From an optimization exercise on the open Yosys and OpenROAD flow, aimed at small area and few clock cycles; shortcuts taken in it are not production practice.
RTL that was checked went through simulation tests only; none was proved equivalent to the original.
Some runs may be left out. An edit can pass the tests and still lose a function that they never use.
Function not checked in runs 2 and 3: the RTL went through the layout flow alone.
The clock cells of runs 8 to 11 come from the design's own scripts or RTL, not from TritonCTS.
No driver is modelled on the clock port, so clock power and skew are understated where the tree is cut down; a real chip needs a root buffer or a tree.
Power figures rest on the tool's default switching activity, not on a simulated workload.

File: flow/config.mk
export PLATFORM = sky130hd
export DESIGN_NAME = diff2d
export DESIGN_NICKNAME = diff2d
export VERILOG_FILES = /design/flow/design.v
export SDC_FILE = /design/flow/constraint.sdc
export NUM_CORES = 4
export LEC_CHECK = 0
export CAP_MARGIN = 20
export CORE_MARGIN = 2
export CORE_UTILIZATION = 40
export SLEW_MARGIN = 20
File: flow/constraint.sdc
create_clock -name core_clock -period 10.0 [get_ports {i_clk}]
set_input_delay 2.0000 -clock core_clock [delete_from_list [all_inputs] [get_ports {i_clk}]]
set_output_delay 2.0000 -clock core_clock [all_outputs]
set_load 0.01 [all_outputs]
File: flow/design.v
module diff2d(i_clk, i_reset, i_data, i_start, o_datax, o_datay, o_address, o_Dx_addr, o_DyValid, o_DxValid, o_bussy);
  parameter WIDTH = 32, ADD_W = 12;
  input  wire                      i_clk;
  input  wire                      i_reset;
  input  wire signed [(WIDTH-1):0] i_data;
  input  wire                      i_start;
  output wire signed [(WIDTH-1):0] o_datax;
  output wire signed [(WIDTH-1):0] o_datay;
  output wire        [(ADD_W-1):0] o_address;
  output wire        [(ADD_W-1):0] o_Dx_addr;
  output wire                      o_DyValid;
  output wire                      o_DxValid;
  output wire                      o_bussy;
  reg  [5:0]  r_x;
  reg  [5:0]  r_y;
  reg         r_phase;   
  reg         r_run;     
  reg         r_dv;      
  reg         r_ov;      
  reg  [(WIDTH-1):0] r_prev;
  reg  [(WIDTH-1):0] r_diff;
  wire        x_zero = (r_x == 6'd0);
  wire [5:0]  n_x = r_x + 6'd1;                        
  wire [5:0]  n_y = r_y + {5'd0, x_zero};
  wire [5:0]  a_y = r_y + {4'd0, x_zero & r_phase, x_zero ^ r_phase};
  wire        last = r_phase & r_dv & (&r_x) & (&r_y);
  always @(posedge i_clk) begin
    r_phase <= i_start | ~r_phase;
    if (i_start) begin
      r_x <= 6'd63;
      r_y <= 6'd63;
    end else if (r_phase) begin
      r_x <= n_x;
      r_y <= n_y;
    end
    if (r_phase | x_zero)
      r_prev <= i_data;
    r_diff <= i_data - r_prev;
  end
  always @(posedge i_clk) begin
    if (i_reset) begin
      r_run <= 1'b0;
      r_dv  <= 1'b0;
      r_ov  <= 1'b0;
    end else begin
      r_run <= i_start | (r_run & ~last);
      r_dv  <= r_run & (r_dv | ~r_phase);
      r_ov  <= r_dv;
    end
  end
  assign o_address = {a_y, n_x};
  assign o_Dx_addr = {r_y, r_x};
  assign o_datay   = r_diff;
  assign o_datax   = r_diff;
  assign o_DyValid = r_ov & ~r_phase;
  assign o_DxValid = r_ov & r_phase;
  assign o_bussy   = r_run | r_dv;
endmodule
File: flow/run.sh
#!/bin/bash
# synth_recipe.tcl (not shown) runs the flow's synth.tcl, then flattens the netlist and writes it again
# the make line also repeats each setting of config.mk as NAME=value (left out here)
make -C /OpenROAD-flow-scripts/flow DESIGN_CONFIG=/design/flow/config.mk WORK_HOME=/design/flow/orfs CLKGATE_MAP_FILE= SYNTH_SCRIPT=/design/flow/synth_recipe.tcl finish
==> reports/qor.json, run 1 <==
{
  "area_growth": {"value": 31.23, "unit": "%"},
  "crit_fanout": {"value": 5},
  "post_route_cells_drive_above_1_share": {"value": 5.576, "unit": "%"},
  "ant_nets": {"value": 0},
  "power.static_leakage": {"value": 0.002517, "unit": "uW"},
  "std_cell_rows": {"value": 38},
  "synthArstFlopShare": {"value": 0, "unit": "%"},
  "min_period": {"value": 5.154, "unit": "ns"},
  "cp_data_arrival_time": {"value": 3.15, "unit": "ns"},
  "synth.lib_cells_used.distinct": {"value": 57},
  "rr_startpoint": {"value": "r_x[0]$_SDFFE_PP1P_"},
  "layout.cell_area.non_filler": {"value": 5978, "unit": "um2"},
  "dpl_cell_area": {"value": 5657, "unit": "um2"},
  "setup_viol": {"value": 0},
  "rsz0062_at_grt": {"value": "no"},
  "power.share.clock": {"value": 30.3, "unit": "%"},
  "drtPass1Iterations": {"value": 4},
  "synth.yosys.seq_area_share": {"value": 42.19, "unit": "%"},
  "hpwlAfterDp": {"value": 7929, "unit": "um"},
  "cts.repair.resized": {"value": 0},
  "synth.cell_area": {"value": 4556, "unit": "um2"},
  "clk_transition_reported_paths": {"value": 0.06, "unit": "ns"},
  "cts_num_sinks": {"value": 80},
  "timing.critical_path.from_type": {"value": "flop"},
  "num_antenna_cells": {"value": 0},
  "initial_utilization": {"value": 41.48, "unit": "%"},
  "p_switching": {"value": 338.8, "unit": "uW"},
  "slew_viol_final": {"value": 0},
  "max-vdd-ir-drop": {"value": 0.09958, "unit": "mV"},
  "cts_max_level": {"value": 3},
  "grtUsageMet1": {"value": 22.35, "unit": "%"},
  "holdBufCountCts": {"value": 0},
  "run_status": {"value": "timing/DRC/antenna clean"},
  "detail_route.wirelength": {"value": 10220, "unit": "um"},
  "number_of_antenna_violations_at_the_first_check_in_global_routing": {"value": 0},
  "whs_path_depth": {"value": 1},
  "critical_path_class": {"value": "flop to output port"},
  "root_buffer": {"value": "clkbuf_16"},
  "worstMarginPinSlew": {"value": 0.6941, "unit": "ns"},
  "critical_path.cell_chain": {"value": "inv_1 > ha_1 > nand2b_1 > nor4_1 > inv_1 > ha_1 > ha_1 > fa_1 > nand3_1 > xnor2_1 > clkdlybuf4s50_1"},
  "cts_tree": {"value": "done"},
  "max_stage_delay_cell_worst_path": {"value": "clkdlybuf4s50_1"},
  "synth-main-ff-cell": {"value": "dfxtp_1"},
  "die-area": {"value": 12260, "unit": "um2"},
  "boundaryPins": {"value": 126},
  "worstHoldStart": {"value": "r_run$_SDFF_PP0_"},
  "power.density": {"value": 195.1, "unit": "nW/um2"},
  "post-synth-top-area-cell": {"value": "dfxtp_1"},
  "worst_hold_slack": {"value": 0.5002, "unit": "ns"},
  "p_int": {"value": 827.6, "unit": "uW"},
  "drt-wirelength-per-cell": {"value": 14.69, "unit": "um"},
  "finalCritPeriodShare": {"value": 51.54, "unit": "%"},
  "ys_seq_elements": {"value": 80},
  "initialDrtViolationCount": {"value": 155},
  "core_area": {"value": 10980, "unit": "um2"},
  "post_cts_setup_buffer_count": {"value": 0},
  "grt_start_max_net_pins": {"value": 21},
  "slowest_delay": {"value": 0.55, "unit": "ns"},
  "number_of_standard_cells_after_synthesis": {"value": 463},
  "layout.nets": {"value": 627},
  "postSynthAreaPerCell": {"value": 9.839, "unit": "um2"},
  "switching_share_of_total_power": {"value": 29.05, "unit": "%"},
  "synth_warnings": {"value": 1},
  "finalHoldViolations": {"value": 0},
  "area_fraction_of_the_dominant_cell_type_after_synthesis": {"value": 21.09, "unit": "%"},
  "worst-endpoint-required": {"value": 8.00, "unit": "ns"},
  "pwr-share-seq": {"value": 35.9, "unit": "%"},
  "layout.filler_cells": {"value": 1016},
  "hold_end": {"value": "r_dv$_SDFF_PP0_"},
  "crit-reg2reg-capture": {"value": "r_prev[10]$_DFFE_PP_"},
  "grt_overflow": {"value": 0},
  "first_pass_grt_wire_length": {"value": 16700, "unit": "um"},
  "place_congestion": {"value": 0.8132},
  "dr_total_vias": {"value": 3497},
  "crit_path_frequent_cell": {"value": "ha_1"},
  "drt_drc_violations_left": {"value": 0},
  "worst_skew_pair.late_latency": {"value": 0.33, "unit": "ns"},
  "holdCritPathClass": {"value": "flop to flop"},
  "max_cap_viol_count": {"value": 0},
  "worst_setup_path_end_kind": {"value": "output port"},
  "via_per_inst": {"value": 5.024},
  "fp.dieW": {"value": 110.7, "unit": "um"},
  "multi_input_comb_area": {"value": 2143, "unit": "um2"},
  "synth.net_count": {"value": 539},
  "totalNegativeSetupSlack": {"value": 0, "unit": "ns"},
  "tritoncts.num_buffers": {"value": 9},
  "synth-edff-count": {"value": 32},
  "slew_headroom": {"value": 53.66, "unit": "%"},
  "timing.reg2reg.setup_slack": {"value": 7.56, "unit": "ns"},
  "achievable-frequency": {"value": 0.1940, "unit": "GHz"},
  "io_buffers": {"value": 125},
  "dieHeight": {"value": 110.7, "unit": "um"},
  "regArea": {"value": 1922, "unit": "um2"},
  "via_count_of_the_first_global_routing_pass": {"value": 3346},
  "combinationalPowerShare": {"value": 33.8, "unit": "%"},
  "groute.usage.overall": {"value": 16.44, "unit": "%"},
  "final.setup_skew": {"value": 0.01134, "unit": "ns"},
  "clk_path_buf_depth": {"value": 2},
  "rr_worst_depth": {"value": 8},
  "post_synth_main_area_contributors": {"value": "dfxtp_1 (21%), edfxtp_1 (21%), ha_1 (11%), buf_4 (5.4%), xnor2_1 (4.2%)"}
}
Testbench counts for the RTL of run 1, summed over its fixed seeds: cycles 196,680.
-- run 1: worst max-delay path by stage --
stage          depth (start not counted)  slack [ns]                start       endpoint
2_1_floorplan                         10        5.79  r_x[0]$_SDFFE_PP1P_  o_address[10]
3_3_place_gp                          11        5.28  r_x[0]$_SDFFE_PP1P_  o_address[10]
3_5_place_dp                          11        5.21  r_x[0]$_SDFFE_PP1P_  o_address[10]
4_1_cts                               11        4.82  r_x[0]$_SDFFE_PP1P_  o_address[10]
5_1_grt                               11        4.64  r_x[0]$_SDFFE_PP1P_  o_address[10]
6_report                              11        4.85  r_x[0]$_SDFFE_PP1P_  o_address[10]
-- run 1: power by group through the flow --
stage                     Clock (uW)  Combinational [uW]  Sequential [uW]
after floorplan                    0                 217              438
after global placement             0                 394              424
after detailed placement           0                 395              427
after CTS                        363                 398              421
after global routing             377                 424              427
final                            353                 394              419
-- run 1: Yosys cell counts, types with 2 or more instances --
cell,n
and3_2,2
nand2b_1,2
nor3_1,2
xnor2_1,22
inv_1,42
a31oi_1,4
nor2b_1,8
dfxtp_1,48
and2_1,4
o21a_1,10
o221ai_1,2
nand3_1,12
or2_2,2
o21ai_2,3
o31ai_1,2
fa_1,2
o211a_1,2
a21oi_1,36
o211ai_1,4
o21ai_0,21
buf_2,3
o21bai_1,2
buf_4,33
nand4_1,10
nand2_1,36
clkbuf_1,7
o41ai_1,2
edfxtp_1,32
and2b_1,2
ha_1,39
nor2_1,9
mux2i_1,2
a21o_1,4
xor2_1,22
and3_1,6
clkbuf_2,3
-- run 1: kinds of logic after synthesis --
group,count (synthesis),share of synthesized area [%]
DFF,80,42.19
and+or+nand+nor,101,11.23
adders and majority gates,41,11.59
muxes,2,0.4395
xor gates and xnor gates,44,8.459
buffers and inverters,91,10.77
AOI/OAI and AO/OA,104,15.33
-- run 1: registers in the layout (all words and copies together), names as in the netlist --
| name | flops |
|---|---|
| r_diff | 32 |
| r_prev | 32 |
| r_y | 6 |
| r_x | 6 |
| r_dv | 1 |
| r_run | 1 |
| r_ov | 1 |
| r_phase | 1 |
-- run 1: cell type report --
class | count | area share (%)
flip-flops and latches | 80 | 32.15
clock inverters | 7 | 1.612
repair buffers | 126 | 21.05
well taps | 140 | 2.930
inverters | 42 | 2.637
clock buffers | 9 | 3.767
multi-input cells | 292 | 35.85
-- run 1: cell usage in the layout, fill, tap and decap left out, drive strengths merged, types with 5 or more instances in the layout --
cell / instances
a21oi: 36
and3: 8
clkbuf: 9
clkdlybuf4s50: 125
clkinv: 5
dfxtp: 48
edfxtp: 32
ha: 39
inv: 42
nand2: 36
nand3: 12
nand4: 10
nor2: 10
nor2b: 8
o21a: 10
o21ai: 24
xnor2: 22
xor2: 22
-- run 1: worst max-delay path, delay by kind of cell, from the launching register on --
kind | cells | cell delay [ns]
xor+xnor | 1 | 0.11
fa+ha+maj | 4 | 1.07
buf+inv | 3 | 0.74
flops | 1 | 0.35
simple gates | 3 | 0.54
-- run 1: layer usage --
| metal | vias to the layer above | routed length, um |
|---|---|---|
| met2 | 87 | 4703 |
| li1 | 1753 | - |
| met5 | - | 0 |
| met1 | 1646 | 4857 |
| met3 | 11 | 537 |
| met4 | 0 | 125 |
-- run 1: through the flow --
step / power (uW) / cells / setup slack, ns
floorplan: 655.7 / 463 / 5.794
global placement: 817.8 / 680 / 5.283
detailed placement: 821.9 / 680 / 5.210
CTS: 1181 / 696 / 4.825
global route: 1227 / 696 / 4.644
finish: 1166 / 696 / 4.846
Fig. 1: run 1, ports around the boundary
The bar under the picture is 20 um long. Pins as bars across the die edge, other pins in gray.
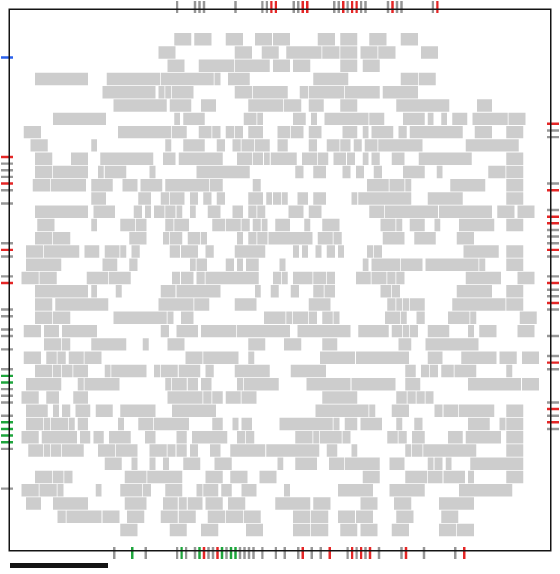
color	port	pins	direction	edge
red	o_datay	32	output	10 right, 9 bottom, 9 top, 4 left
green	o_address	12	output	6 left, 6 bottom
blue	i_clk	1	input	left

Fig. 2: run 1, M2 wires
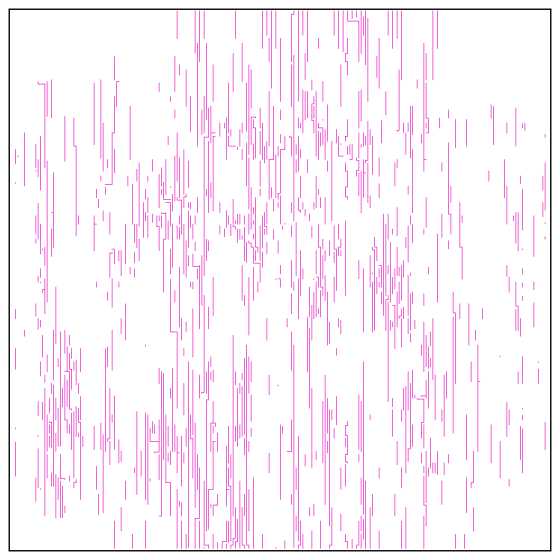
share of all routed wire	46%
wire length on this layer	4700 um

Fig. 3: run 1, routing congestion map
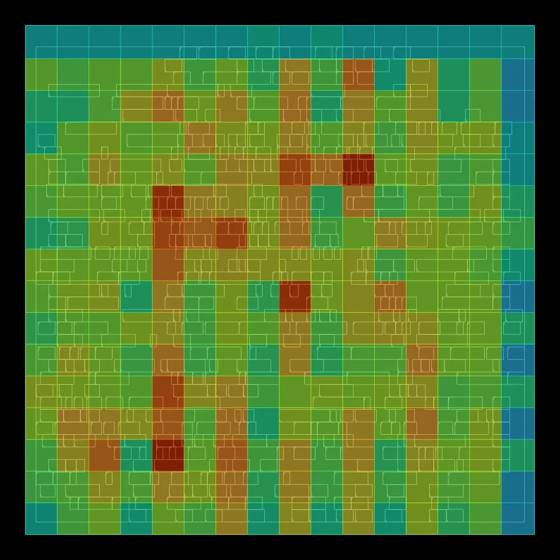
final core utilization: 54.43%
global routing met3 resource utilization: 4.429%
peak-usage layer in the global routing report: met2
fraction of met2 tracks used by global routing: 25.89%

## Run 2: what changed since run 1
--- a/flow/design.v
+++ b/flow/design.v
@@ -1,5 +1,6 @@
 module diff2d(i_clk, i_reset, i_data, i_start, o_datax, o_datay, o_address, o_Dx_addr, o_DyValid, o_DxValid, o_bussy);
   parameter WIDTH = 32, ADD_W = 12;
+  localparam H = WIDTH/2;
   input  wire                      i_clk;
   input  wire                      i_reset;
   input  wire signed [(WIDTH-1):0] i_data;
@@ -17,13 +18,35 @@
   reg         r_run;     
   reg         r_dv;      
   reg         r_ov;      
-  reg  [(WIDTH-1):0] r_prev;
-  reg  [(WIDTH-1):0] r_diff;
+  reg         r_ld;      
+  reg  [(H-1):0]     r_nprev_lo;   
+  reg  [(WIDTH-1):H] r_nprev_hi;   
+  reg  [(WIDTH-1):H] r_data_hi;
+  reg  [(H-1):0]     r_diff_lo;
+  reg                r_carry;
   wire        x_zero = (r_x == 6'd0);
   wire [5:0]  n_x = r_x + 6'd1;                        
   wire [5:0]  n_y = r_y + {5'd0, x_zero};
   wire [5:0]  a_y = r_y + {4'd0, x_zero & r_phase, x_zero ^ r_phase};
   wire        last = r_phase & r_dv & (&r_x) & (&r_y);
+  wire        ld = r_phase | x_zero;
+  function [H:0] add_rc;
+    input [(H-1):0] a;
+    input [(H-1):0] b;
+    input           cin;
+    integer i;
+    reg c;
+    begin
+      c = cin;
+      for (i = 0; i < H; i = i + 1) begin
+        add_rc[i] = a[i] ^ b[i] ^ c;
+        c = (a[i] & b[i]) | (c & (a[i] ^ b[i]));
+      end
+      add_rc[H] = c;
+    end
+  endfunction
+  wire [H:0]         w_lo = add_rc(i_data[(H-1):0], r_nprev_lo, 1'b1);
+  wire [H:0]         w_hi = add_rc(r_data_hi, r_nprev_hi, r_carry);
   always @(posedge i_clk) begin
     r_phase <= i_start | ~r_phase;
     if (i_start) begin
@@ -33,9 +56,14 @@
       r_x <= n_x;
       r_y <= n_y;
     end
-    if (r_phase | x_zero)
-      r_prev <= i_data;
-    r_diff <= i_data - r_prev;
+    r_ld <= ld;
+    if (ld)
+      r_nprev_lo <= ~i_data[(H-1):0];
+    if (r_ld)
+      r_nprev_hi <= ~r_data_hi;
+    r_data_hi <= i_data[(WIDTH-1):H];
+    r_diff_lo <= w_lo[(H-1):0];
+    r_carry   <= w_lo[H];
   end
   always @(posedge i_clk) begin
     if (i_reset) begin
@@ -48,10 +76,11 @@
       r_ov  <= r_dv;
     end
   end
+  wire [(WIDTH-1):0] w_diff = {w_hi[(H-1):0], r_diff_lo};
   assign o_address = {a_y, n_x};
   assign o_Dx_addr = {r_y, r_x};
-  assign o_datay   = r_diff;
-  assign o_datax   = r_diff;
+  assign o_datay   = w_diff;
+  assign o_datax   = w_diff;
   assign o_DyValid = r_ov & ~r_phase;
   assign o_DxValid = r_ov & r_phase;
   assign o_bussy   = r_run | r_dv;
--- a/flow/config.mk
+++ b/flow/config.mk
@@ -7,5 +7,8 @@
 export LEC_CHECK = 0
 export CAP_MARGIN = 20
 export CORE_MARGIN = 2
-export CORE_UTILIZATION = 40
+export CORE_UTILIZATION = 70
+export CTS_BUF_LIST = sky130_fd_sc_hd__clkbuf_4
+export CTS_CLUSTER_DIAMETER = 100
+export CTS_CLUSTER_SIZE = 40
 export SLEW_MARGIN = 20
==> reports/qor.json, run 2 <==
{
  "fp.dieW": {"value": 76.15, "unit": "um", "change": "-31%"},
  "post_synth_main_area_contributors": {"value": "dfxtp_1 (27%), edfxtp_1 (26%), fa_1 (17%), buf_4 (6.8%), inv_1 (6.0%)"},
  "post_synth_fa_ha_maj_area_fraction": {"value": 20.12, "unit": "%", "change": "+8.5 points"},
  "synthTopCellsByCount": {"value": "inv_1 (58), dfxtp_1 (50), buf_4 (33), edfxtp_1 (32), fa_1 (31)"},
  "synthSimpleGateAreaFrac": {"value": 6.593, "unit": "%", "change": "-4.6 points"},
  "synth-main-ff-cell": {"value": "dfxtp_1"},
  "error": {"value": "[ERROR GRT-0232] Routing congestion too high. Check the congestion heatmap in the GUI."},
  "cell_with_the_most_instances_after_synthesis": {"value": "inv_1"},
  "synth.lib_cells_used.distinct": {"value": 31, "change": "-46%"},
  "run_status": {"value": "aborted with a tool error"},
  "post_cts_setup_buffer_count": {"value": 0, "change": "unchanged"},
  "synth_warnings": {"value": 1, "change": "unchanged"},
  "synth.yosys.seq_area_share": {"value": 53.85, "unit": "%", "change": "+12 points"},
  "synth_xor_area_share": {"value": 3.606, "unit": "%", "change": "-4.9 points"},
  "std_cell_rows": {"value": 26, "change": "-32%"},
  "cts_num_sinks": {"value": 82, "change": "+2.5%"},
  "post-synth-top-area-cell": {"value": "dfxtp_1"},
  "ys_seq_elements": {"value": 82, "change": "+2.5%"},
  "synth_compound_gate_area_share": {"value": 1.648, "unit": "%", "change": "-14 points"},
  "place_congestion": {"value": 0.7262, "change": "-11%"},
  "io_buffers": {"value": 125, "change": "unchanged"},
  "post_placement_cell_count": {"value": 442, "change": "-35%"},
  "clk_path_buf_depth": {"value": 2, "change": "unchanged"},
  "synth.cell_area": {"value": 3643, "unit": "um2", "change": "-20%"},
  "stop_stage": {"value": "5_1_grt"},
  "synth.net_count": {"value": 361, "change": "-33%"},
  "grt_overflow": {"value": 7},
  "boundaryPins": {"value": 126, "change": "unchanged"},
  "initial_utilization": {"value": 71.79, "unit": "%", "change": "+30 points"},
  "area_fraction_of_the_dominant_cell_type_after_synthesis": {"value": 27.47, "unit": "%", "change": "+6.4 points"},
  "synthArstFlopShare": {"value": 0, "unit": "%", "change": "unchanged"},
  "synth_top_family_by_area": {"value": "adder cells"},
  "grt_start_max_net_pins": {"value": 21},
  "postSynthAreaPerCell": {"value": 12.74, "unit": "um2", "change": "+29%"},
  "dieHeight": {"value": 76.15, "unit": "um", "change": "-31%"},
  "cts_max_level": {"value": 3, "change": "unchanged"},
  "crit_endpoint": {"value": "o_datax[31]"},
  "number_of_standard_cells_after_synthesis": {"value": 286, "change": "-38%"},
  "root_buffer": {"value": "clkbuf_4"},
  "tritoncts.num_buffers": {"value": 9, "change": "unchanged"},
  "synth.mux.area_fraction": {"value": 0.2747, "unit": "%", "change": "-0.16 points"},
  "holdBufCountCts": {"value": 0, "change": "unchanged"},
  "worst_path_end_type": {"value": "top-level output"},
  "hpwlAfterDp": {"value": 7342, "unit": "um", "change": "-7.4%"},
  "synth-edff-count": {"value": 32, "change": "unchanged"},
  "groute.usage.overall": {"value": 63.46, "unit": "%"}
}
[run 2: changes by cell type after synthesis, moves of 10 or more]
cell / delta
a21oi_1: -33
fa_1: +29
ha_1: -30
inv_1: +16
nand2_1: -23
o21a_1: -10
o21ai_0: -17
xnor2_1: -16
xor2_1: -13
[run 2: how the worst min path moves through the flow]
stage	from	to	slack, ns
CTS	r_run$_SDFF_PP0_	r_dv$_SDFF_PP0_	0.50
global placement	r_data_hi[31]$_DFF_P_	r_nprev_hi[31]$_DFFE_PP_	0.45
floorplan	r_run$_SDFF_PP0_	r_dv$_SDFF_PP0_	0.44
detailed placement	r_data_hi[21]$_DFF_P_	r_nprev_hi[21]$_DFFE_PP_	0.47
[run 2: routing by layer]
layer,overflow,GRT usage [%]
met4,3,69.64
met2,4,87.95
met1,0,60.69
met5,0,0
met3,0,39.10
[run 2: power groups by stage]
stage                     Sequential, uW  Clock (uW)  Combinational, uW
after detailed placement             424           0                298
after CTS                            420         246                320
after global placement               419           0                277
after floorplan                      421           0                146
[run 2: kinds of logic after synthesis]
family                   after synthesis
buffers and inverters                 97
flip-flops                            82
AND/OR/NAND/NOR                       41
adder cells (fa/ha/maj)               40
XOR/XNOR                              15
AO/OA/AOI/OAI                         10
multiplexers                           1
[run 2: per-stage QoR]
step / util (%) / cell area, um2 / setup WS (ns)
floorplan: - / 3643 / 1.482
global placement: 92.48 / 4693 / 1.078
detailed placement: 92.48 / 4693 / 0.6419
CTS: 95.91 / 4867 / 0.02992
[run 2: timing repair]
action | in CTS
endpoints found under the setup margin | 1
gates cloned | 0
endpoints found under the hold margin | 0
gates resized for setup | 1
## Run 3: what changed since run 2
==> flow/flow/run.sh (new file) <==
#!/bin/bash
# The standard layout, with the smallest buffer on each port and a clock tree
# without dummy balancing loads. make's full output goes to flow.log.
set -euo pipefail
export BUFFER_PORTS_ARGS="-buffer_cell sky130_fd_sc_hd__buf_1"
export CTS_ARGS="-sink_clustering_enable -repair_clock_nets -dont_use_dummy_load -buf_list sky130_fd_sc_hd__clkbuf_4 -sink_clustering_size 40 -sink_clustering_max_diameter 100"
bash standard.sh > flow.log 2>&1
==> flow/standard.sh (new file) <==
#!/bin/bash
# synth_recipe.tcl (not shown) runs the flow's synth.tcl, then flattens the netlist and writes it again
# the make line also repeats each setting of config.mk as NAME=value (left out here)
make -C /OpenROAD-flow-scripts/flow DESIGN_CONFIG=/design/flow/config.mk WORK_HOME=/design/flow/orfs CLKGATE_MAP_FILE= SYNTH_SCRIPT=/design/flow/synth_recipe.tcl "${@:-finish}"
removed: flow/run.sh
Fig. 4: run 3, M2 wires
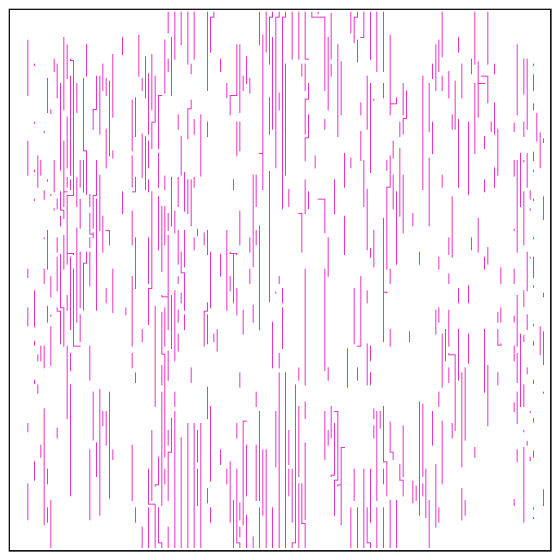
share of all routed wire	50%
nets with wire on the layer	409
longest straight run	27.0 um
wire length on this layer	2820 um
main direction	vertical
fraction of met2 tracks used by global routing: 33.84%
wire length reported by the detailed router: 5669 um
total vias in the final route: 2152

Fig. 5: run 3, ports around the boundary
The bar under the picture is 20 um long. Pins as bars across the die edge, other pins in gray.
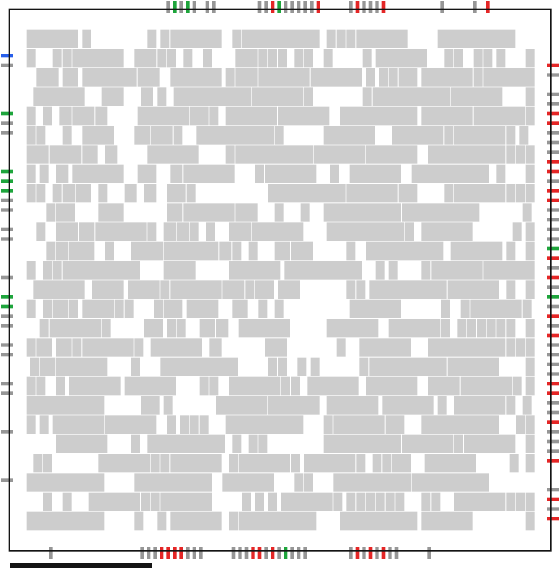
color	port	pins	direction	edge
green	o_address	12	output	6 left, 3 top, 2 right, 1 bottom
blue	i_clk	1	input	left
red	o_datay	32	output	17 right, 10 bottom, 5 top
height of the die: 76.15 um
Port Buf Inserts: 125

==> reports/qor.json, run 3 <==
{
  "cts.repair.resized": {"value": 0, "change": "-1"},
  "layout.nets": {"value": 458},
  "power.density": {"value": 181.4, "unit": "nW/um2"},
  "synth_warnings": {"value": 1, "change": "unchanged"},
  "cts_max_level": {"value": 3, "change": "unchanged"},
  "grt_start_max_net_pins": {"value": 21},
  "drtPass1Iterations": {"value": 4},
  "setup_viol": {"value": 0},
  "layout.filler_cells": {"value": 355},
  "post_synth_main_area_contributors": {"value": "dfxtp_1 (27%), edfxtp_1 (26%), fa_1 (17%), buf_4 (6.8%), inv_1 (6.0%)"},
  "number_of_standard_cells_after_synthesis": {"value": 286, "change": "unchanged"},
  "synth.yosys.seq_area_share": {"value": 53.85, "unit": "%", "change": "unchanged"},
  "cts_num_sinks": {"value": 82, "change": "unchanged"},
  "holdCritPathClass": {"value": "flop to flop"},
  "core_area": {"value": 5075, "unit": "um2"},
  "synth.cell_area": {"value": 3643, "unit": "um2", "change": "unchanged"},
  "synthArstFlopShare": {"value": 0, "unit": "%", "change": "unchanged"},
  "mostFrequentLayoutCell": {"value": "buf_1"},
  "final.setup_skew": {"value": 0.02820, "unit": "ns"},
  "synth-edff-count": {"value": 32, "change": "unchanged"},
  "groute.usage.overall": {"value": 20.62, "unit": "%"},
  "number_of_antenna_violations_at_the_first_check_in_global_routing": {"value": 0},
  "holdBufCountCts": {"value": 0, "change": "unchanged"},
  "area_fraction_of_the_dominant_cell_type_after_synthesis": {"value": 27.47, "unit": "%", "change": "unchanged"},
  "rsz0062_at_grt": {"value": "no"},
  "grt_overflow": {"value": 0},
  "totalNegativeSetupSlack": {"value": 0, "unit": "ns"},
  "drt_drc_violations_left": {"value": 0},
  "tritoncts.num_buffers": {"value": 9, "change": "unchanged"},
  "max-vdd-ir-drop": {"value": 0.1118, "unit": "mV"},
  "post-synth-top-area-cell": {"value": "dfxtp_1"},
  "drt-wirelength-per-cell": {"value": 12.57, "unit": "um"},
  "regArea": {"value": 1962, "unit": "um2"},
  "via_per_inst": {"value": 4.772},
  "min_period": {"value": 8.993, "unit": "ns"},
  "multi_input_comb_area": {"value": 1175, "unit": "um2"},
  "place_congestion": {"value": 0.7127, "change": "-1.9%"},
  "via_count_of_the_first_global_routing_pass": {"value": 2010},
  "fp.dieW": {"value": 76.15, "unit": "um", "change": "unchanged"},
  "fin_util": {"value": 78.40, "unit": "%"},
  "finalHoldViolations": {"value": 0},
  "clk_path_buf_depth": {"value": 2, "change": "unchanged"},
  "synth.net_count": {"value": 361, "change": "unchanged"},
  "die-area": {"value": 5798, "unit": "um2"},
  "slew_headroom": {"value": 45.81, "unit": "%"},
  "worst_skew_pair.late_latency": {"value": 0.40, "unit": "ns"},
  "crit_fanout": {"value": 2},
  "initialDrtViolationCount": {"value": 52},
  "synth.lib_cells_used.distinct": {"value": 31, "change": "unchanged"},
  "num_antenna_cells": {"value": 0},
  "hpwlAfterDp": {"value": 4412, "unit": "um", "change": "-40%"},
  "boundaryPins": {"value": 126, "change": "unchanged"},
  "worst-endpoint-required": {"value": 8.00, "unit": "ns"},
  "ant_nets": {"value": 0},
  "timing.critical_path.from_type": {"value": "flop"},
  "ys_seq_elements": {"value": 82, "change": "unchanged"},
  "power.static_leakage": {"value": 0.001708, "unit": "uW"},
  "std_cell_rows": {"value": 26, "change": "unchanged"},
  "cts_tree": {"value": "done"},
  "clk_transition_reported_paths": {"value": 0.10, "unit": "ns"},
  "initial_utilization": {"value": 71.79, "unit": "%", "change": "unchanged"},
  "cell_with_the_most_instances_after_synthesis": {"value": "inv_1"},
  "slew_viol_final": {"value": 0},
  "achievable-frequency": {"value": 0.1112, "unit": "GHz"},
  "synthTopCellsByCount": {"value": "inv_1 (58), dfxtp_1 (50), buf_4 (33), edfxtp_1 (32), fa_1 (31)"},
  "max_cap_viol_count": {"value": 0},
  "critical_path_class": {"value": "flop to output port"},
  "cp_data_arrival_time": {"value": 6.99, "unit": "ns"},
  "postSynthAreaPerCell": {"value": 12.74, "unit": "um2", "change": "unchanged"},
  "first_pass_grt_wire_length": {"value": 9177, "unit": "um"},
  "post_route_cells_drive_above_1_share": {"value": 3.412, "unit": "%"},
  "area_growth": {"value": 9.203, "unit": "%"},
  "layout.cells.most_common_list": {"value": "buf_1 (125), inv_1 (58), dfxtp_1 (50)"},
  "post_cts_setup_buffer_count": {"value": 0, "change": "unchanged"},
  "worst_setup_path_end_kind": {"value": "output port"},
  "run_status": {"value": "timing/DRC/antenna clean"},
  "root_buffer": {"value": "clkbuf_4"},
  "finalCritPeriodShare": {"value": 89.93, "unit": "%"},
  "synth-main-ff-cell": {"value": "dfxtp_1"},
  "worstMarginPinSlew": {"value": 0.8118, "unit": "ns"}
}
Fig. 6: run 3, a small window of the routed layout
The bar under the picture is 10 um long. Region (4, 42) to (34, 72) um. Cells in gray, sequential cells in the stronger gray; small squares are vias.
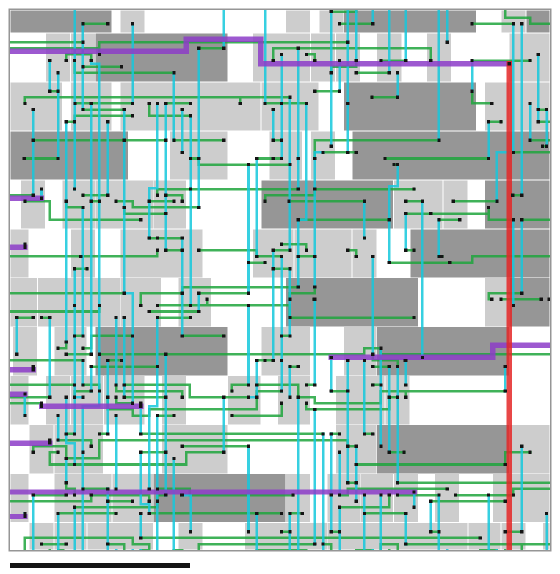
color	layer
cyan	metal 2
red	metal 4
green	metal 1
purple	metal 3
netlist names of flops here include	r_x (5), r_nprev_hi (2), r_y (2)
most frequent	buf_1 (12), dfxtp_1 (9), nand2_1 (8)
cells with their middle in the window	79
sequential cells in the window	11

==> run 3: cell counts after synthesis <==
Identical to the previous run, type by type.
==> run 3: report_power, final <==
| part | internal (uW) | leakage, uW | switching (uW) |
|---|---|---|---|
| sequential | 383 | 0.000740 | 28.9 |
| clock | 42.0 | 0.0000414 | 91.7 |
| combinational | 68.3 | 0.000927 | 108 |
==> run 3: layout make-up <==
class                   count  share of cell area [%]
flip-flops and latches     82                   49.31
multi-input cells         107                   29.53
repair buffers            125                   11.79
inverters                  58                   5.472
well taps                  70                   2.201
clock buffers               9                   1.698
==> run 3: path summary, 6_finish.rpt <==
kind,startpoint,to,slack [ns],cells past startpoint
setup / recovery,r_nprev_hi[16]$_DFFE_PP_,o_datay[31],1.01,20
setup reg to reg,r_nprev_lo[0]$_DFFE_PP_,r_diff_lo[15]$_DFF_P_,3.42,22
hold reg to reg,r_data_hi[27]$_DFF_P_,r_nprev_hi[27]$_DFFE_PP_,0.47,1
hold / removal,r_data_hi[27]$_DFF_P_,r_nprev_hi[27]$_DFFE_PP_,0.47,1
==> run 3: per-stage QoR <==
stage                     cells  setup slack (ns)  instance area [um2]  total power (uW)  hold slack [ns]
final                       451             1.007                 3979             722.0           0.4740
after global routing        451            0.6532                 3979             764.2           0.4978
after detailed placement    442             1.404                 3911             598.7           0.4577
after floorplan             286             1.482                 3643             567.4           0.4387
after CTS                   451            0.9580                 3979             730.8           0.4828
after global placement      442             1.472                 3911             591.4           0.4519
==> run 3: kinds of logic after synthesis <==
group	after synthesis	synth area share, %
xor+xnor	15	3.606
simple gates	41	6.594
compound gates	10	1.648
mux	1	0.2747
buf+inv	97	13.91
fa+ha+maj	40	20.12
flops	82	53.85
==> run 3: metal layers <==
layer	up-vias	share of wire (%)	global-route usage (%)	wire, um
met3	4	6.1	4.621	346
met5	-	0	0	0
li1	1045	-	-	-
met2	79	50	33.84	2823
met1	1024	43	26.15	2431
met4	0	1.2	10.36	67
==> run 3: worst max-delay path, stage by stage (launching register included) <==
cell      delay [ns]
edfxtp_1        0.37
inv_1           0.08
fa_1            0.16
inv_1           0.05
fa_1            0.37
fa_1            0.39
fa_1            0.40
fa_1            0.40
fa_1            0.39
fa_1            0.39
fa_1            0.39
fa_1            0.38
fa_1            0.39
fa_1            0.38
fa_1            0.39
fa_1            0.38
fa_1            0.38
fa_1            0.38
xnor2_1         0.20
xnor2_1         0.15
buf_1           0.17
## Run 4: what changed since run 3
--- a/flow/design.v
+++ b/flow/design.v
@@ -18,7 +18,6 @@
   reg         r_run;     
   reg         r_dv;      
   reg         r_ov;      
-  reg         r_ld;      
   reg  [(H-1):0]     r_nprev_lo;   
   reg  [(WIDTH-1):H] r_nprev_hi;   
   reg  [(WIDTH-1):H] r_data_hi;
@@ -30,6 +29,7 @@
   wire [5:0]  a_y = r_y + {4'd0, x_zero & r_phase, x_zero ^ r_phase};
   wire        last = r_phase & r_dv & (&r_x) & (&r_y);
   wire        ld = r_phase | x_zero;
+  wire        ld_d = ~r_phase | x_zero;
   function [H:0] add_rc;
     input [(H-1):0] a;
     input [(H-1):0] b;
@@ -40,7 +40,7 @@
       c = cin;
       for (i = 0; i < H; i = i + 1) begin
         add_rc[i] = a[i] ^ b[i] ^ c;
-        c = (a[i] & b[i]) | (c & (a[i] ^ b[i]));
+        c = (a[i] & b[i]) | (a[i] & c) | (b[i] & c);
       end
       add_rc[H] = c;
     end
@@ -56,10 +56,9 @@
       r_x <= n_x;
       r_y <= n_y;
     end
-    r_ld <= ld;
     if (ld)
       r_nprev_lo <= ~i_data[(H-1):0];
-    if (r_ld)
+    if (ld_d)
       r_nprev_hi <= ~r_data_hi;
     r_data_hi <= i_data[(WIDTH-1):H];
     r_diff_lo <= w_lo[(H-1):0];
==> flow/flow/run.sh (replaced) <==
#!/bin/bash
# The standard layout, with the smallest buffer on each port and a clock tree
# without dummy balancing loads. make's full output goes to flow.log.
set -euo pipefail
export BUFFER_PORTS_ARGS="-buffer_cell sky130_fd_sc_hd__buf_1"
export CTS_ARGS="-sink_clustering_enable -repair_clock_nets -dont_use_dummy_load -buf_list sky130_fd_sc_hd__clkbuf_8 -sink_clustering_size 100 -sink_clustering_max_diameter 500"
bash standard.sh > flow.log 2>&1
--- a/flow/config.mk
+++ b/flow/config.mk
@@ -8,7 +8,4 @@
 export CAP_MARGIN = 20
 export CORE_MARGIN = 2
 export CORE_UTILIZATION = 70
-export CTS_BUF_LIST = sky130_fd_sc_hd__clkbuf_4
-export CTS_CLUSTER_DIAMETER = 100
-export CTS_CLUSTER_SIZE = 40
 export SLEW_MARGIN = 20
Fig. 7: run 4, ports around the boundary
The bar under the picture is 20 um long. Pins as bars across the die edge, other pins in gray.
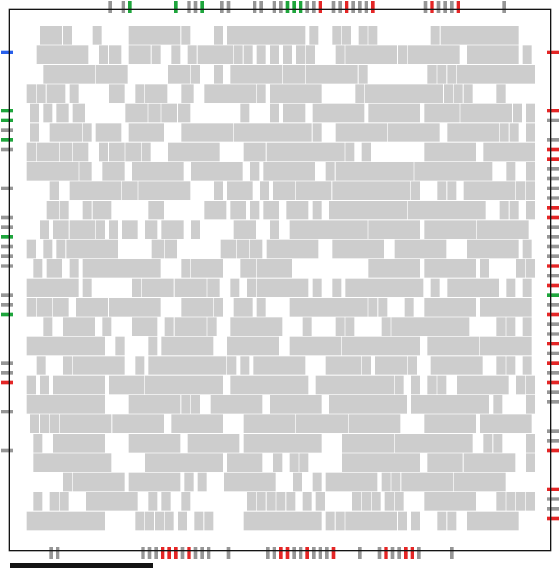
color	port	pins	direction	edge
red	o_datay	32	output	15 right, 11 bottom, 5 top, 1 left
green	o_address	12	output	6 top, 5 left, 1 right
blue	i_clk	1	input	left

Fig. 8: run 4, routing congestion map
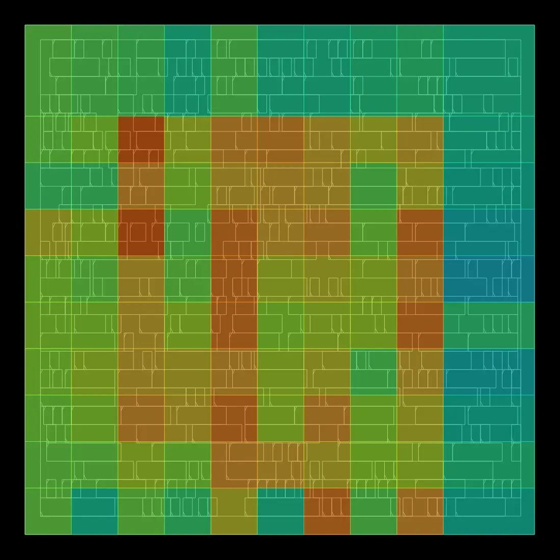
fraction of met2 tracks used by global routing: 33.82%
met1 track utilization from global routing: 23.19%

==> reports/qor.json, run 4 <==
{
  "core_area": {"value": 5042, "unit": "um2", "change": "-0.64%"},
  "worst-endpoint-required": {"value": 8.00, "unit": "ns", "change": "about the same"},
  "finalNonFillerCells": {"value": 448, "change": "-0.67%"},
  "fp.dieW": {"value": 75.64, "unit": "um", "change": "-0.67%"},
  "ys_seq_elements": {"value": 81, "change": "-1.2%"},
  "drt-wirelength-per-cell": {"value": 11.93, "unit": "um", "change": "-5.1%"},
  "std_cell_rows": {"value": 26, "change": "unchanged"},
  "area_fraction_of_the_dominant_cell_type_after_synthesis": {"value": 27.31, "unit": "%", "change": "-0.16 points"},
  "io_buffers": {"value": 125, "change": "unchanged"},
  "synthTopCellsByCount": {"value": "inv_1 (55), dfxtp_1 (49), buf_4 (35), edfxtp_1 (32), fa_1 (31)"},
  "worst_skew_pair.late_latency": {"value": 0.35, "unit": "ns", "change": "-0.05 ns"},
  "cts_max_level": {"value": 3, "change": "unchanged"},
  "root_buffer": {"value": "clkbuf_8"},
  "mostFrequentLayoutCell": {"value": "buf_1"},
  "holdCritPathClass": {"value": "flop to flop"},
  "synth-main-ff-cell": {"value": "dfxtp_1"},
  "run_status": {"value": "timing/DRC/antenna clean"},
  "post_route_cells_drive_above_1_share": {"value": 3.175, "unit": "%", "change": "-0.24 points"},
  "dr_total_vias": {"value": 2131, "change": "-0.98%"},
  "place_congestion": {"value": 0.7319, "change": "+2.7%"},
  "clk_path_buf_depth": {"value": 2, "change": "unchanged"},
  "final.setup_skew": {"value": 0.02181, "unit": "ns", "change": "-0.006389 ns"},
  "worst_setup_path_end_kind": {"value": "output port"},
  "num_antenna_cells": {"value": 0, "change": "unchanged"},
  "synth_warnings": {"value": 1, "change": "unchanged"},
  "rsz0062_at_grt": {"value": "no"},
  "ant_nets": {"value": 0, "change": "unchanged"},
  "synth.yosys.seq_area_share": {"value": 54.06, "unit": "%", "change": "+0.21 points"},
  "setup_viol": {"value": 0, "change": "unchanged"},
  "synth.lib_cells_used.distinct": {"value": 29, "change": "-6.5%"},
  "min_period": {"value": 8.988, "unit": "ns", "change": "-0.004960 ns"},
  "post_cts_setup_buffer_count": {"value": 0, "change": "unchanged"},
  "cell_with_the_most_instances_after_synthesis": {"value": "inv_1"},
  "multi_input_comb_area": {"value": 1167, "unit": "um2", "change": "-0.64%"},
  "hpwlAfterDp": {"value": 4231, "unit": "um", "change": "-4.1%"},
  "cts_num_sinks": {"value": 81, "change": "-1.2%"},
  "via_per_inst": {"value": 4.757, "change": "-0.31%"},
  "groute.usage.overall": {"value": 20.00, "unit": "%", "change": "-0.62 points"},
  "worstMarginPinSlew": {"value": 0.7185, "unit": "ns", "change": "-0.09328 ns"},
  "regArea": {"value": 1942, "unit": "um2", "change": "-1.0%"},
  "crit_path_frequent_cell": {"value": "fa_1"},
  "achievable-frequency": {"value": 0.1113, "unit": "GHz", "change": "about the same"},
  "initialDrtViolationCount": {"value": 58, "change": "+12%"},
  "crit_fanout": {"value": 2, "change": "unchanged"},
  "layout.cells.most_common_list": {"value": "buf_1 (125), inv_1 (55), dfxtp_1 (49)"},
  "boundaryPins": {"value": 126, "change": "unchanged"},
  "finalCritPeriodShare": {"value": 89.88, "unit": "%", "change": "about the same"},
  "slew_viol_final": {"value": 0, "change": "unchanged"},
  "synth-edff-count": {"value": 32, "change": "unchanged"},
  "holdBufCountCts": {"value": 0, "change": "unchanged"},
  "via_count_of_the_first_global_routing_pass": {"value": 1957, "change": "-2.6%"},
  "grtUsageMet3": {"value": 8.069, "unit": "%", "change": "+3.4 points"},
  "setup_ws": {"value": 1.012, "unit": "ns", "change": "+0.004960 ns"},
  "initial_utilization": {"value": 71.24, "unit": "%", "change": "-0.55 points"},
  "power.static_leakage": {"value": 0.001708, "unit": "uW", "change": "about the same"},
  "drt_drc_violations_left": {"value": 0, "change": "unchanged"},
  "slew_headroom": {"value": 52.04, "unit": "%", "change": "+6.2 points"},
  "totalNegativeSetupSlack": {"value": 0, "unit": "ns", "change": "unchanged"},
  "dp_worst_setup_slack": {"value": 1.374, "unit": "ns", "change": "-0.03080 ns"},
  "cts_tree": {"value": "done"},
  "layout.nets": {"value": 456, "change": "-0.44%"},
  "drtPass1Iterations": {"value": 4, "change": "unchanged"},
  "cp_data_arrival_time": {"value": 6.99, "unit": "ns", "change": "about the same"},
  "clk_transition_reported_paths": {"value": 0.06, "unit": "ns", "change": "-0.04 ns"},
  "grt_start_max_net_pins": {"value": 23, "change": "+9.5%"},
  "tritoncts.num_buffers": {"value": 9, "change": "unchanged"},
  "synth.net_count": {"value": 358, "change": "-0.83%"},
  "finalHoldViolations": {"value": 0, "change": "unchanged"},
  "number_of_antenna_violations_at_the_first_check_in_global_routing": {"value": 0, "change": "unchanged"},
  "post-synth-top-area-cell": {"value": "dfxtp_1"},
  "critical_path_class": {"value": "flop to output port"},
  "cts.repair.resized": {"value": 0, "change": "unchanged"},
  "number_of_standard_cells_after_synthesis": {"value": 282, "change": "-1.4%"},
  "detail_route.wirelength": {"value": 5343, "unit": "um", "change": "-5.8%"},
  "critical_path.cell_chain": {"value": "inv_1 > fa_1 > inv_1 > fa_1 > fa_1 > fa_1 > fa_1 > fa_1 > fa_1 > fa_1 > fa_1 > fa_1 > fa_1 > fa_1 > fa_1 > fa_1 > fa_1 > xnor2_1 > xnor2_1 > buf_1"},
  "area_growth": {"value": 11.25, "unit": "%"},
  "max_stage_delay_cell_worst_path": {"value": "fa_1"},
  "post_placement_cell_count": {"value": 439, "change": "-0.68%"},
  "die-area": {"value": 5721, "unit": "um2", "change": "-1.3%"},
  "layout.filler_cells": {"value": 359, "change": "+1.1%"},
  "postSynthAreaPerCell": {"value": 12.74, "unit": "um2", "change": "about the same"},
  "grt_overflow": {"value": 0, "change": "unchanged"}
}
Testbench counts for the RTL of run 4, summed over its fixed seeds: cycles 196,680.
Fig. 9: run 4, a small window of the routed layout
The bar under the picture is 10 um long. Region (4, 42) to (34, 72) um. Cells in gray, sequential cells in the stronger gray; small squares are vias.
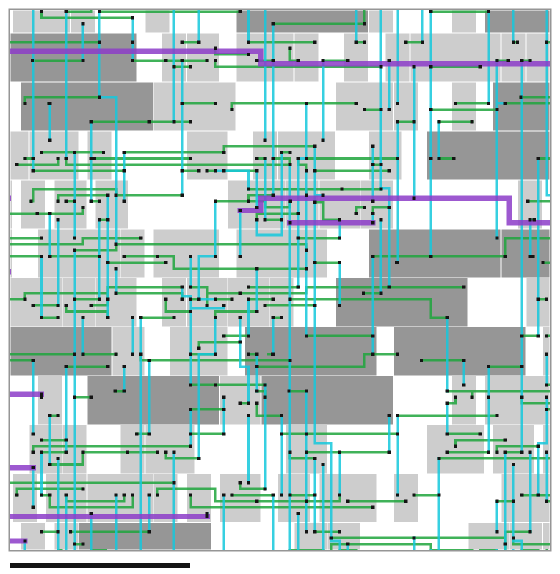
color	layer
purple	metal 3
green	metal 1
cyan	metal 2
most frequent	buf_1 (13), dfxtp_1 (11), xor2_1 (7)
cells with their middle in the window	79
netlist names of flops here include	r_x (5), r_data_hi (2), r_y (2)
sequential cells in the window	11

==> run 4: kinds of logic (layout without fill, tap and decap cells) <==
kind of cell	count (synthesis)	in the layout	share of synthesized area (%)
adder cells (fa/ha/maj)	41	41	20.76
flip-flops	81	81	54.06
AND/OR/NAND/NOR	41	41	6.131
XOR/XNOR	15	15	3.657
multiplexers	1	1	0.2787
AO/OA/AOI/OAI	10	10	1.672
buffers and inverters	93	189	13.44
==> run 4: power breakdown <==
part | switching [uW] | internal, uW | leakage, uW
Sequential | 25.0 | 378 | 0.000723
Clock | 94.3 | 80.3 | 0.0000647
Combinational | 103 | 64.4 | 0.000919
Total | 222 | 523 | 0.00171
==> run 4: cell type report <==
class / instances / area share, %
Tap cell: 70 / 2.192
Sequential cell: 81 / 48.59
Multi-Input combinational cell: 108 / 29.21
Timing Repair Buffer: 125 / 11.74
Inverter: 55 / 5.166
Clock buffer: 9 / 3.100
==> run 4: metrics by stage <==
stage | cell area [um2] | util [%] | hold slack (ns) | power, uW
3_3_place_gp | 3872 | 76.80 | 0.4561 | 574.0
4_1_cts | 3996 | 79.26 | 0.4774 | 754.9
3_5_place_dp | 3872 | 76.80 | 0.4624 | 580.3
2_1_floorplan | 3592 | - | 0.4403 | 550.5
5_1_grt | 3996 | 79.26 | 0.4913 | 791.9
6_report | 3996 | 79.26 | 0.4719 | 744.6
==> run 4: critical path: cells and delay by family, from the launching register on <==
| kind | cells | cell delay (ns) |
|---|---|---|
| buffers and inverters | 3 | 0.32 |
| adder cells (fa/ha/maj) | 15 | 5.63 |
| XOR/XNOR | 2 | 0.35 |
| flip-flops | 1 | 0.35 |
==> run 4: final timing paths <==
kind | slack (ns) | startpoint | cells past startpoint | to
worst max register to register | 3.37 | r_nprev_lo[0]$_DFFE_PP_ | 20 | r_diff_lo[15]$_DFF_P_
worst min register to register | 0.47 | r_data_hi[31]$_DFF_P_ | 1 | r_nprev_hi[31]$_DFFE_PP_
worst min-delay path | 0.47 | r_data_hi[31]$_DFF_P_ | 1 | r_nprev_hi[31]$_DFFE_PP_
worst max-delay path | 1.01 | r_nprev_hi[16]$_DFFE_PP_ | 20 | o_datay[31]
==> run 4: routing by layer <==
layer / vias up / part of all wire (%)
li1: 1033 / -
met1: 1020 / 40
met2: 71 / 52
met3: 7 / 6.5
met4: 0 / 1.2
met5: - / 0
## Run 5: what changed since run 4
==> flow/flow/run.sh (replaced) <==
#!/bin/bash
# The standard layout, with the smallest buffer on each port and a clock tree
# without dummy balancing loads. make's full output goes to flow.log.
set -euo pipefail
export BUFFER_PORTS_ARGS="-buffer_cell sky130_fd_sc_hd__buf_1"
export CTS_ARGS="-sink_clustering_enable -repair_clock_nets -dont_use_dummy_load -buf_list sky130_fd_sc_hd__clkbuf_16 -sink_clustering_size 100 -sink_clustering_max_diameter 500"
bash standard.sh > flow.log 2>&1
Fig. 10: run 5, routing congestion map
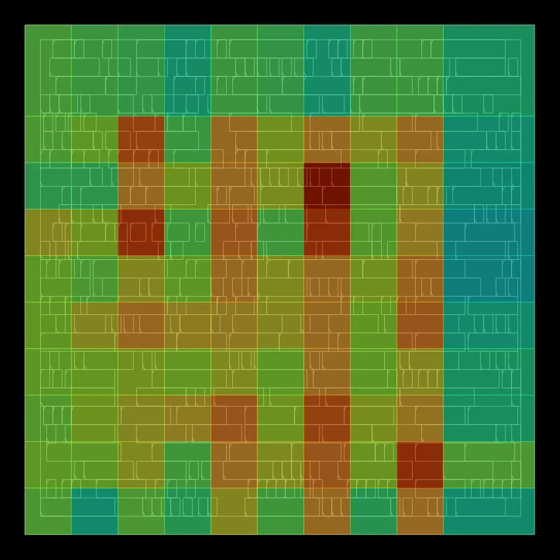
fraction of met2 tracks used by global routing: 35.07%
final core utilization: 81.27%
wire per inst: 12.60 um
global routing met3 resource utilization: 8.466%

Fig. 11: run 5, a small window of the routed layout
The bar under the picture is 10 um long. Region (4, 42) to (34, 72) um. Cells in gray, sequential cells in the stronger gray; small squares are vias.
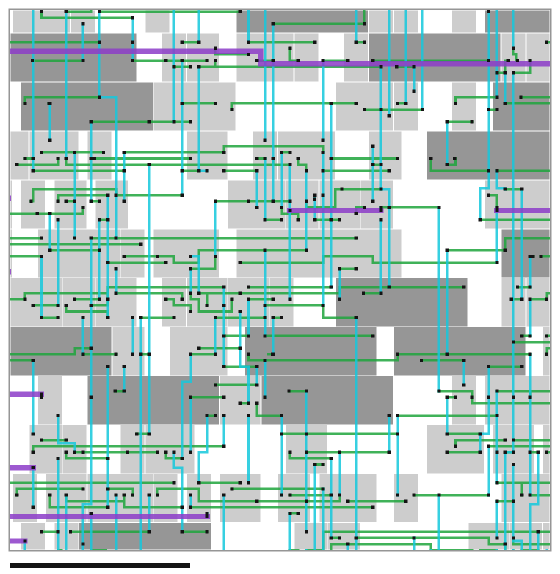
color	layer
green	metal 1
purple	metal 3
cyan	metal 2
cells with their middle in the window	77
most frequent	buf_1 (12), dfxtp_1 (11), xor2_1 (7)
sequential cells in the window	11
netlist names of flops here include	r_x (5), r_data_hi (2), r_y (2)

==> reports/qor.json, run 5 <==
{
  "boundaryPins": {"value": 126, "change": "unchanged"},
  "layout.cell_area.non_filler": {"value": 4098, "unit": "um2", "change": "+2.5%"},
  "post_cts_setup_buffer_count": {"value": 0, "change": "unchanged"},
  "detail_route.wirelength": {"value": 5644, "unit": "um", "change": "+5.6%"},
  "finalCritPeriodShare": {"value": 90.67, "unit": "%", "change": "+0.79 points"},
  "crit_fanout": {"value": 2, "change": "unchanged"},
  "finalHoldViolations": {"value": 0, "change": "unchanged"},
  "ys_seq_elements": {"value": 81, "change": "unchanged"},
  "min_period": {"value": 9.067, "unit": "ns", "change": "+0.07929 ns"},
  "tritoncts.num_buffers": {"value": 9, "change": "unchanged"},
  "finalNonFillerCells": {"value": 448, "change": "unchanged"},
  "ant_nets": {"value": 0, "change": "unchanged"},
  "slew_headroom": {"value": 51.84, "unit": "%", "change": "-0.19 points"},
  "run_status": {"value": "timing/DRC/antenna clean"},
  "clk_transition_reported_paths": {"value": 0.05, "unit": "ns", "change": "about the same"},
  "place_congestion": {"value": 0.7319, "change": "unchanged"},
  "critical_path_class": {"value": "flop to output port"},
  "cp_data_arrival_time": {"value": 7.07, "unit": "ns", "change": "+0.08 ns"},
  "initialDrtViolationCount": {"value": 77, "change": "+33%"},
  "layout.nets": {"value": 456, "change": "unchanged"},
  "worst_setup_path_end_kind": {"value": "output port"},
  "final.setup_skew": {"value": 0.01517, "unit": "ns", "change": "-0.006640 ns"},
  "worst_skew_pair.late_latency": {"value": 0.33, "unit": "ns", "change": "-0.02 ns"},
  "number_of_standard_cells_after_synthesis": {"value": 282, "change": "unchanged"},
  "worstMarginPinSlew": {"value": 0.7214, "unit": "ns", "change": "+0.002879 ns"},
  "drt_drc_violations_left": {"value": 0, "change": "unchanged"},
  "cts_tree": {"value": "done"},
  "dr_total_vias": {"value": 2158, "change": "+1.3%"},
  "groute.usage.overall": {"value": 21.29, "unit": "%", "change": "+1.3 points"},
  "post_route_cells_drive_above_1_share": {"value": 3.175, "unit": "%", "change": "unchanged"},
  "synth.yosys.seq_area_share": {"value": 54.06, "unit": "%", "change": "unchanged"},
  "achievable-frequency": {"value": 0.1103, "unit": "GHz", "change": "-0.87%"},
  "post-synth-top-area-cell": {"value": "dfxtp_1"},
  "synth.net_count": {"value": 358, "change": "unchanged"},
  "cell_with_the_most_instances_after_synthesis": {"value": "inv_1"},
  "area_fraction_of_the_dominant_cell_type_after_synthesis": {"value": 27.31, "unit": "%", "change": "unchanged"},
  "synthTopCellsByCount": {"value": "inv_1 (55), dfxtp_1 (49), buf_4 (35), edfxtp_1 (32), fa_1 (31)"},
  "mostFrequentLayoutCell": {"value": "buf_1"},
  "layout.cells.most_common_list": {"value": "buf_1 (125), inv_1 (55), dfxtp_1 (49)"},
  "post_placement_cell_count": {"value": 439, "change": "unchanged"},
  "grt_overflow": {"value": 0, "change": "unchanged"},
  "cts.repair.resized": {"value": 0, "change": "unchanged"},
  "postSynthAreaPerCell": {"value": 12.74, "unit": "um2", "change": "unchanged"},
  "clk_path_buf_depth": {"value": 2, "change": "unchanged"},
  "std_cell_rows": {"value": 26, "change": "unchanged"},
  "worst-endpoint-required": {"value": 8.00, "unit": "ns", "change": "about the same"},
  "drtPass1Iterations": {"value": 4, "change": "unchanged"},
  "num_antenna_cells": {"value": 0, "change": "unchanged"},
  "rsz0062_at_grt": {"value": "no"},
  "cts_max_level": {"value": 3, "change": "unchanged"},
  "area_growth": {"value": 14.07, "unit": "%"},
  "cts_num_sinks": {"value": 81, "change": "unchanged"},
  "via_per_inst": {"value": 4.817, "change": "+1.3%"},
  "grt_start_max_net_pins": {"value": 23, "change": "unchanged"},
  "multi_input_comb_area": {"value": 1167, "unit": "um2", "change": "unchanged"},
  "layout.filler_cells": {"value": 322, "change": "-10%"},
  "holdCritPathClass": {"value": "flop to flop"},
  "synth-main-ff-cell": {"value": "dfxtp_1"},
  "initial_utilization": {"value": 71.24, "unit": "%", "change": "unchanged"},
  "synth_warnings": {"value": 1, "change": "unchanged"}
}
Fig. 12: run 5, ports around the boundary
The bar under the picture is 20 um long. Pins as bars across the die edge, other pins in gray.
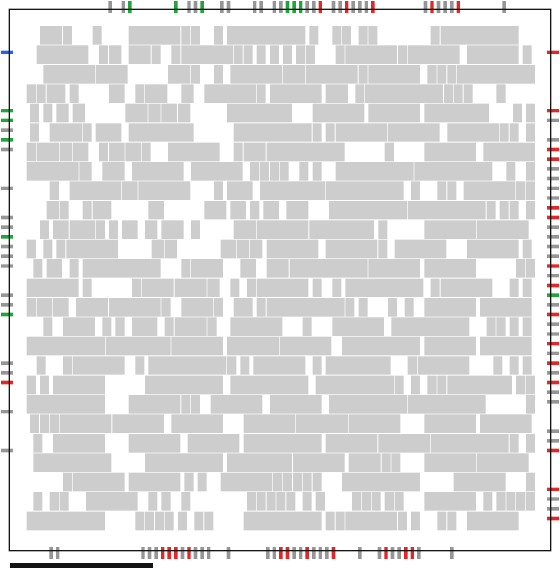
color	port	pins	direction	edge
red	o_datay	32	output	15 right, 11 bottom, 5 top, 1 left
blue	i_clk	1	input	left
green	o_address	12	output	6 top, 5 left, 1 right
height of the die: 75.64 um
width of the die: 75.64 um

run 5: cell counts after synthesis:
No cell type changed its count.
run 5: worst paths after layout:
| path | slack [ns] | cells after the start | to | start |
|---|---|---|---|---|
| worst max-delay path | 0.93 | 20 | o_datay[31] | r_nprev_hi[16]$_DFFE_PP_ |
| worst min-delay path | 0.47 | 1 | r_nprev_hi[31]$_DFFE_PP_ | r_data_hi[31]$_DFF_P_ |
| worst max register to register | 3.30 | 20 | r_diff_lo[15]$_DFF_P_ | r_nprev_lo[0]$_DFFE_PP_ |
| worst min register to register | 0.47 | 1 | r_nprev_hi[31]$_DFFE_PP_ | r_data_hi[31]$_DFF_P_ |
run 5: per-layer routing:
layer	vias to the layer above	wire length [um]	share of wire, %	track usage [%]
li1	1036	-	-	-
met1	1040	2311	41	26.67
met2	77	2977	53	35.07
met3	5	321	5.7	8.466
met4	0	34	0.60	5.263
met5	-	0	0	0
run 5: cell type report:
cell class,count,share of cell area (%)
multi-input combinational,108,28.49
inverter,55,5.038
tap,70,2.137
timing repair buffer,125,11.45
clock buffer,9,5.496
sequential,81,47.39
run 5: through the flow:
stage / setup slack, ns / total power, uW / hold slack, ns
global placement: 1.452 / 574.0 / 0.4561
global route: 0.6351 / 883.6 / 0.4844
CTS: 0.8839 / 845.1 / 0.4669
finish: 0.9329 / 835.5 / 0.4654
detailed placement: 1.374 / 580.3 / 0.4624
floorplan: 1.482 / 550.5 / 0.4403
run 5: cells by family after synthesis:
kind of cell	count (synthesis)	share of synthesized area [%]
AO/OA/AOI/OAI	10	1.672
buffers and inverters	93	13.44
adder cells (fa/ha/maj)	41	20.76
AND/OR/NAND/NOR	41	6.131
XOR/XNOR	15	3.657
multiplexers	1	0.2787
flip-flops	81	54.06
run 5: critical path, cell delays in order (launching register included):
cell      delay [ns]
edfxtp_1        0.37
inv_1           0.09
fa_1            0.18
inv_1           0.06
fa_1            0.37
fa_1            0.39
fa_1            0.40
fa_1            0.39
fa_1            0.41
fa_1            0.39
fa_1            0.41
fa_1            0.42
fa_1            0.39
fa_1            0.38
fa_1            0.38
fa_1            0.38
fa_1            0.38
fa_1            0.39
xnor2_1         0.21
xnor2_1         0.16
buf_1           0.17
run 5: power breakdown:
group / internal [uW] / total, uW / switching (uW)
Combinational: 64.9 / 168 / 104
Sequential: 379 / 404 / 25.2
Clock: 158 / 263 / 105
Total: 601 / 836 / 234
## Run 6: what changed since run 5
==> flow/flow/run.sh (replaced) <==
#!/bin/bash
# The standard layout, with the smallest buffer on each port and a clock tree
# of one buffer (flow/pre_cts.tcl). make's full output goes to flow.log.
set -euo pipefail
export BUFFER_PORTS_ARGS="-buffer_cell sky130_fd_sc_hd__buf_1"
export PRE_CTS_TCL="$PWD/flow/pre_cts.tcl"
export CLOCK_ROOT_BUF=sky130_fd_sc_hd__clkbuf_16
bash standard.sh > flow.log 2>&1
==> flow/flow/pre_cts.tcl (new file) <==
# Clock tree: a single clock buffer, placed at the centre of the registers,
# drives every register's clock pin; the clock port drives only that buffer.
set xs 0
set ys 0
set n 0
foreach inst [[ord::get_db_block] getInsts] {
  if { [[$inst getMaster] isSequential] } {
    set bb [$inst getBBox]
    set xs [expr { $xs + ([$bb xMin] + [$bb xMax]) / 2.0 }]
    set ys [expr { $ys + ([$bb yMin] + [$bb yMax]) / 2.0 }]
    incr n
  }
}
set dbu [[ord::get_db_tech] getDbUnitsPerMicron]
set cx [expr { $xs / $n / $dbu }]
set cy [expr { $ys / $n / $dbu }]
puts "clock root buffer for $n registers at ($cx, $cy)"
insert_buffer -buffer_cell $::env(CLOCK_ROOT_BUF) -net i_clk \
  -location [list $cx $cy] -buffer_name clkbuf_root -net_name clknet_root
[[ord::get_db_block] findNet clknet_root] setSigType CLOCK
# the tree is built: clock_tree_synthesis has nothing left to do
proc clock_tree_synthesis { args } {
  puts "clock_tree_synthesis skipped: the clock tree is the single buffer clkbuf_root"
}
==> reports/qor.json, run 6 <==
{
  "run_status": {"value": "aborted with a tool error"},
  "stop_stage": {"value": "4_1_cts"},
  "error": {"value": "Error: cts.tcl, 6 invalid command name \"NULL\""},
  "synth.yosys.seq_area_share": {"value": 54.06, "unit": "%", "change": "unchanged"},
  "synth.lib_cells_used.distinct": {"value": 29},
  "dieHeight": {"value": 75.64, "unit": "um", "change": "unchanged"},
  "post_synth_fa_ha_maj_area_fraction": {"value": 20.76, "unit": "%", "change": "unchanged"},
  "synth_xor_area_share": {"value": 3.657, "unit": "%", "change": "unchanged"},
  "synth_warnings": {"value": 1, "change": "unchanged"},
  "dpl_cell_area": {"value": 3872, "unit": "um2"},
  "synthSimpleGateAreaFrac": {"value": 6.130, "unit": "%", "change": "unchanged"},
  "synth_top_family_by_area": {"value": "adder cells"},
  "synth.cell_area": {"value": 3592, "unit": "um2"},
  "boundaryPins": {"value": 126, "change": "unchanged"},
  "hpwlAfterDp": {"value": 4231, "unit": "um"},
  "ys_seq_elements": {"value": 81, "change": "unchanged"},
  "synth.net_count": {"value": 358, "change": "unchanged"},
  "synthArstFlopShare": {"value": 0, "unit": "%"},
  "cell_with_the_most_instances_after_synthesis": {"value": "inv_1"},
  "post_synth_main_area_contributors": {"value": "dfxtp_1 (27%), edfxtp_1 (27%), fa_1 (17%), buf_4 (7.3%), inv_1 (5.7%)"},
  "synth-main-ff-cell": {"value": "dfxtp_1"},
  "io_buffers": {"value": 125},
  "synthTopCellsByCount": {"value": "inv_1 (55), dfxtp_1 (49), buf_4 (35), edfxtp_1 (32), fa_1 (31)"},
  "fp.dieW": {"value": 75.64, "unit": "um", "change": "unchanged"},
  "std_cell_rows": {"value": 26, "change": "unchanged"},
  "area_fraction_of_the_dominant_cell_type_after_synthesis": {"value": 27.31, "unit": "%", "change": "unchanged"},
  "dp_worst_setup_slack": {"value": 1.374, "unit": "ns", "change": "unchanged"},
  "number_of_standard_cells_after_synthesis": {"value": 282, "change": "unchanged"},
  "synth.mux.area_fraction": {"value": 0.2786, "unit": "%", "change": "unchanged"},
  "synth_compound_gate_area_share": {"value": 1.672, "unit": "%", "change": "unchanged"},
  "post-synth-top-area-cell": {"value": "dfxtp_1"},
  "synth-edff-count": {"value": 32},
  "initial_utilization": {"value": 71.24, "unit": "%", "change": "unchanged"},
  "place_congestion": {"value": 0.7319, "change": "unchanged"},
  "postSynthAreaPerCell": {"value": 12.74, "unit": "um2", "change": "unchanged"}
}
==> run 6: power by group through the flow <==
stage	combinational (uW)	sequential, uW	clock [uW]
floorplan	137	414	0
detailed placement	169	411	0
global placement	164	410	0
==> run 6: kinds of logic after synthesis <==
kind of cell / Yosys count
XOR/XNOR: 15
multiplexers: 1
adder cells (fa/ha/maj): 41
AO/OA/AOI/OAI: 10
buffers and inverters: 93
AND/OR/NAND/NOR: 41
flip-flops: 81
==> run 6: how the worst max path moves through the flow <==
stage                                         from          end  slack, ns  cells past startpoint
after floorplan           r_nprev_hi[16]$_DFFE_PP_  o_datay[31]       1.48                     20
after global placement    r_nprev_hi[16]$_DFFE_PP_  o_datay[31]       1.45                     20
after detailed placement  r_nprev_hi[16]$_DFFE_PP_  o_datay[31]       1.37                     20
==> run 6: metrics by stage <==
step | util (%) | total power [uW] | hold slack [ns] | instances
detailed placement | 76.80 | 580.3 | 0.4624 | 439
global placement | 76.80 | 574.0 | 0.4561 | 439
floorplan | - | 550.5 | 0.4403 | 282
## Run 7: what changed since run 6
--- a/flow/flow/run.sh
+++ b/flow/flow/run.sh
@@ -4,5 +4,5 @@
 set -euo pipefail
 export BUFFER_PORTS_ARGS="-buffer_cell sky130_fd_sc_hd__buf_1"
 export PRE_CTS_TCL="$PWD/flow/pre_cts.tcl"
-export CLOCK_ROOT_BUF=sky130_fd_sc_hd__clkbuf_16
+export CLOCK_ROOT_BUF=sky130_fd_sc_hd__clkbuf_8
 bash standard.sh > flow.log 2>&1
==> reports/qor.json, run 7 <==
{
  "run_status": {"value": "aborted with a tool error"},
  "stop_stage": {"value": "4_1_cts"},
  "error": {"value": "Error: cts.tcl, 6 invalid command name \"NULL\""},
  "synthTopCellsByCount": {"value": "inv_1 (55), dfxtp_1 (49), buf_4 (35), edfxtp_1 (32), fa_1 (31)"},
  "initial_utilization": {"value": 71.24, "unit": "%", "change": "unchanged"},
  "io_buffers": {"value": 125, "change": "unchanged"},
  "dieHeight": {"value": 75.64, "unit": "um", "change": "unchanged"},
  "fp.dieW": {"value": 75.64, "unit": "um", "change": "unchanged"},
  "postSynthAreaPerCell": {"value": 12.74, "unit": "um2", "change": "unchanged"},
  "synth.lib_cells_used.distinct": {"value": 29, "change": "unchanged"},
  "number_of_standard_cells_after_synthesis": {"value": 282, "change": "unchanged"},
  "synth-edff-count": {"value": 32, "change": "unchanged"},
  "cell_with_the_most_instances_after_synthesis": {"value": "inv_1"},
  "place_congestion": {"value": 0.7319, "change": "unchanged"},
  "boundaryPins": {"value": 126, "change": "unchanged"},
  "hpwlAfterDp": {"value": 4231, "unit": "um", "change": "unchanged"},
  "post-synth-top-area-cell": {"value": "dfxtp_1"},
  "post_synth_main_area_contributors": {"value": "dfxtp_1 (27%), edfxtp_1 (27%), fa_1 (17%), buf_4 (7.3%), inv_1 (5.7%)"},
  "synth.cell_area": {"value": 3592, "unit": "um2", "change": "unchanged"},
  "synth-main-ff-cell": {"value": "dfxtp_1"},
  "ys_seq_elements": {"value": 81, "change": "unchanged"},
  "synth.net_count": {"value": 358, "change": "unchanged"},
  "synth_warnings": {"value": 1, "change": "unchanged"},
  "area_fraction_of_the_dominant_cell_type_after_synthesis": {"value": 27.31, "unit": "%", "change": "unchanged"},
  "dp_worst_setup_slack": {"value": 1.374, "unit": "ns", "change": "unchanged"},
  "synth.yosys.seq_area_share": {"value": 54.06, "unit": "%", "change": "unchanged"},
  "std_cell_rows": {"value": 26, "change": "unchanged"},
  "synthArstFlopShare": {"value": 0, "unit": "%", "change": "unchanged"}
}
-- run 7: cell counts after synthesis --
Identical to the previous run, type by type.
-- run 7: cell families after synthesis --
kind of cell	Yosys count	synth area share (%)
XOR/XNOR	15	3.657
flip-flops	81	54.06
adder cells (fa/ha/maj)	41	20.76
multiplexers	1	0.2787
buffers and inverters	93	13.44
AND/OR/NAND/NOR	41	6.131
AO/OA/AOI/OAI	10	1.672
-- run 7: worst max path at each step --
stage             endpoint  slack (ns)  cells after the start
3_3_place_gp   o_datay[31]        1.45                     20
3_5_place_dp   o_datay[31]        1.37                     20
2_1_floorplan  o_datay[31]        1.48                     20
-- run 7: metrics by stage --
| stage | instance area (um2) | instances | util, % |
|---|---|---|---|
| global placement | 3872 | 439 | 76.80 |
| detailed placement | 3872 | 439 | 76.80 |
| floorplan | 3592 | 282 | - |
-- run 7: power groups by stage --
stage | logic (uW) | registers (uW) | clock network [uW]
after detailed placement | 169 | 411 | 0
after global placement | 164 | 410 | 0
after floorplan | 137 | 414 | 0
## Run 8: what changed since run 7
==> flow/flow/run.sh (replaced) <==
#!/bin/bash
# The standard layout, with the smallest buffer on each port and a two-level
# clock tree built by flow/pre_cts.tcl. make's full output goes to flow.log.
set -euo pipefail
export BUFFER_PORTS_ARGS="-buffer_cell sky130_fd_sc_hd__buf_1"
export PRE_CTS_TCL="$PWD/flow/pre_cts.tcl"
export CLOCK_LEAVES=8
export CLOCK_LEAF_BUF=sky130_fd_sc_hd__clkbuf_4
export CLOCK_ROOT_BUF=sky130_fd_sc_hd__clkbuf_4
bash standard.sh > flow.log 2>&1
==> flow/flow/pre_cts.tcl (replaced) <==
# Clock tree built by hand: the registers are split into CLOCK_LEAVES groups by
# position (halving alternately along x and y); a leaf buffer at each group's
# centre drives that group's clock pins, and a root buffer at the centre of the
# leaves drives the leaves. The clock port drives only the root buffer.
set blk [ord::get_db_block]
set clk [$blk findNet i_clk]

proc centre { iterms } {
  set xs 0.0
  set ys 0.0
  foreach it $iterms {
    set bb [[$it getInst] getBBox]
    set xs [expr { $xs + ([$bb xMin] + [$bb xMax]) / 2.0 }]
    set ys [expr { $ys + ([$bb yMin] + [$bb yMax]) / 2.0 }]
  }
  set n [llength $iterms]
  return [list [expr { int($xs / $n) }] [expr { int($ys / $n) }]]
}

proc split_groups { iterms levels axis } {
  if { $levels == 0 } { return [list $iterms] }
  set keyed {}
  foreach it $iterms {
    set bb [[$it getInst] getBBox]
    if { $axis == 0 } { set k [expr { [$bb xMin] + [$bb xMax] }] } else { set k [expr { [$bb yMin] + [$bb yMax] }] }
    lappend keyed [list $k $it]
  }
  set sorted {}
  foreach p [lsort -integer -index 0 $keyed] { lappend sorted [lindex $p 1] }
  set h [expr { [llength $sorted] / 2 }]
  set a [lrange $sorted 0 [expr { $h - 1 }]]
  set b [lrange $sorted $h end]
  return [concat [split_groups $a [expr { $levels - 1 }] [expr { 1 - $axis }]] \
                 [split_groups $b [expr { $levels - 1 }] [expr { 1 - $axis }]]]
}

proc add_buffer { blk master name netname driver_net loads } {
  set inst [odb::dbInst_create $blk $master $name]
  set net [odb::dbNet_create $blk $netname]
  $net setSigType CLOCK
  foreach it $loads {
    $it disconnect
    $it connect $net
  }
  [$inst findITerm X] connect $net
  [$inst findITerm A] connect $driver_net
  set c [centre $loads]
  set w [[$inst getMaster] getWidth]
  $inst setLocation [expr { [lindex $c 0] - $w / 2 }] [lindex $c 1]
  $inst setPlacementStatus PLACED
  return $inst
}

set sinks {}
foreach it [$clk getITerms] { lappend sinks $it }
set levels [expr { int(log($::env(CLOCK_LEAVES)) / log(2) + 0.5) }]
set groups [split_groups $sinks $levels 0]
set leaf_master [[ord::get_db] findMaster $::env(CLOCK_LEAF_BUF)]
set root_master [[ord::get_db] findMaster $::env(CLOCK_ROOT_BUF)]
set leaves {}
set k 0
foreach g $groups {
  set inst [add_buffer $blk $leaf_master clkbuf_leaf_$k clknet_leaf_$k $clk $g]
  puts "clock leaf $k: [llength $g] registers"
  lappend leaves [$inst findITerm A]
  incr k
}
add_buffer $blk $root_master clkbuf_root clknet_root $clk $leaves
puts "clock root drives $k leaves"

# the tree is built: clock_tree_synthesis has nothing left to do
proc clock_tree_synthesis { args } {
  puts "clock_tree_synthesis skipped: the clock tree was built by pre_cts.tcl"
}
Fig. 13: run 8, M2 wires
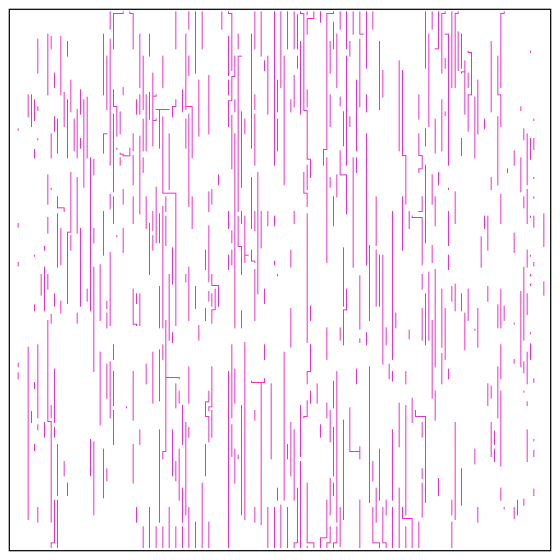
share of all routed wire	52%
main direction	vertical
nets with wire on the layer	407
fraction of met2 tracks used by global routing: 34.01%
wire length reported by the detailed router: 5344 um

Fig. 14: run 8, placement by cell class
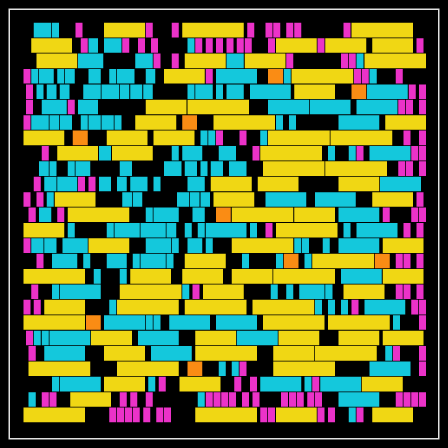
color	class	cells	share of their area
orange	clock drivers	9	1.8%
magenta	other buffers and delay cells	125	12%
cyan	combinational and other logic	163	36%
yellow	flops	81	50%
final standard cell area without fillers: 3940 um2
Core Rows: 26
final core utilization: 78.14%
area of the core: 5042 um2

==> reports/qor.json, run 8 <==
{
  "run_status": {"value": "timing/DRC/antenna clean"},
  "p_switching": {"value": 215.8, "unit": "uW"},
  "finalHoldViolations": {"value": 0},
  "totalNegativeSetupSlack": {"value": 0, "unit": "ns"},
  "rr_worst_depth": {"value": 20},
  "worstHoldStart": {"value": "r_data_hi[31]$_DFF_P_"},
  "slowest_delay": {"value": 0.41, "unit": "ns"},
  "number_of_standard_cells_after_synthesis": {"value": 282, "change": "unchanged"},
  "layout.cells.most_common_list": {"value": "buf_1 (125), inv_1 (55), dfxtp_1 (49)"},
  "postSynthAreaPerCell": {"value": 12.74, "unit": "um2", "change": "unchanged"},
  "synthTopCellsByCount": {"value": "inv_1 (55), dfxtp_1 (49), buf_4 (35), edfxtp_1 (32), fa_1 (31)"},
  "synth.yosys.seq_area_share": {"value": 54.06, "unit": "%", "change": "unchanged"},
  "critical_path_class": {"value": "flop to output port"},
  "area_fraction_of_the_dominant_cell_type_after_synthesis": {"value": 27.31, "unit": "%", "change": "unchanged"},
  "synth.cell_area": {"value": 3592, "unit": "um2", "change": "unchanged"},
  "fp.dieW": {"value": 75.64, "unit": "um", "change": "unchanged"},
  "critical_path.cell_chain": {"value": "inv_1 > fa_1 > inv_1 > fa_1 > fa_1 > fa_1 > fa_1 > fa_1 > fa_1 > fa_1 > fa_1 > fa_1 > fa_1 > fa_1 > fa_1 > fa_1 > fa_1 > xnor2_1 > xnor2_1 > buf_1"},
  "dpl_cell_area": {"value": 3872, "unit": "um2", "change": "unchanged"},
  "initial_utilization": {"value": 71.24, "unit": "%", "change": "unchanged"},
  "worst_hold_slack": {"value": 0.4826, "unit": "ns"},
  "power.share.clock": {"value": 18.6, "unit": "%"},
  "holdBufCountCts": {"value": 0},
  "mostFrequentLayoutCell": {"value": "buf_1"},
  "synth-edff-count": {"value": 32, "change": "unchanged"},
  "grt_start_max_net_pins": {"value": 23},
  "first_pass_grt_wire_length": {"value": 8286, "unit": "um"},
  "finalCritPeriodShare": {"value": 90.62, "unit": "%"},
  "synth.lib_cells_used.distinct": {"value": 29, "change": "unchanged"},
  "place_congestion": {"value": 0.7319, "change": "unchanged"},
  "cell_with_the_most_instances_after_synthesis": {"value": "inv_1"},
  "slew_headroom": {"value": 50.07, "unit": "%"},
  "area_growth": {"value": 9.683, "unit": "%"},
  "worst-endpoint-required": {"value": 8.00, "unit": "ns"},
  "max_cap_viol_count": {"value": 0},
  "boundaryPins": {"value": 126, "change": "unchanged"},
  "post_synth_main_area_contributors": {"value": "dfxtp_1 (27%), edfxtp_1 (27%), fa_1 (17%), buf_4 (7.3%), inv_1 (5.7%)"},
  "synth-main-ff-cell": {"value": "dfxtp_1"},
  "io_buffers": {"value": 125, "change": "unchanged"},
  "max_stage_delay_cell_worst_path": {"value": "fa_1"},
  "rsz0062_at_grt": {"value": "no"},
  "synth.net_count": {"value": 358, "change": "unchanged"},
  "ys_seq_elements": {"value": 81, "change": "unchanged"},
  "combinationalPowerShare": {"value": 23.9, "unit": "%"},
  "drt_drc_violations_left": {"value": 0},
  "synthArstFlopShare": {"value": 0, "unit": "%", "change": "unchanged"},
  "worstMarginPinSlew": {"value": 0.7480, "unit": "ns"},
  "dieHeight": {"value": 75.64, "unit": "um", "change": "unchanged"},
  "hpwlAfterDp": {"value": 4231, "unit": "um", "change": "unchanged"},
  "timing.reg2reg.setup_slack": {"value": 3.36, "unit": "ns"},
  "ant_nets": {"value": 0},
  "path_delay_family": {"value": "adder cells"},
  "synth_warnings": {"value": 1, "change": "unchanged"},
  "post-synth-top-area-cell": {"value": "dfxtp_1"},
  "rr_startpoint": {"value": "r_nprev_lo[0]$_DFFE_PP_"}
}
Fig. 15: run 8, routing congestion map
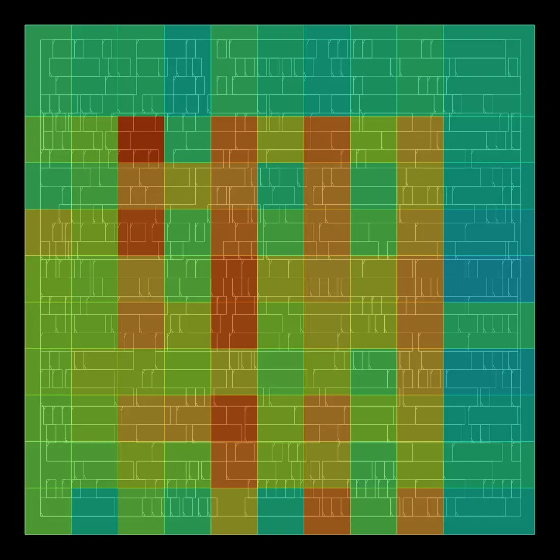
Overall Global Routing Usage: 18.39%
met1 track utilization from global routing: 23.40%
wire per inst: 11.93 um

## run 8: cell counts after synthesis
No cell type changed its count.
## run 8: cell type report
type	instances	area, um2	share of cell area (%)
flip-flops and latches	81	1942	49.29
multi-input cells	108	1167	29.63
repair buffers	125	469.2	11.91
inverters	55	206.4	5.240
well taps	70	87.58	2.223
plain buffers	9	67.56	1.715
## run 8: stage by stage
step	std cells	utilization [%]	power [uW]	setup WS, ns
4_1_cts	448	78.14	679.4	1.348
5_1_grt	448	78.14	750.2	0.5804
3_3_place_gp	439	76.80	574.0	1.452
2_1_floorplan	282	-	550.5	1.482
6_report	448	78.14	699.7	0.9384
3_5_place_dp	439	76.80	580.3	1.374
## run 8: cells by family (layout without fill, tap and decap cells)
logic type,after synthesis,count (layout),share of synthesized area [%]
and+or+nand+nor,41,41,6.131
buffers and inverters,93,189,13.44
adders and majority gates,41,41,20.76
muxes,1,1,0.2787
xor gates and xnor gates,15,15,3.657
DFF,81,81,54.06
AOI/OAI and AO/OA,10,10,1.672
## run 8: layer usage
layer,global-route usage (%),routed length (um),vias to the layer above
li1,-,-,1032
met1,23.40,2154,1015
met2,34.01,2772,74
met3,3.042,348,6
met4,2.534,69,0
met5,0,0,-
## run 8: worst max-delay path by stage
stage,from,end,cells after the start
4_1_cts,r_nprev_hi[16]$_DFFE_PP_,o_datay[31],20
5_1_grt,r_nprev_hi[16]$_DFFE_PP_,o_datax[31],20
3_5_place_dp,r_nprev_hi[16]$_DFFE_PP_,o_datay[31],20
3_3_place_gp,r_nprev_hi[16]$_DFFE_PP_,o_datay[31],20
6_report,r_nprev_hi[16]$_DFFE_PP_,o_datay[31],20
2_1_floorplan,r_nprev_hi[16]$_DFFE_PP_,o_datay[31],20
## run 8: power groups by stage
stage / clock [uW] / combinational (uW) / sequential (uW)
finish: 130 / 167 / 403
global route: 147 / 194 / 409
CTS: 97.5 / 171 / 411
detailed placement: 0 / 169 / 411
global placement: 0 / 164 / 410
floorplan: 0 / 137 / 414
## Run 9: what changed since run 8
--- a/flow/design.v
+++ b/flow/design.v
@@ -18,7 +18,8 @@
   reg         r_run;     
   reg         r_dv;      
   reg         r_ov;      
-  reg  [(H-1):0]     r_nprev_lo;   
+  reg  [(H-1):1]     r_nprev_lo;   
+  reg                r_prev_0;     
   reg  [(WIDTH-1):H] r_nprev_hi;   
   reg  [(WIDTH-1):H] r_data_hi;
   reg  [(H-1):0]     r_diff_lo;
@@ -30,23 +31,27 @@
   wire        last = r_phase & r_dv & (&r_x) & (&r_y);
   wire        ld = r_phase | x_zero;
   wire        ld_d = ~r_phase | x_zero;
-  function [H:0] add_rc;
-    input [(H-1):0] a;
-    input [(H-1):0] b;
-    input           cin;
+  function [WIDTH:0] add_rc;
+    input [(WIDTH-1):0] a;
+    input [(WIDTH-1):0] b;
+    input               cin;
+    input integer       n;
     integer i;
     reg c;
     begin
+      add_rc = {(WIDTH+1){1'b0}};
       c = cin;
-      for (i = 0; i < H; i = i + 1) begin
+      for (i = 0; i < n; i = i + 1) begin
         add_rc[i] = a[i] ^ b[i] ^ c;
         c = (a[i] & b[i]) | (a[i] & c) | (b[i] & c);
       end
-      add_rc[H] = c;
+      add_rc[n] = c;
     end
   endfunction
-  wire [H:0]         w_lo = add_rc(i_data[(H-1):0], r_nprev_lo, 1'b1);
-  wire [H:0]         w_hi = add_rc(r_data_hi, r_nprev_hi, r_carry);
+  wire               w_c1 = i_data[0] | ~r_prev_0;
+  wire [WIDTH:0]     w_lo1 = add_rc({{(WIDTH-H+1){1'b0}}, i_data[(H-1):1]}, {{(WIDTH-H+1){1'b0}}, r_nprev_lo}, w_c1, H-1);
+  wire [H:0]         w_lo = {w_lo1[H-1:0], i_data[0] ^ r_prev_0};
+  wire [WIDTH:0]     w_hi = add_rc({{H{1'b0}}, r_data_hi}, {{H{1'b0}}, r_nprev_hi}, r_carry, WIDTH-H);
   always @(posedge i_clk) begin
     r_phase <= i_start | ~r_phase;
     if (i_start) begin
@@ -56,8 +61,10 @@
       r_x <= n_x;
       r_y <= n_y;
     end
-    if (ld)
-      r_nprev_lo <= ~i_data[(H-1):0];
+    if (ld) begin
+      r_nprev_lo <= ~i_data[(H-1):1];
+      r_prev_0   <= i_data[0];
+    end
     if (ld_d)
       r_nprev_hi <= ~r_data_hi;
     r_data_hi <= i_data[(WIDTH-1):H];
@@ -75,7 +82,7 @@
       r_ov  <= r_dv;
     end
   end
-  wire [(WIDTH-1):0] w_diff = {w_hi[(H-1):0], r_diff_lo};
+  wire [(WIDTH-1):0] w_diff = {w_hi[(WIDTH-H-1):0], r_diff_lo};
   assign o_address = {a_y, n_x};
   assign o_Dx_addr = {r_y, r_x};
   assign o_datay   = w_diff;
--- a/flow/flow/run.sh
+++ b/flow/flow/run.sh
@@ -6,5 +6,5 @@
 export PRE_CTS_TCL="$PWD/flow/pre_cts.tcl"
 export CLOCK_LEAVES=8
 export CLOCK_LEAF_BUF=sky130_fd_sc_hd__clkbuf_4
-export CLOCK_ROOT_BUF=sky130_fd_sc_hd__clkbuf_4
+export CLOCK_ROOT_BUF=sky130_fd_sc_hd__clkbuf_1
 bash standard.sh > flow.log 2>&1
Fig. 16: run 9, M2 wires
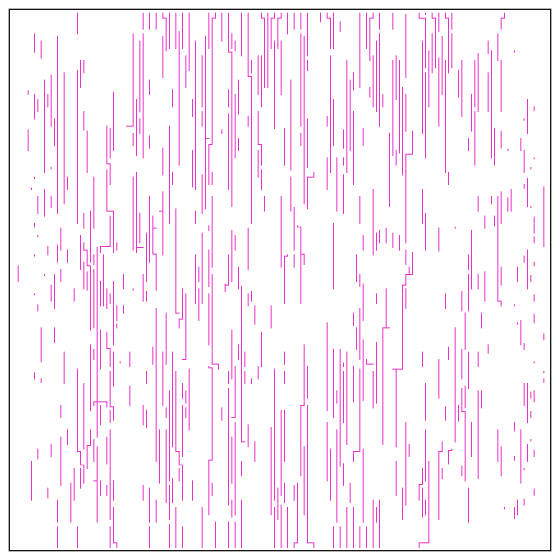
main direction	vertical
share of all routed wire	52%
longest straight run	26.5 um
fraction of met2 tracks used by global routing: 35.56%
total vias in the final route: 2108

Fig. 17: run 9, routing congestion map
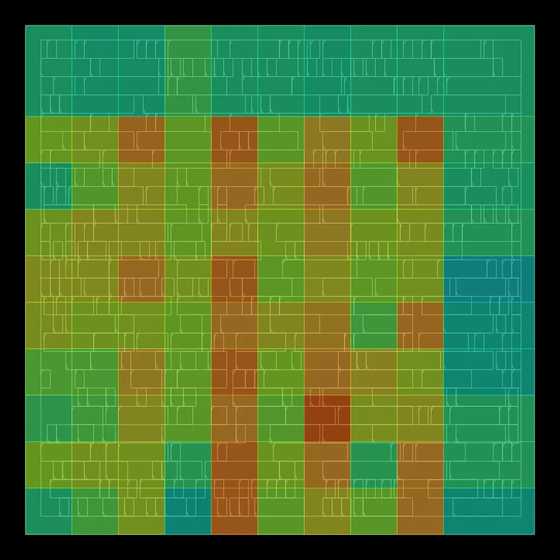
met1 track utilization from global routing: 23.61%
global routing met3 resource utilization: 2.646%
Overall Global Routing Usage: 18.73%
wire per inst: 11.87 um

==> reports/qor.json, run 9 <==
{
  "via_per_inst": {"value": 4.716},
  "area_fraction_of_the_dominant_cell_type_after_synthesis": {"value": 27.34, "unit": "%", "change": "+0.029 points"},
  "critical_path.cell_chain": {"value": "inv_1 > fa_1 > inv_1 > fa_1 > fa_1 > fa_1 > fa_1 > fa_1 > fa_1 > fa_1 > fa_1 > fa_1 > fa_1 > fa_1 > fa_1 > fa_1 > fa_1 > xnor2_1 > xnor2_1 > buf_1"},
  "number_of_antenna_violations_at_the_first_check_in_global_routing": {"value": 0},
  "whs_path_depth": {"value": 1},
  "grt_overflow": {"value": 0},
  "layout.cells.most_common_list": {"value": "buf_1 (125), inv_1 (54), dfxtp_1 (49)"},
  "largestRegisters": {"value": "r_data_hi x16, r_diff_lo x16, r_nprev_hi x16"},
  "boundaryPins": {"value": 126, "change": "unchanged"},
  "rsz0062_at_grt": {"value": "no"},
  "finalCritPeriodShare": {"value": 93.31, "unit": "%", "change": "+2.7 points"},
  "power.static_leakage": {"value": 0.001675, "unit": "uW"},
  "place_congestion": {"value": 0.7183, "change": "-1.9%"},
  "hold_end": {"value": "r_dv$_SDFF_PP0_"},
  "finalHoldViolations": {"value": 0, "change": "unchanged"},
  "area_growth": {"value": 9.589, "unit": "%", "change": "about the same"},
  "die-area": {"value": 5715, "unit": "um2"},
  "rr_worst_depth": {"value": 19, "change": "-5.0%"},
  "p_switching": {"value": 217.6, "unit": "uW", "change": "+0.83%"},
  "worst-endpoint-required": {"value": 8.00, "unit": "ns", "change": "about the same"},
  "achievable-frequency": {"value": 0.1072, "unit": "GHz"},
  "holdBufCountCts": {"value": 0, "change": "unchanged"},
  "combinationalPowerShare": {"value": 23.9, "unit": "%", "change": "about the same"},
  "fp.dieW": {"value": 75.60, "unit": "um", "change": "about the same"},
  "post_synth_main_area_contributors": {"value": "dfxtp_1 (27%), edfxtp_1 (27%), fa_1 (17%), buf_4 (7.3%), inv_1 (5.6%)"},
  "dieHeight": {"value": 75.60, "unit": "um", "change": "about the same"},
  "post_route_cells_drive_above_1_share": {"value": 2.918, "unit": "%"},
  "slew_headroom": {"value": 48.09, "unit": "%", "change": "-2.0 points"},
  "totalNegativeSetupSlack": {"value": 0, "unit": "ns", "change": "unchanged"},
  "post_cts_setup_buffer_count": {"value": 0},
  "crit_path_frequent_cell": {"value": "fa_1"},
  "slew_viol_final": {"value": 0},
  "setup_viol": {"value": 0},
  "num_antenna_cells": {"value": 0},
  "synth.cell_area": {"value": 3588, "unit": "um2", "change": "-0.10%"},
  "ant_nets": {"value": 0, "change": "unchanged"},
  "cell_with_the_most_instances_after_synthesis": {"value": "inv_1"},
  "timing.critical_path.from_type": {"value": "flop"},
  "synthTopCellsByCount": {"value": "inv_1 (54), dfxtp_1 (49), buf_4 (35), edfxtp_1 (32), fa_1 (31)"},
  "setup_ws": {"value": 0.6694, "unit": "ns", "change": "-0.2690 ns"},
  "min_period": {"value": 9.331, "unit": "ns"},
  "pwr-share-seq": {"value": 57.9, "unit": "%"},
  "max_cap_viol_count": {"value": 0, "change": "unchanged"},
  "dp_worst_setup_slack": {"value": 1.338, "unit": "ns", "change": "-0.03537 ns"},
  "layout.nets": {"value": 455},
  "timing.reg2reg.setup_slack": {"value": 3.34, "unit": "ns", "change": "-0.02 ns"},
  "synth.yosys.seq_area_share": {"value": 54.11, "unit": "%", "change": "+0.057 points"},
  "io_buffers": {"value": 125, "change": "unchanged"},
  "postSynthAreaPerCell": {"value": 12.77, "unit": "um2", "change": "+0.25%"},
  "crit_fanout": {"value": 2},
  "worst_setup_path_end_kind": {"value": "output port"},
  "detail_route.wirelength": {"value": 5304, "unit": "um", "change": "-0.75%"},
  "worstHoldStart": {"value": "r_run$_SDFF_PP0_"},
  "post_placement_cell_count": {"value": 438, "change": "-0.23%"},
  "first_pass_grt_wire_length": {"value": 8383, "unit": "um", "change": "+1.2%"},
  "initial_utilization": {"value": 71.17, "unit": "%", "change": "-0.074 points"},
  "rr_startpoint": {"value": "r_prev_0$_DFFE_PP_"},
  "cp_data_arrival_time": {"value": 7.33, "unit": "ns"},
  "power.density": {"value": 177.4, "unit": "nW/um2"},
  "synthArstFlopShare": {"value": 0, "unit": "%", "change": "unchanged"},
  "worst_hold_slack": {"value": 0.4807, "unit": "ns", "change": "-0.001972 ns"},
  "hpwlAfterDp": {"value": 4187, "unit": "um", "change": "-1.0%"},
  "synth.lib_cells_used.distinct": {"value": 28, "change": "-3.4%"},
  "power.share.clock": {"value": 18.3, "unit": "%", "change": "-0.3 points"},
  "synth-edff-count": {"value": 32, "change": "unchanged"},
  "max_stage_delay_cell_worst_path": {"value": "fa_1"},
  "synth-main-ff-cell": {"value": "dfxtp_1"},
  "switching_share_of_total_power": {"value": 31.20, "unit": "%"},
  "synth_warnings": {"value": 1, "change": "unchanged"},
  "std_cell_rows": {"value": 26, "change": "unchanged"},
  "finalNonFillerCells": {"value": 447, "change": "-0.22%"},
  "mostFrequentLayoutCell": {"value": "buf_1"},
  "cts.repair.resized": {"value": 0},
  "synth.net_count": {"value": 357, "change": "-0.28%"},
  "worstMarginPinSlew": {"value": 0.7776, "unit": "ns", "change": "+0.02965 ns"},
  "run_status": {"value": "timing/DRC/antenna clean"},
  "worst_skew_pair.late_latency": {"value": 0.68, "unit": "ns"},
  "clk_transition_reported_paths": {"value": 0.11, "unit": "ns"},
  "slowest_delay": {"value": 0.40, "unit": "ns", "change": "about the same"},
  "final.setup_skew": {"value": 0.01060, "unit": "ns"},
  "holdCritPathClass": {"value": "flop to flop"},
  "core_area": {"value": 5042, "unit": "um2", "change": "unchanged"},
  "initialDrtViolationCount": {"value": 64},
  "p_int": {"value": 479.9, "unit": "uW"},
  "via_count_of_the_first_global_routing_pass": {"value": 2014},
  "number_of_standard_cells_after_synthesis": {"value": 281, "change": "-0.35%"},
  "critical_path_class": {"value": "flop to output port"},
  "drt_drc_violations_left": {"value": 0, "change": "unchanged"},
  "post-synth-top-area-cell": {"value": "dfxtp_1"},
  "crit-reg2reg-capture": {"value": "r_diff_lo[15]$_DFF_P_"},
  "grt_start_max_net_pins": {"value": 23, "change": "unchanged"},
  "ys_seq_elements": {"value": 81, "change": "unchanged"},
  "max-vdd-ir-drop": {"value": 0.1446, "unit": "mV"},
  "drtPass1Iterations": {"value": 4},
  "dpl_cell_area": {"value": 3869, "unit": "um2", "change": "about the same"}
}
Testbench counts for the RTL of run 9, summed over its fixed seeds: cycles 196,680.
Fig. 18: run 9, placement by cell class
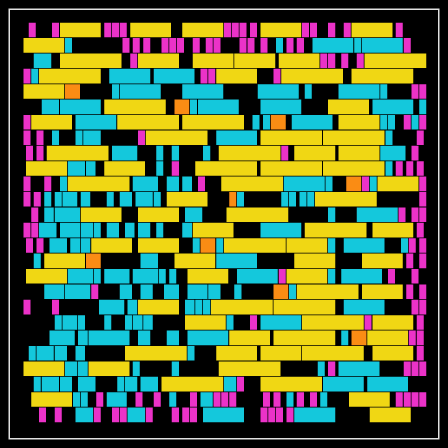
color	class	cells	share of their area
orange	clock drivers	9	1.7%
magenta	other buffers and delay cells	125	12%
cyan	combinational and other logic	162	36%
yellow	flops	81	51%
proportion of cell area occupied by registers: 49.38%
final standard cell area without fillers: 3933 um2

run 9: power by group through the flow:
stage               Combinational [uW]  Sequential, uW  Clock (uW)
floorplan                          137             414           0
global placement                   164             410           0
detailed placement                 170             412           0
CTS                                170             412        94.5
global route                       195             411         145
finish                             166             404         128
run 9: logic make-up after synthesis:
| kind of cell | count (synthesis) | synth area share (%) |
|---|---|---|
| mux | 1 | 0.2790 |
| flops | 81 | 54.11 |
| buf+inv | 92 | 13.35 |
| fa+ha+maj | 41 | 20.78 |
| compound gates | 10 | 1.673 |
| simple gates | 41 | 6.137 |
| xor+xnor | 15 | 3.661 |
run 9: critical path, delay by kind of cell, from the launching register on:
kind       cells  cell delay, ns
xor+xnor       2            0.38
fa+ha+maj     15            5.58
buf+inv        3            0.30
flops          1            0.38
run 9: worst max path at each step:
stage                                   startpoint          end  slack [ns]
final                     r_nprev_hi[16]$_DFFE_PP_  o_datay[31]        0.67
after global routing      r_nprev_hi[16]$_DFFE_PP_  o_datay[31]        0.28
after CTS                 r_nprev_hi[16]$_DFFE_PP_  o_datay[31]        1.32
after detailed placement  r_nprev_hi[16]$_DFFE_PP_  o_datay[31]        1.34
after global placement    r_nprev_hi[16]$_DFFE_PP_  o_datax[31]        1.52
after floorplan           r_nprev_hi[16]$_DFFE_PP_  o_datay[31]        1.48
run 9: area by class of cell:
type | count | area, um2
multi-input cells | 108 | 1167
fillers | 352 | 1110
plain buffers | 9 | 63.81
flip-flops and latches | 81 | 1942
well taps | 70 | 87.58
repair buffers | 125 | 469.2
inverters | 54 | 202.7
run 9: routing by layer:
metal	GRT usage, %	share of wire, %
met5	0	0
met2	35.56	52
met1	23.61	41
met3	2.646	6.8
met4	1.949	1.0
run 9: metrics by stage:
| step | util [%] | total power (uW) |
|---|---|---|
| 2_1_floorplan | - | 550.3 |
| 3_3_place_gp | 76.72 | 574.2 |
| 3_5_place_dp | 76.72 | 581.3 |
| 4_1_cts | 77.99 | 676.6 |
| 5_1_grt | 77.99 | 750.5 |
| 6_report | 77.99 | 697.5 |
## Run 10: what changed since run 9
--- a/flow/flow/run.sh
+++ b/flow/flow/run.sh
@@ -6,5 +6,5 @@
 export PRE_CTS_TCL="$PWD/flow/pre_cts.tcl"
 export CLOCK_LEAVES=8
 export CLOCK_LEAF_BUF=sky130_fd_sc_hd__clkbuf_4
-export CLOCK_ROOT_BUF=sky130_fd_sc_hd__clkbuf_1
+export CLOCK_ROOT_BUF=sky130_fd_sc_hd__clkbuf_2
 bash standard.sh > flow.log 2>&1
Fig. 19: run 10, a small window of the routed layout
The bar under the picture is 10 um long. Region (4, 42) to (34, 72) um. Cells in gray, sequential cells in the stronger gray; small squares are vias.
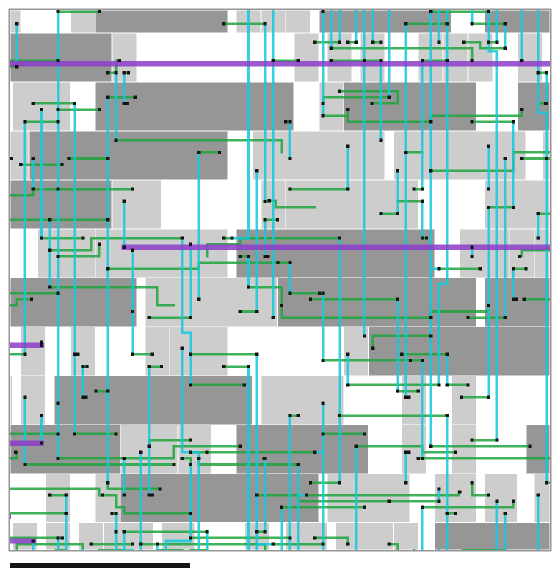
color	layer
purple	metal 3
green	metal 1
cyan	metal 2
cells with their middle in the window	63
netlist names of flops here include	r_nprev_hi (7), r_data_hi (5), r_x (2)
sequential cells in the window	14
most frequent	buf_1 (15), inv_1 (11)

Fig. 20: run 10, routing congestion map
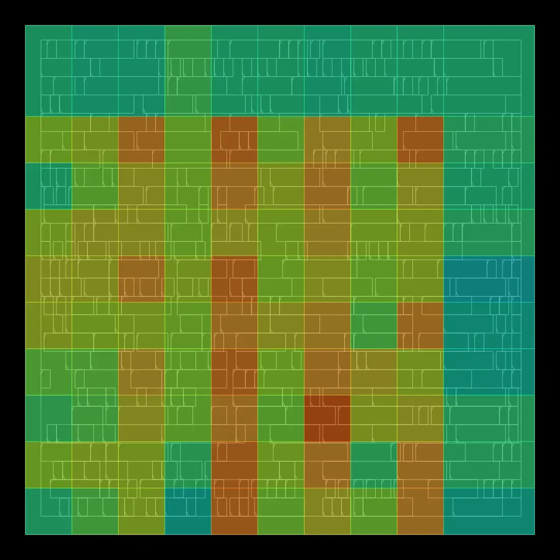
Overall Global Routing Usage: 18.76%
met1 track utilization from global routing: 23.71%
final core utilization: 78.01%
wire per inst: 11.88 um

==> reports/qor.json, run 10 <==
{
  "fp.dieW": {"value": 75.60, "unit": "um", "change": "unchanged"},
  "grt_overflow": {"value": 0, "change": "unchanged"},
  "ant_nets": {"value": 0, "change": "unchanged"},
  "synthArstFlopShare": {"value": 0, "unit": "%", "change": "unchanged"},
  "die-area": {"value": 5715, "unit": "um2", "change": "unchanged"},
  "power.static_leakage": {"value": 0.001678, "unit": "uW", "change": "+0.18%"},
  "slew_headroom": {"value": 47.98, "unit": "%", "change": "-0.11 points"},
  "finalCritPeriodShare": {"value": 91.14, "unit": "%", "change": "-2.2 points"},
  "drt_drc_violations_left": {"value": 0, "change": "unchanged"},
  "layout.cells.most_common_list": {"value": "buf_1 (125), inv_1 (54), dfxtp_1 (49)"},
  "rr_startpoint": {"value": "r_prev_0$_DFFE_PP_"},
  "slowest_delay": {"value": 0.40, "unit": "ns", "change": "about the same"},
  "area_fraction_of_the_dominant_cell_type_after_synthesis": {"value": 27.34, "unit": "%", "change": "unchanged"},
  "num_antenna_cells": {"value": 0, "change": "unchanged"},
  "synth_warnings": {"value": 1, "change": "unchanged"},
  "critical_path_class": {"value": "flop to output port"},
  "final.setup_skew": {"value": 0.01011, "unit": "ns", "change": "-0.0004944 ns"},
  "initial_utilization": {"value": 71.17, "unit": "%", "change": "unchanged"},
  "critical_path.cell_chain": {"value": "inv_1 > fa_1 > inv_1 > fa_1 > fa_1 > fa_1 > fa_1 > fa_1 > fa_1 > fa_1 > fa_1 > fa_1 > fa_1 > fa_1 > fa_1 > fa_1 > fa_1 > xnor2_1 > xnor2_1 > buf_1"},
  "cell_with_the_most_instances_after_synthesis": {"value": "inv_1"},
  "max_cap_viol_count": {"value": 0, "change": "unchanged"},
  "number_of_antenna_violations_at_the_first_check_in_global_routing": {"value": 0, "change": "unchanged"},
  "std_cell_rows": {"value": 26, "change": "unchanged"},
  "max_stage_delay_cell_worst_path": {"value": "fa_1"},
  "timing.critical_path.from_type": {"value": "flop"},
  "worst-path-stages": {"value": 20, "change": "unchanged"},
  "min_period": {"value": 9.114, "unit": "ns", "change": "-0.2163 ns"},
  "io_buffers": {"value": 125, "change": "unchanged"},
  "synth.lib_cells_used.distinct": {"value": 28, "change": "unchanged"},
  "power.density": {"value": 177.7, "unit": "nW/um2", "change": "+0.17%"},
  "rr_worst_depth": {"value": 19, "change": "unchanged"},
  "power.share.clock": {"value": 18.4, "unit": "%", "change": "about the same"},
  "run_status": {"value": "timing/DRC/antenna clean"},
  "dp_worst_setup_slack": {"value": 1.338, "unit": "ns", "change": "unchanged"},
  "rsz0062_at_grt": {"value": "no"},
  "boundaryPins": {"value": 126, "change": "unchanged"},
  "synthTopCellsByCount": {"value": "inv_1 (54), dfxtp_1 (49), buf_4 (35), edfxtp_1 (32), fa_1 (31)"},
  "worstHoldStart": {"value": "r_run$_SDFF_PP0_"},
  "crit-reg2reg-capture": {"value": "r_diff_lo[15]$_DFF_P_"},
  "mostFrequentLayoutCell": {"value": "buf_1"},
  "setup_viol": {"value": 0, "change": "unchanged"},
  "place_congestion": {"value": 0.7183, "change": "unchanged"},
  "timing.reg2reg.setup_slack": {"value": 3.34, "unit": "ns", "change": "about the same"},
  "combinationalPowerShare": {"value": 23.8, "unit": "%", "change": "about the same"},
  "pwr-share-seq": {"value": 57.7, "unit": "%", "change": "-0.2 points"},
  "switching_share_of_total_power": {"value": 31.15, "unit": "%", "change": "-0.050 points"},
  "synth.cell_area": {"value": 3588, "unit": "um2", "change": "unchanged"},
  "achievable-frequency": {"value": 0.1097, "unit": "GHz", "change": "+2.4%"},
  "initialDrtViolationCount": {"value": 64, "change": "unchanged"},
  "via_per_inst": {"value": 4.720, "change": "about the same"},
  "via_count_of_the_first_global_routing_pass": {"value": 2017, "change": "+0.15%"},
  "worstMarginPinSlew": {"value": 0.7793, "unit": "ns", "change": "+0.001627 ns"},
  "crit_fanout": {"value": 2, "change": "unchanged"},
  "dieHeight": {"value": 75.60, "unit": "um", "change": "unchanged"},
  "hold_end": {"value": "r_dv$_SDFF_PP0_"},
  "setup_ws": {"value": 0.8857, "unit": "ns", "change": "+0.2163 ns"},
  "hpwlAfterDp": {"value": 4187, "unit": "um", "change": "unchanged"},
  "ys_seq_elements": {"value": 81, "change": "unchanged"},
  "first_pass_grt_wire_length": {"value": 8397, "unit": "um", "change": "+0.17%"},
  "largestRegisters": {"value": "r_data_hi x16, r_diff_lo x16, r_nprev_hi x16"},
  "synth-edff-count": {"value": 32, "change": "unchanged"},
  "synth.yosys.seq_area_share": {"value": 54.11, "unit": "%", "change": "unchanged"},
  "clk_transition_reported_paths": {"value": 0.10, "unit": "ns", "change": "about the same"},
  "post_cts_setup_buffer_count": {"value": 0, "change": "unchanged"},
  "worst_setup_path_end_kind": {"value": "output port"},
  "max-vdd-ir-drop": {"value": 0.1446, "unit": "mV", "change": "about the same"},
  "area_growth": {"value": 9.623, "unit": "%", "change": "about the same"}
}
Fig. 21: run 10, ports around the boundary
The bar under the picture is 20 um long. Pins as bars across the die edge, other pins in gray.
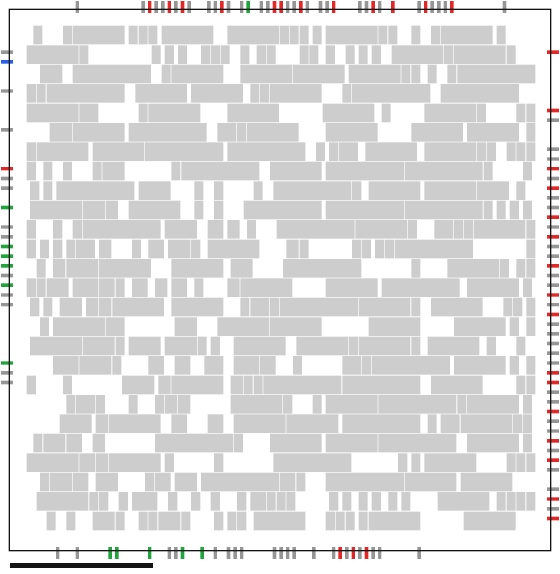
color	port	pins	direction	edge
green	o_address	12	output	6 left, 5 bottom, 1 top
red	o_datay	32	output	16 right, 12 top, 3 bottom, 1 left
blue	i_clk	1	input	left

run 10: cell types whose count changed in the layout (fill, tap and decap cells not counted):
cell and delta:
clkbuf_1 -1, clkbuf_2 +1
run 10: power groups by stage:
stage / Sequential, uW / Combinational (uW) / Clock, uW
2_1_floorplan: 414 / 137 / 0
3_3_place_gp: 410 / 164 / 0
3_5_place_dp: 412 / 170 / 0
4_1_cts: 412 / 170 / 95.6
5_1_grt: 411 / 195 / 146
6_report: 404 / 166 / 129
run 10: metal layers:
metal  wire [um]  global-route usage [%]  vias to the layer above
met5           0                       0                        -
met4          55                   1.949                        0
met2        2734                   35.56                       78
met3         359                   2.646                        5
li1            -                       -                     1032
met1        2163                   23.71                      995
run 10: cell families (layout without fill, tap and decap cells):
group,Yosys count,count (layout),share of synthesized area (%)
AOI/OAI and AO/OA,10,10,1.673
adders and majority gates,41,41,20.78
xor gates and xnor gates,15,15,3.661
muxes,1,1,0.2790
buffers and inverters,92,188,13.35
DFF,81,81,54.11
and+or+nand+nor,41,41,6.137
run 10: layout make-up:
cell class | instances | area [um2]
Sequential cell | 81 | 1942
Tap cell | 70 | 87.58
Multi-Input combinational cell | 108 | 1167
Timing Repair Buffer | 125 | 469.2
Fill cell | 351 | 1109
Inverter | 54 | 202.7
Buffer | 9 | 65.06
run 10: how the worst max path moves through the flow:
stage,endpoint,startpoint,slack (ns)
6_report,o_datay[31],r_nprev_hi[16]$_DFFE_PP_,0.89
5_1_grt,o_datay[31],r_nprev_hi[16]$_DFFE_PP_,0.53
4_1_cts,o_datay[31],r_nprev_hi[16]$_DFFE_PP_,1.32
3_5_place_dp,o_datay[31],r_nprev_hi[16]$_DFFE_PP_,1.34
3_3_place_gp,o_datax[31],r_nprev_hi[16]$_DFFE_PP_,1.52
2_1_floorplan,o_datay[31],r_nprev_hi[16]$_DFFE_PP_,1.48
run 10: through the flow:
step | instances | total power, uW | hold WS [ns] | instance area (um2)
global route | 447 | 751.7 | 0.5018 | 3934
floorplan | 281 | 550.3 | 0.4403 | 3588
finish | 447 | 698.9 | 0.4799 | 3934
detailed placement | 438 | 581.3 | 0.4665 | 3869
CTS | 447 | 677.7 | 0.4661 | 3934
global placement | 438 | 574.2 | 0.4481 | 3869
## Run 11: what changed since run 10
--- a/flow/design.v
+++ b/flow/design.v
@@ -23,12 +23,29 @@
   reg  [(WIDTH-1):H] r_nprev_hi;   
   reg  [(WIDTH-1):H] r_data_hi;
   reg  [(H-1):0]     r_diff_lo;
-  reg                r_carry;
+  reg                r_borrow;    
   wire        x_zero = (r_x == 6'd0);
-  wire [5:0]  n_x = r_x + 6'd1;                        
-  wire [5:0]  n_y = r_y + {5'd0, x_zero};
-  wire [5:0]  a_y = r_y + {4'd0, x_zero & r_phase, x_zero ^ r_phase};
-  wire        last = r_phase & r_dv & (&r_x) & (&r_y);
+  function [6:0] inc6;
+    input [5:0] v;
+    input       ci;
+    integer i;
+    reg c;
+    begin
+      c = ci;
+      for (i = 0; i < 6; i = i + 1) begin
+        inc6[i] = v[i] ^ c;
+        c = v[i] & c;
+      end
+      inc6[6] = c;
+    end
+  endfunction
+  wire [6:0]  w_nx = inc6(r_x, 1'b1);
+  wire [6:0]  w_ny = inc6(r_y, x_zero);
+  wire [6:0]  w_ay = inc6(w_ny[5:0], r_phase);
+  wire [5:0]  n_x = w_nx[5:0];                         
+  wire [5:0]  n_y = w_ny[5:0];
+  wire [5:0]  a_y = w_ay[5:0];
+  wire        last = r_dv & w_nx[6] & w_ay[6];
   wire        ld = r_phase | x_zero;
   wire        ld_d = ~r_phase | x_zero;
   function [WIDTH:0] add_rc;
@@ -51,7 +68,7 @@
   wire               w_c1 = i_data[0] | ~r_prev_0;
   wire [WIDTH:0]     w_lo1 = add_rc({{(WIDTH-H+1){1'b0}}, i_data[(H-1):1]}, {{(WIDTH-H+1){1'b0}}, r_nprev_lo}, w_c1, H-1);
   wire [H:0]         w_lo = {w_lo1[H-1:0], i_data[0] ^ r_prev_0};
-  wire [WIDTH:0]     w_hi = add_rc({{H{1'b0}}, r_data_hi}, {{H{1'b0}}, r_nprev_hi}, r_carry, WIDTH-H);
+  wire [WIDTH:0]     w_hi = add_rc({{H{1'b0}}, r_data_hi}, {{H{1'b0}}, r_nprev_hi}, ~r_borrow, WIDTH-H);
   always @(posedge i_clk) begin
     r_phase <= i_start | ~r_phase;
     if (i_start) begin
@@ -69,7 +86,7 @@
       r_nprev_hi <= ~r_data_hi;
     r_data_hi <= i_data[(WIDTH-1):H];
     r_diff_lo <= w_lo[(H-1):0];
-    r_carry   <= w_lo[H];
+    r_borrow  <= ~w_lo[H];
   end
   always @(posedge i_clk) begin
     if (i_reset) begin
--- a/flow/flow/run.sh
+++ b/flow/flow/run.sh
@@ -4,7 +4,7 @@
 set -euo pipefail
 export BUFFER_PORTS_ARGS="-buffer_cell sky130_fd_sc_hd__buf_1"
 export PRE_CTS_TCL="$PWD/flow/pre_cts.tcl"
-export CLOCK_LEAVES=8
-export CLOCK_LEAF_BUF=sky130_fd_sc_hd__clkbuf_4
+export CLOCK_LEAVES=4
+export CLOCK_LEAF_BUF=sky130_fd_sc_hd__clkbuf_8
 export CLOCK_ROOT_BUF=sky130_fd_sc_hd__clkbuf_2
 bash standard.sh > flow.log 2>&1
Fig. 22: run 11, a small window of the routed layout
The bar under the picture is 10 um long. Region (4, 41) to (34, 71) um. Cells in gray, sequential cells in the stronger gray; small squares are vias.
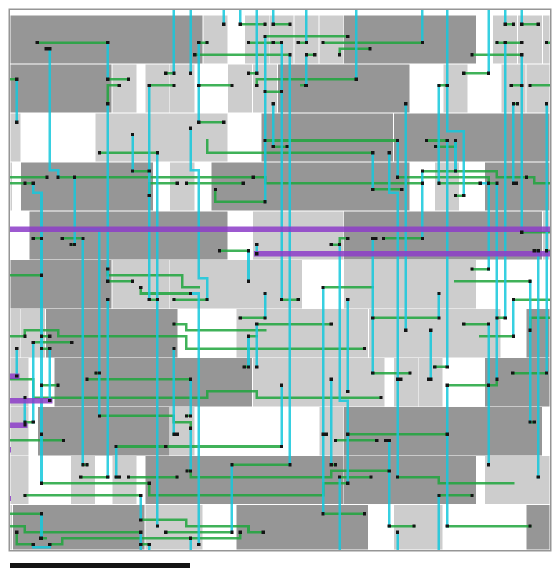
color	layer
cyan	metal 2
green	metal 1
purple	metal 3
netlist names of flops here include	r_data_hi (9), r_nprev_hi (8), r_x (2)
cells with their middle in the window	56
sequential cells in the window	19
most frequent	buf_1 (18), dfxtp_1 (11), inv_1 (9)

Fig. 23: run 11, routing congestion map
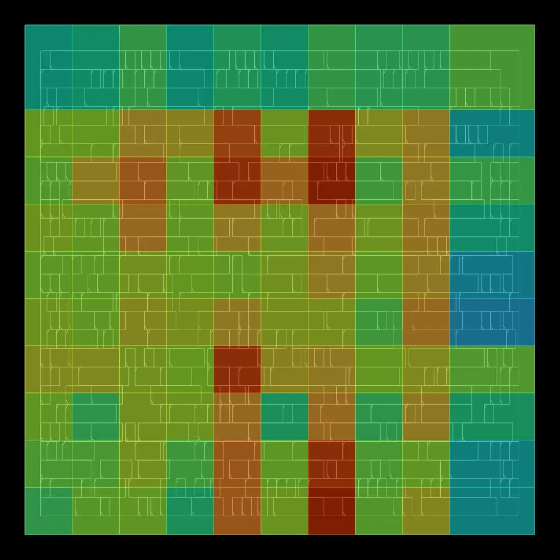
Overall Global Routing Usage: 18.60%
wire per inst: 12.55 um
global routing met3 resource utilization: 2.439%
fraction of met2 tracks used by global routing: 34.12%

==> reports/qor.json, run 11 <==
{
  "area_growth": {"value": 10.76, "unit": "%"},
  "worst_setup_path_end_kind": {"value": "output port"},
  "multi_input_comb_area": {"value": 1121, "unit": "um2", "change": "-4.0%"},
  "power.share.clock": {"value": 18.1, "unit": "%", "change": "-0.3 points"},
  "cell_with_the_most_instances_after_synthesis": {"value": "dfxtp_1"},
  "drt_drc_violations_left": {"value": 0, "change": "unchanged"},
  "regArea": {"value": 1942, "unit": "um2", "change": "unchanged"},
  "area_fraction_of_the_dominant_cell_type_after_synthesis": {"value": 28.20, "unit": "%", "change": "+0.87 points"},
  "clk_transition_reported_paths": {"value": 0.12, "unit": "ns", "change": "+0.02 ns"},
  "layout.nets": {"value": 428},
  "layout.cells.most_common_list": {"value": "buf_1 (125), dfxtp_1 (49), inv_1 (41)"},
  "timing.critical_path.from_type": {"value": "flop"},
  "layout.filler_cells": {"value": 303, "change": "-14%"},
  "via_per_inst": {"value": 4.724, "change": "about the same"},
  "max_cap_viol_count": {"value": 0, "change": "unchanged"},
  "synthTopCellsByCount": {"value": "dfxtp_1 (49), inv_1 (41), buf_4 (32), edfxtp_1 (32), fa_1 (30)"},
  "synth_warnings": {"value": 1, "change": "unchanged"},
  "grt_overflow": {"value": 0, "change": "unchanged"},
  "std_cell_rows": {"value": 25, "change": "-3.8%"},
  "synth.lib_cells_used.distinct": {"value": 27, "change": "-3.6%"},
  "finalCritPeriodShare": {"value": 93.22, "unit": "%", "change": "+2.1 points"},
  "post_cts_setup_buffer_count": {"value": 0, "change": "unchanged"},
  "synthSimpleGateAreaFrac": {"value": 2.698, "unit": "%", "change": "-3.4 points"},
  "rsz0062_at_grt": {"value": "no"},
  "p_int": {"value": 481.4, "unit": "uW"},
  "boundaryPins": {"value": 126, "change": "unchanged"},
  "synth-main-ff-cell": {"value": "dfxtp_1"},
  "place_congestion": {"value": 0.7356, "change": "+2.4%"},
  "hpwlAfterDp": {"value": 4223, "unit": "um", "change": "+0.85%"},
  "totalNegativeSetupSlack": {"value": 0, "unit": "ns"},
  "setup_viol": {"value": 0, "change": "unchanged"},
  "initial_utilization": {"value": 73.16, "unit": "%", "change": "+2.0 points"},
  "pwr-share-seq": {"value": 57.8, "unit": "%", "change": "about the same"},
  "critical_path_class": {"value": "flop to output port"},
  "dieHeight": {"value": 74.49, "unit": "um", "change": "-1.5%"},
  "power.total": {"value": 694.7, "unit": "uW", "change": "-0.61%"},
  "number_of_standard_cells_after_synthesis": {"value": 245},
  "fp.dieW": {"value": 74.49, "unit": "um", "change": "-1.5%"},
  "final.setup_skew": {"value": 0.007489, "unit": "ns", "change": "-0.002619 ns"},
  "post_synth_main_area_contributors": {"value": "dfxtp_1 (28%), edfxtp_1 (28%), fa_1 (17%), buf_4 (6.9%), ha_1 (6.5%)"},
  "worst-endpoint-required": {"value": 8.00, "unit": "ns"},
  "max_stage_delay_cell_worst_path": {"value": "fa_1"},
  "first_pass_grt_wire_length": {"value": 8045, "unit": "um", "change": "-4.2%"},
  "run_status": {"value": "timing/DRC/antenna clean"},
  "synth_compound_gate_area_share": {"value": 1.763, "unit": "%", "change": "+0.089 points"},
  "ys_seq_elements": {"value": 81, "change": "unchanged"},
  "switching_share_of_total_power": {"value": 30.70, "unit": "%", "change": "-0.45 points"},
  "post_placement_cell_count": {"value": 405, "change": "-7.5%"},
  "io_buffers": {"value": 125, "change": "unchanged"},
  "worstMarginPinSlew": {"value": 0.4158, "unit": "ns", "change": "-0.3635 ns"},
  "synth.yosys.seq_area_share": {"value": 55.83, "unit": "%", "change": "+1.7 points"},
  "synth-edff-count": {"value": 32, "change": "unchanged"},
  "finalNonFillerCells": {"value": 410, "change": "-8.3%"},
  "critical_path.cell_chain": {"value": "fa_1 > fa_1 > fa_1 > fa_1 > fa_1 > fa_1 > fa_1 > fa_1 > fa_1 > fa_1 > fa_1 > fa_1 > fa_1 > fa_1 > fa_1 > xnor2_1 > xnor2_1 > buf_1"},
  "largestRegisters": {"value": "r_data_hi x16, r_diff_lo x16, r_nprev_hi x16"},
  "mostFrequentLayoutCell": {"value": "buf_1"},
  "synth_xor_area_share": {"value": 1.007, "unit": "%", "change": "-2.7 points"},
  "post_synth_fa_ha_maj_area_fraction": {"value": 23.74, "unit": "%", "change": "+3.0 points"},
  "synth.cell_area": {"value": 3478, "unit": "um2", "change": "-3.1%"},
  "synth_top_family_by_area": {"value": "adder cells"},
  "num_antenna_cells": {"value": 0, "change": "unchanged"},
  "slew_headroom": {"value": 72.25, "unit": "%", "change": "+24 points"},
  "holdCritPathClass": {"value": "flop to flop"},
  "combinationalPowerShare": {"value": 24.2, "unit": "%", "change": "+0.4 points"},
  "max-vdd-ir-drop": {"value": 0.1309, "unit": "mV", "change": "-9.4%"},
  "dr_total_vias": {"value": 1937},
  "achievable-frequency": {"value": 0.1073, "unit": "GHz", "change": "-2.2%"},
  "number_of_antenna_violations_at_the_first_check_in_global_routing": {"value": 0, "change": "unchanged"},
  "die-area": {"value": 5549, "unit": "um2", "change": "-2.9%"},
  "power.static_leakage": {"value": 0.001627, "unit": "uW", "change": "-3.1%"},
  "crit_fanout": {"value": 2, "change": "unchanged"},
  "initialDrtViolationCount": {"value": 98, "change": "+53%"},
  "power.density": {"value": 180.3, "unit": "nW/um2", "change": "+1.5%"},
  "slowest_delay": {"value": 0.45, "unit": "ns", "change": "+0.05 ns"},
  "detail_route.wirelength": {"value": 5144, "unit": "um"},
  "synth.mux.area_fraction": {"value": 2.590, "unit": "%", "change": "+2.3 points"},
  "ant_nets": {"value": 0, "change": "unchanged"},
  "synthArstFlopShare": {"value": 0, "unit": "%", "change": "unchanged"},
  "via_count_of_the_first_global_routing_pass": {"value": 1855, "change": "-8.0%"},
  "min_period": {"value": 9.322, "unit": "ns", "change": "+0.2079 ns"}
}
Testbench counts for the RTL of run 11, summed over its fixed seeds: cycles 196,680.
Fig. 24: run 11, placement by cell class
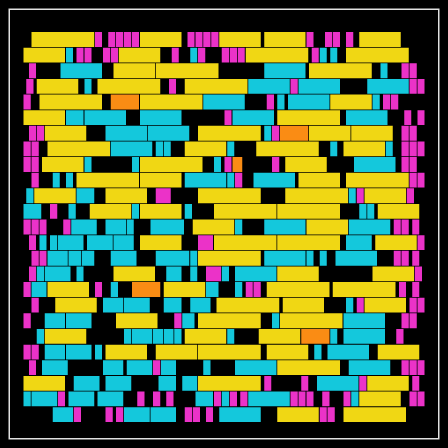
color	class	cells	share of their area
orange	clock drivers	5	1.6%
cyan	combinational and other logic	129	34%
magenta	other buffers and delay cells	128	13%
yellow	flops	81	52%

[run 11: cell types whose count changed in the layout (fill, tap and decap cells not counted), moves of 3 or more]
cell	delta
buf_4	+3
clkbuf_4	-8
clkbuf_8	+4
ha_1	+8
inv_1	-13
mux2i_1	+8
nand3_1	-6
nand4_1	-5
nor2_1	-3
o21ai_0	-3
xnor2_1	-3
xor2_1	-8
[run 11: worst paths after layout]
kind | from | end | slack, ns | depth (start not counted)
hold reg to reg | r_data_hi[31]$_DFF_P_ | r_nprev_hi[31]$_DFFE_PP_ | 0.48 | 1
hold / removal | r_data_hi[31]$_DFF_P_ | r_nprev_hi[31]$_DFFE_PP_ | 0.48 | 1
setup / recovery | r_nprev_hi[16]$_DFFE_PP_ | o_datax[31] | 0.68 | 18
setup reg to reg | r_prev_0$_DFFE_PP_ | r_diff_lo[15]$_DFF_P_ | 3.36 | 17
[run 11: worst max-delay path, delay by kind of cell (launching register included)]
family                   cells  cell delay (ns)
XOR/XNOR                     2             0.38
adder cells (fa/ha/maj)     15             5.94
buffers and inverters        1             0.17
flip-flops                   1             0.42
[run 11: cells by family after synthesis]
kind of cell / Yosys count
simple gates: 19
mux: 9
fa+ha+maj: 48
buf+inv: 76
xor+xnor: 4
compound gates: 8
flops: 81
[run 11: stage by stage]
stage	worst slack [ns]	utilization [%]	cell area, um2	hold slack, ns
after floorplan	1.276	-	3478	0.4384
after global placement	1.332	79.76	3792	0.4464
after detailed placement	1.083	79.76	3792	0.4617
after CTS	1.079	81.03	3852	0.4574
after global routing	0.2836	81.03	3852	0.4885
final	0.6778	81.03	3852	0.4827
[run 11: area by class of cell]
type | instances | share of cell area (%)
sequential | 81 | 50.41
multi-input combinational | 88 | 29.10
timing repair buffer | 128 | 12.76
inverter | 41 | 3.995
tap | 67 | 2.176
buffer | 5 | 1.559
[run 11: power groups by stage]
stage | clock [uW] | sequential (uW) | combinational [uW]
floorplan | 0 | 415 | 131
global placement | 0 | 408 | 164
detailed placement | 0 | 409 | 170
CTS | 93.8 | 410 | 171
global route | 140 | 407 | 191
finish | 125 | 401 | 168
[run 11: per-layer routing]
layer  part of all wire (%)  vias up  GRT usage (%)
met5                      0        -              0
met4                    2.1        0          4.167
met3                    6.6       11          2.439
met2                     52       80          34.12
met1                     40      905          23.67
li1                       -      941              -

separate check: timing with driven ports:
The flow's constraints put no driver on any port. The routed layouts listed below were extracted and timed again, unchanged, in two steps.
Step 1 (the two cells are an assumption about what drives the block):
set clk [get_ports {i_clk}]
set_driving_cell -lib_cell sky130_fd_sc_hd__clkbuf_16 $clk
set_driving_cell -lib_cell sky130_fd_sc_hd__buf_2 [delete_from_list [all_inputs] $clk]
Step 2 moves the port delays by t, midway between the first and last clock arrival at a register: inputs arrive t later, outputs are due t later. That takes back most of the time a late clock gives input paths.
Slacks: no drivers / after step 1 / after step 2; pairs: no drivers / after step 1.
run	shift t [ns]	setup WS [ns]	worst register clock-pin slew, ns	worst slew at a driven data input, ns	pins driven straight from the clock port
run 1	0.366	4.846 / 4.809 / 5.175	0.06 / 0.06	0.05	1
run 3	0.416	1.007 / 0.979 / 1.395	0.12 / 0.12	0.04	1
run 4	0.364	1.012 / 0.983 / 1.347	0.08 / 0.08	0.04	1
run 5	0.351	0.933 / 0.902 / 1.253	0.06 / 0.06	0.04	1
run 8	0.423	0.938 / 0.913 / 1.336	0.11 / 0.11	0.04	1
run 9	0.704	0.669 / 0.643 / 1.347	0.11 / 0.11	0.05	1
run 10	0.488	0.886 / 0.861 / 1.349	0.11 / 0.11	0.05	1
run 11	0.433	0.678 / 0.655 / 1.088	0.12 / 0.12	0.05	1
After both steps setup and hold are still met in every run listed.
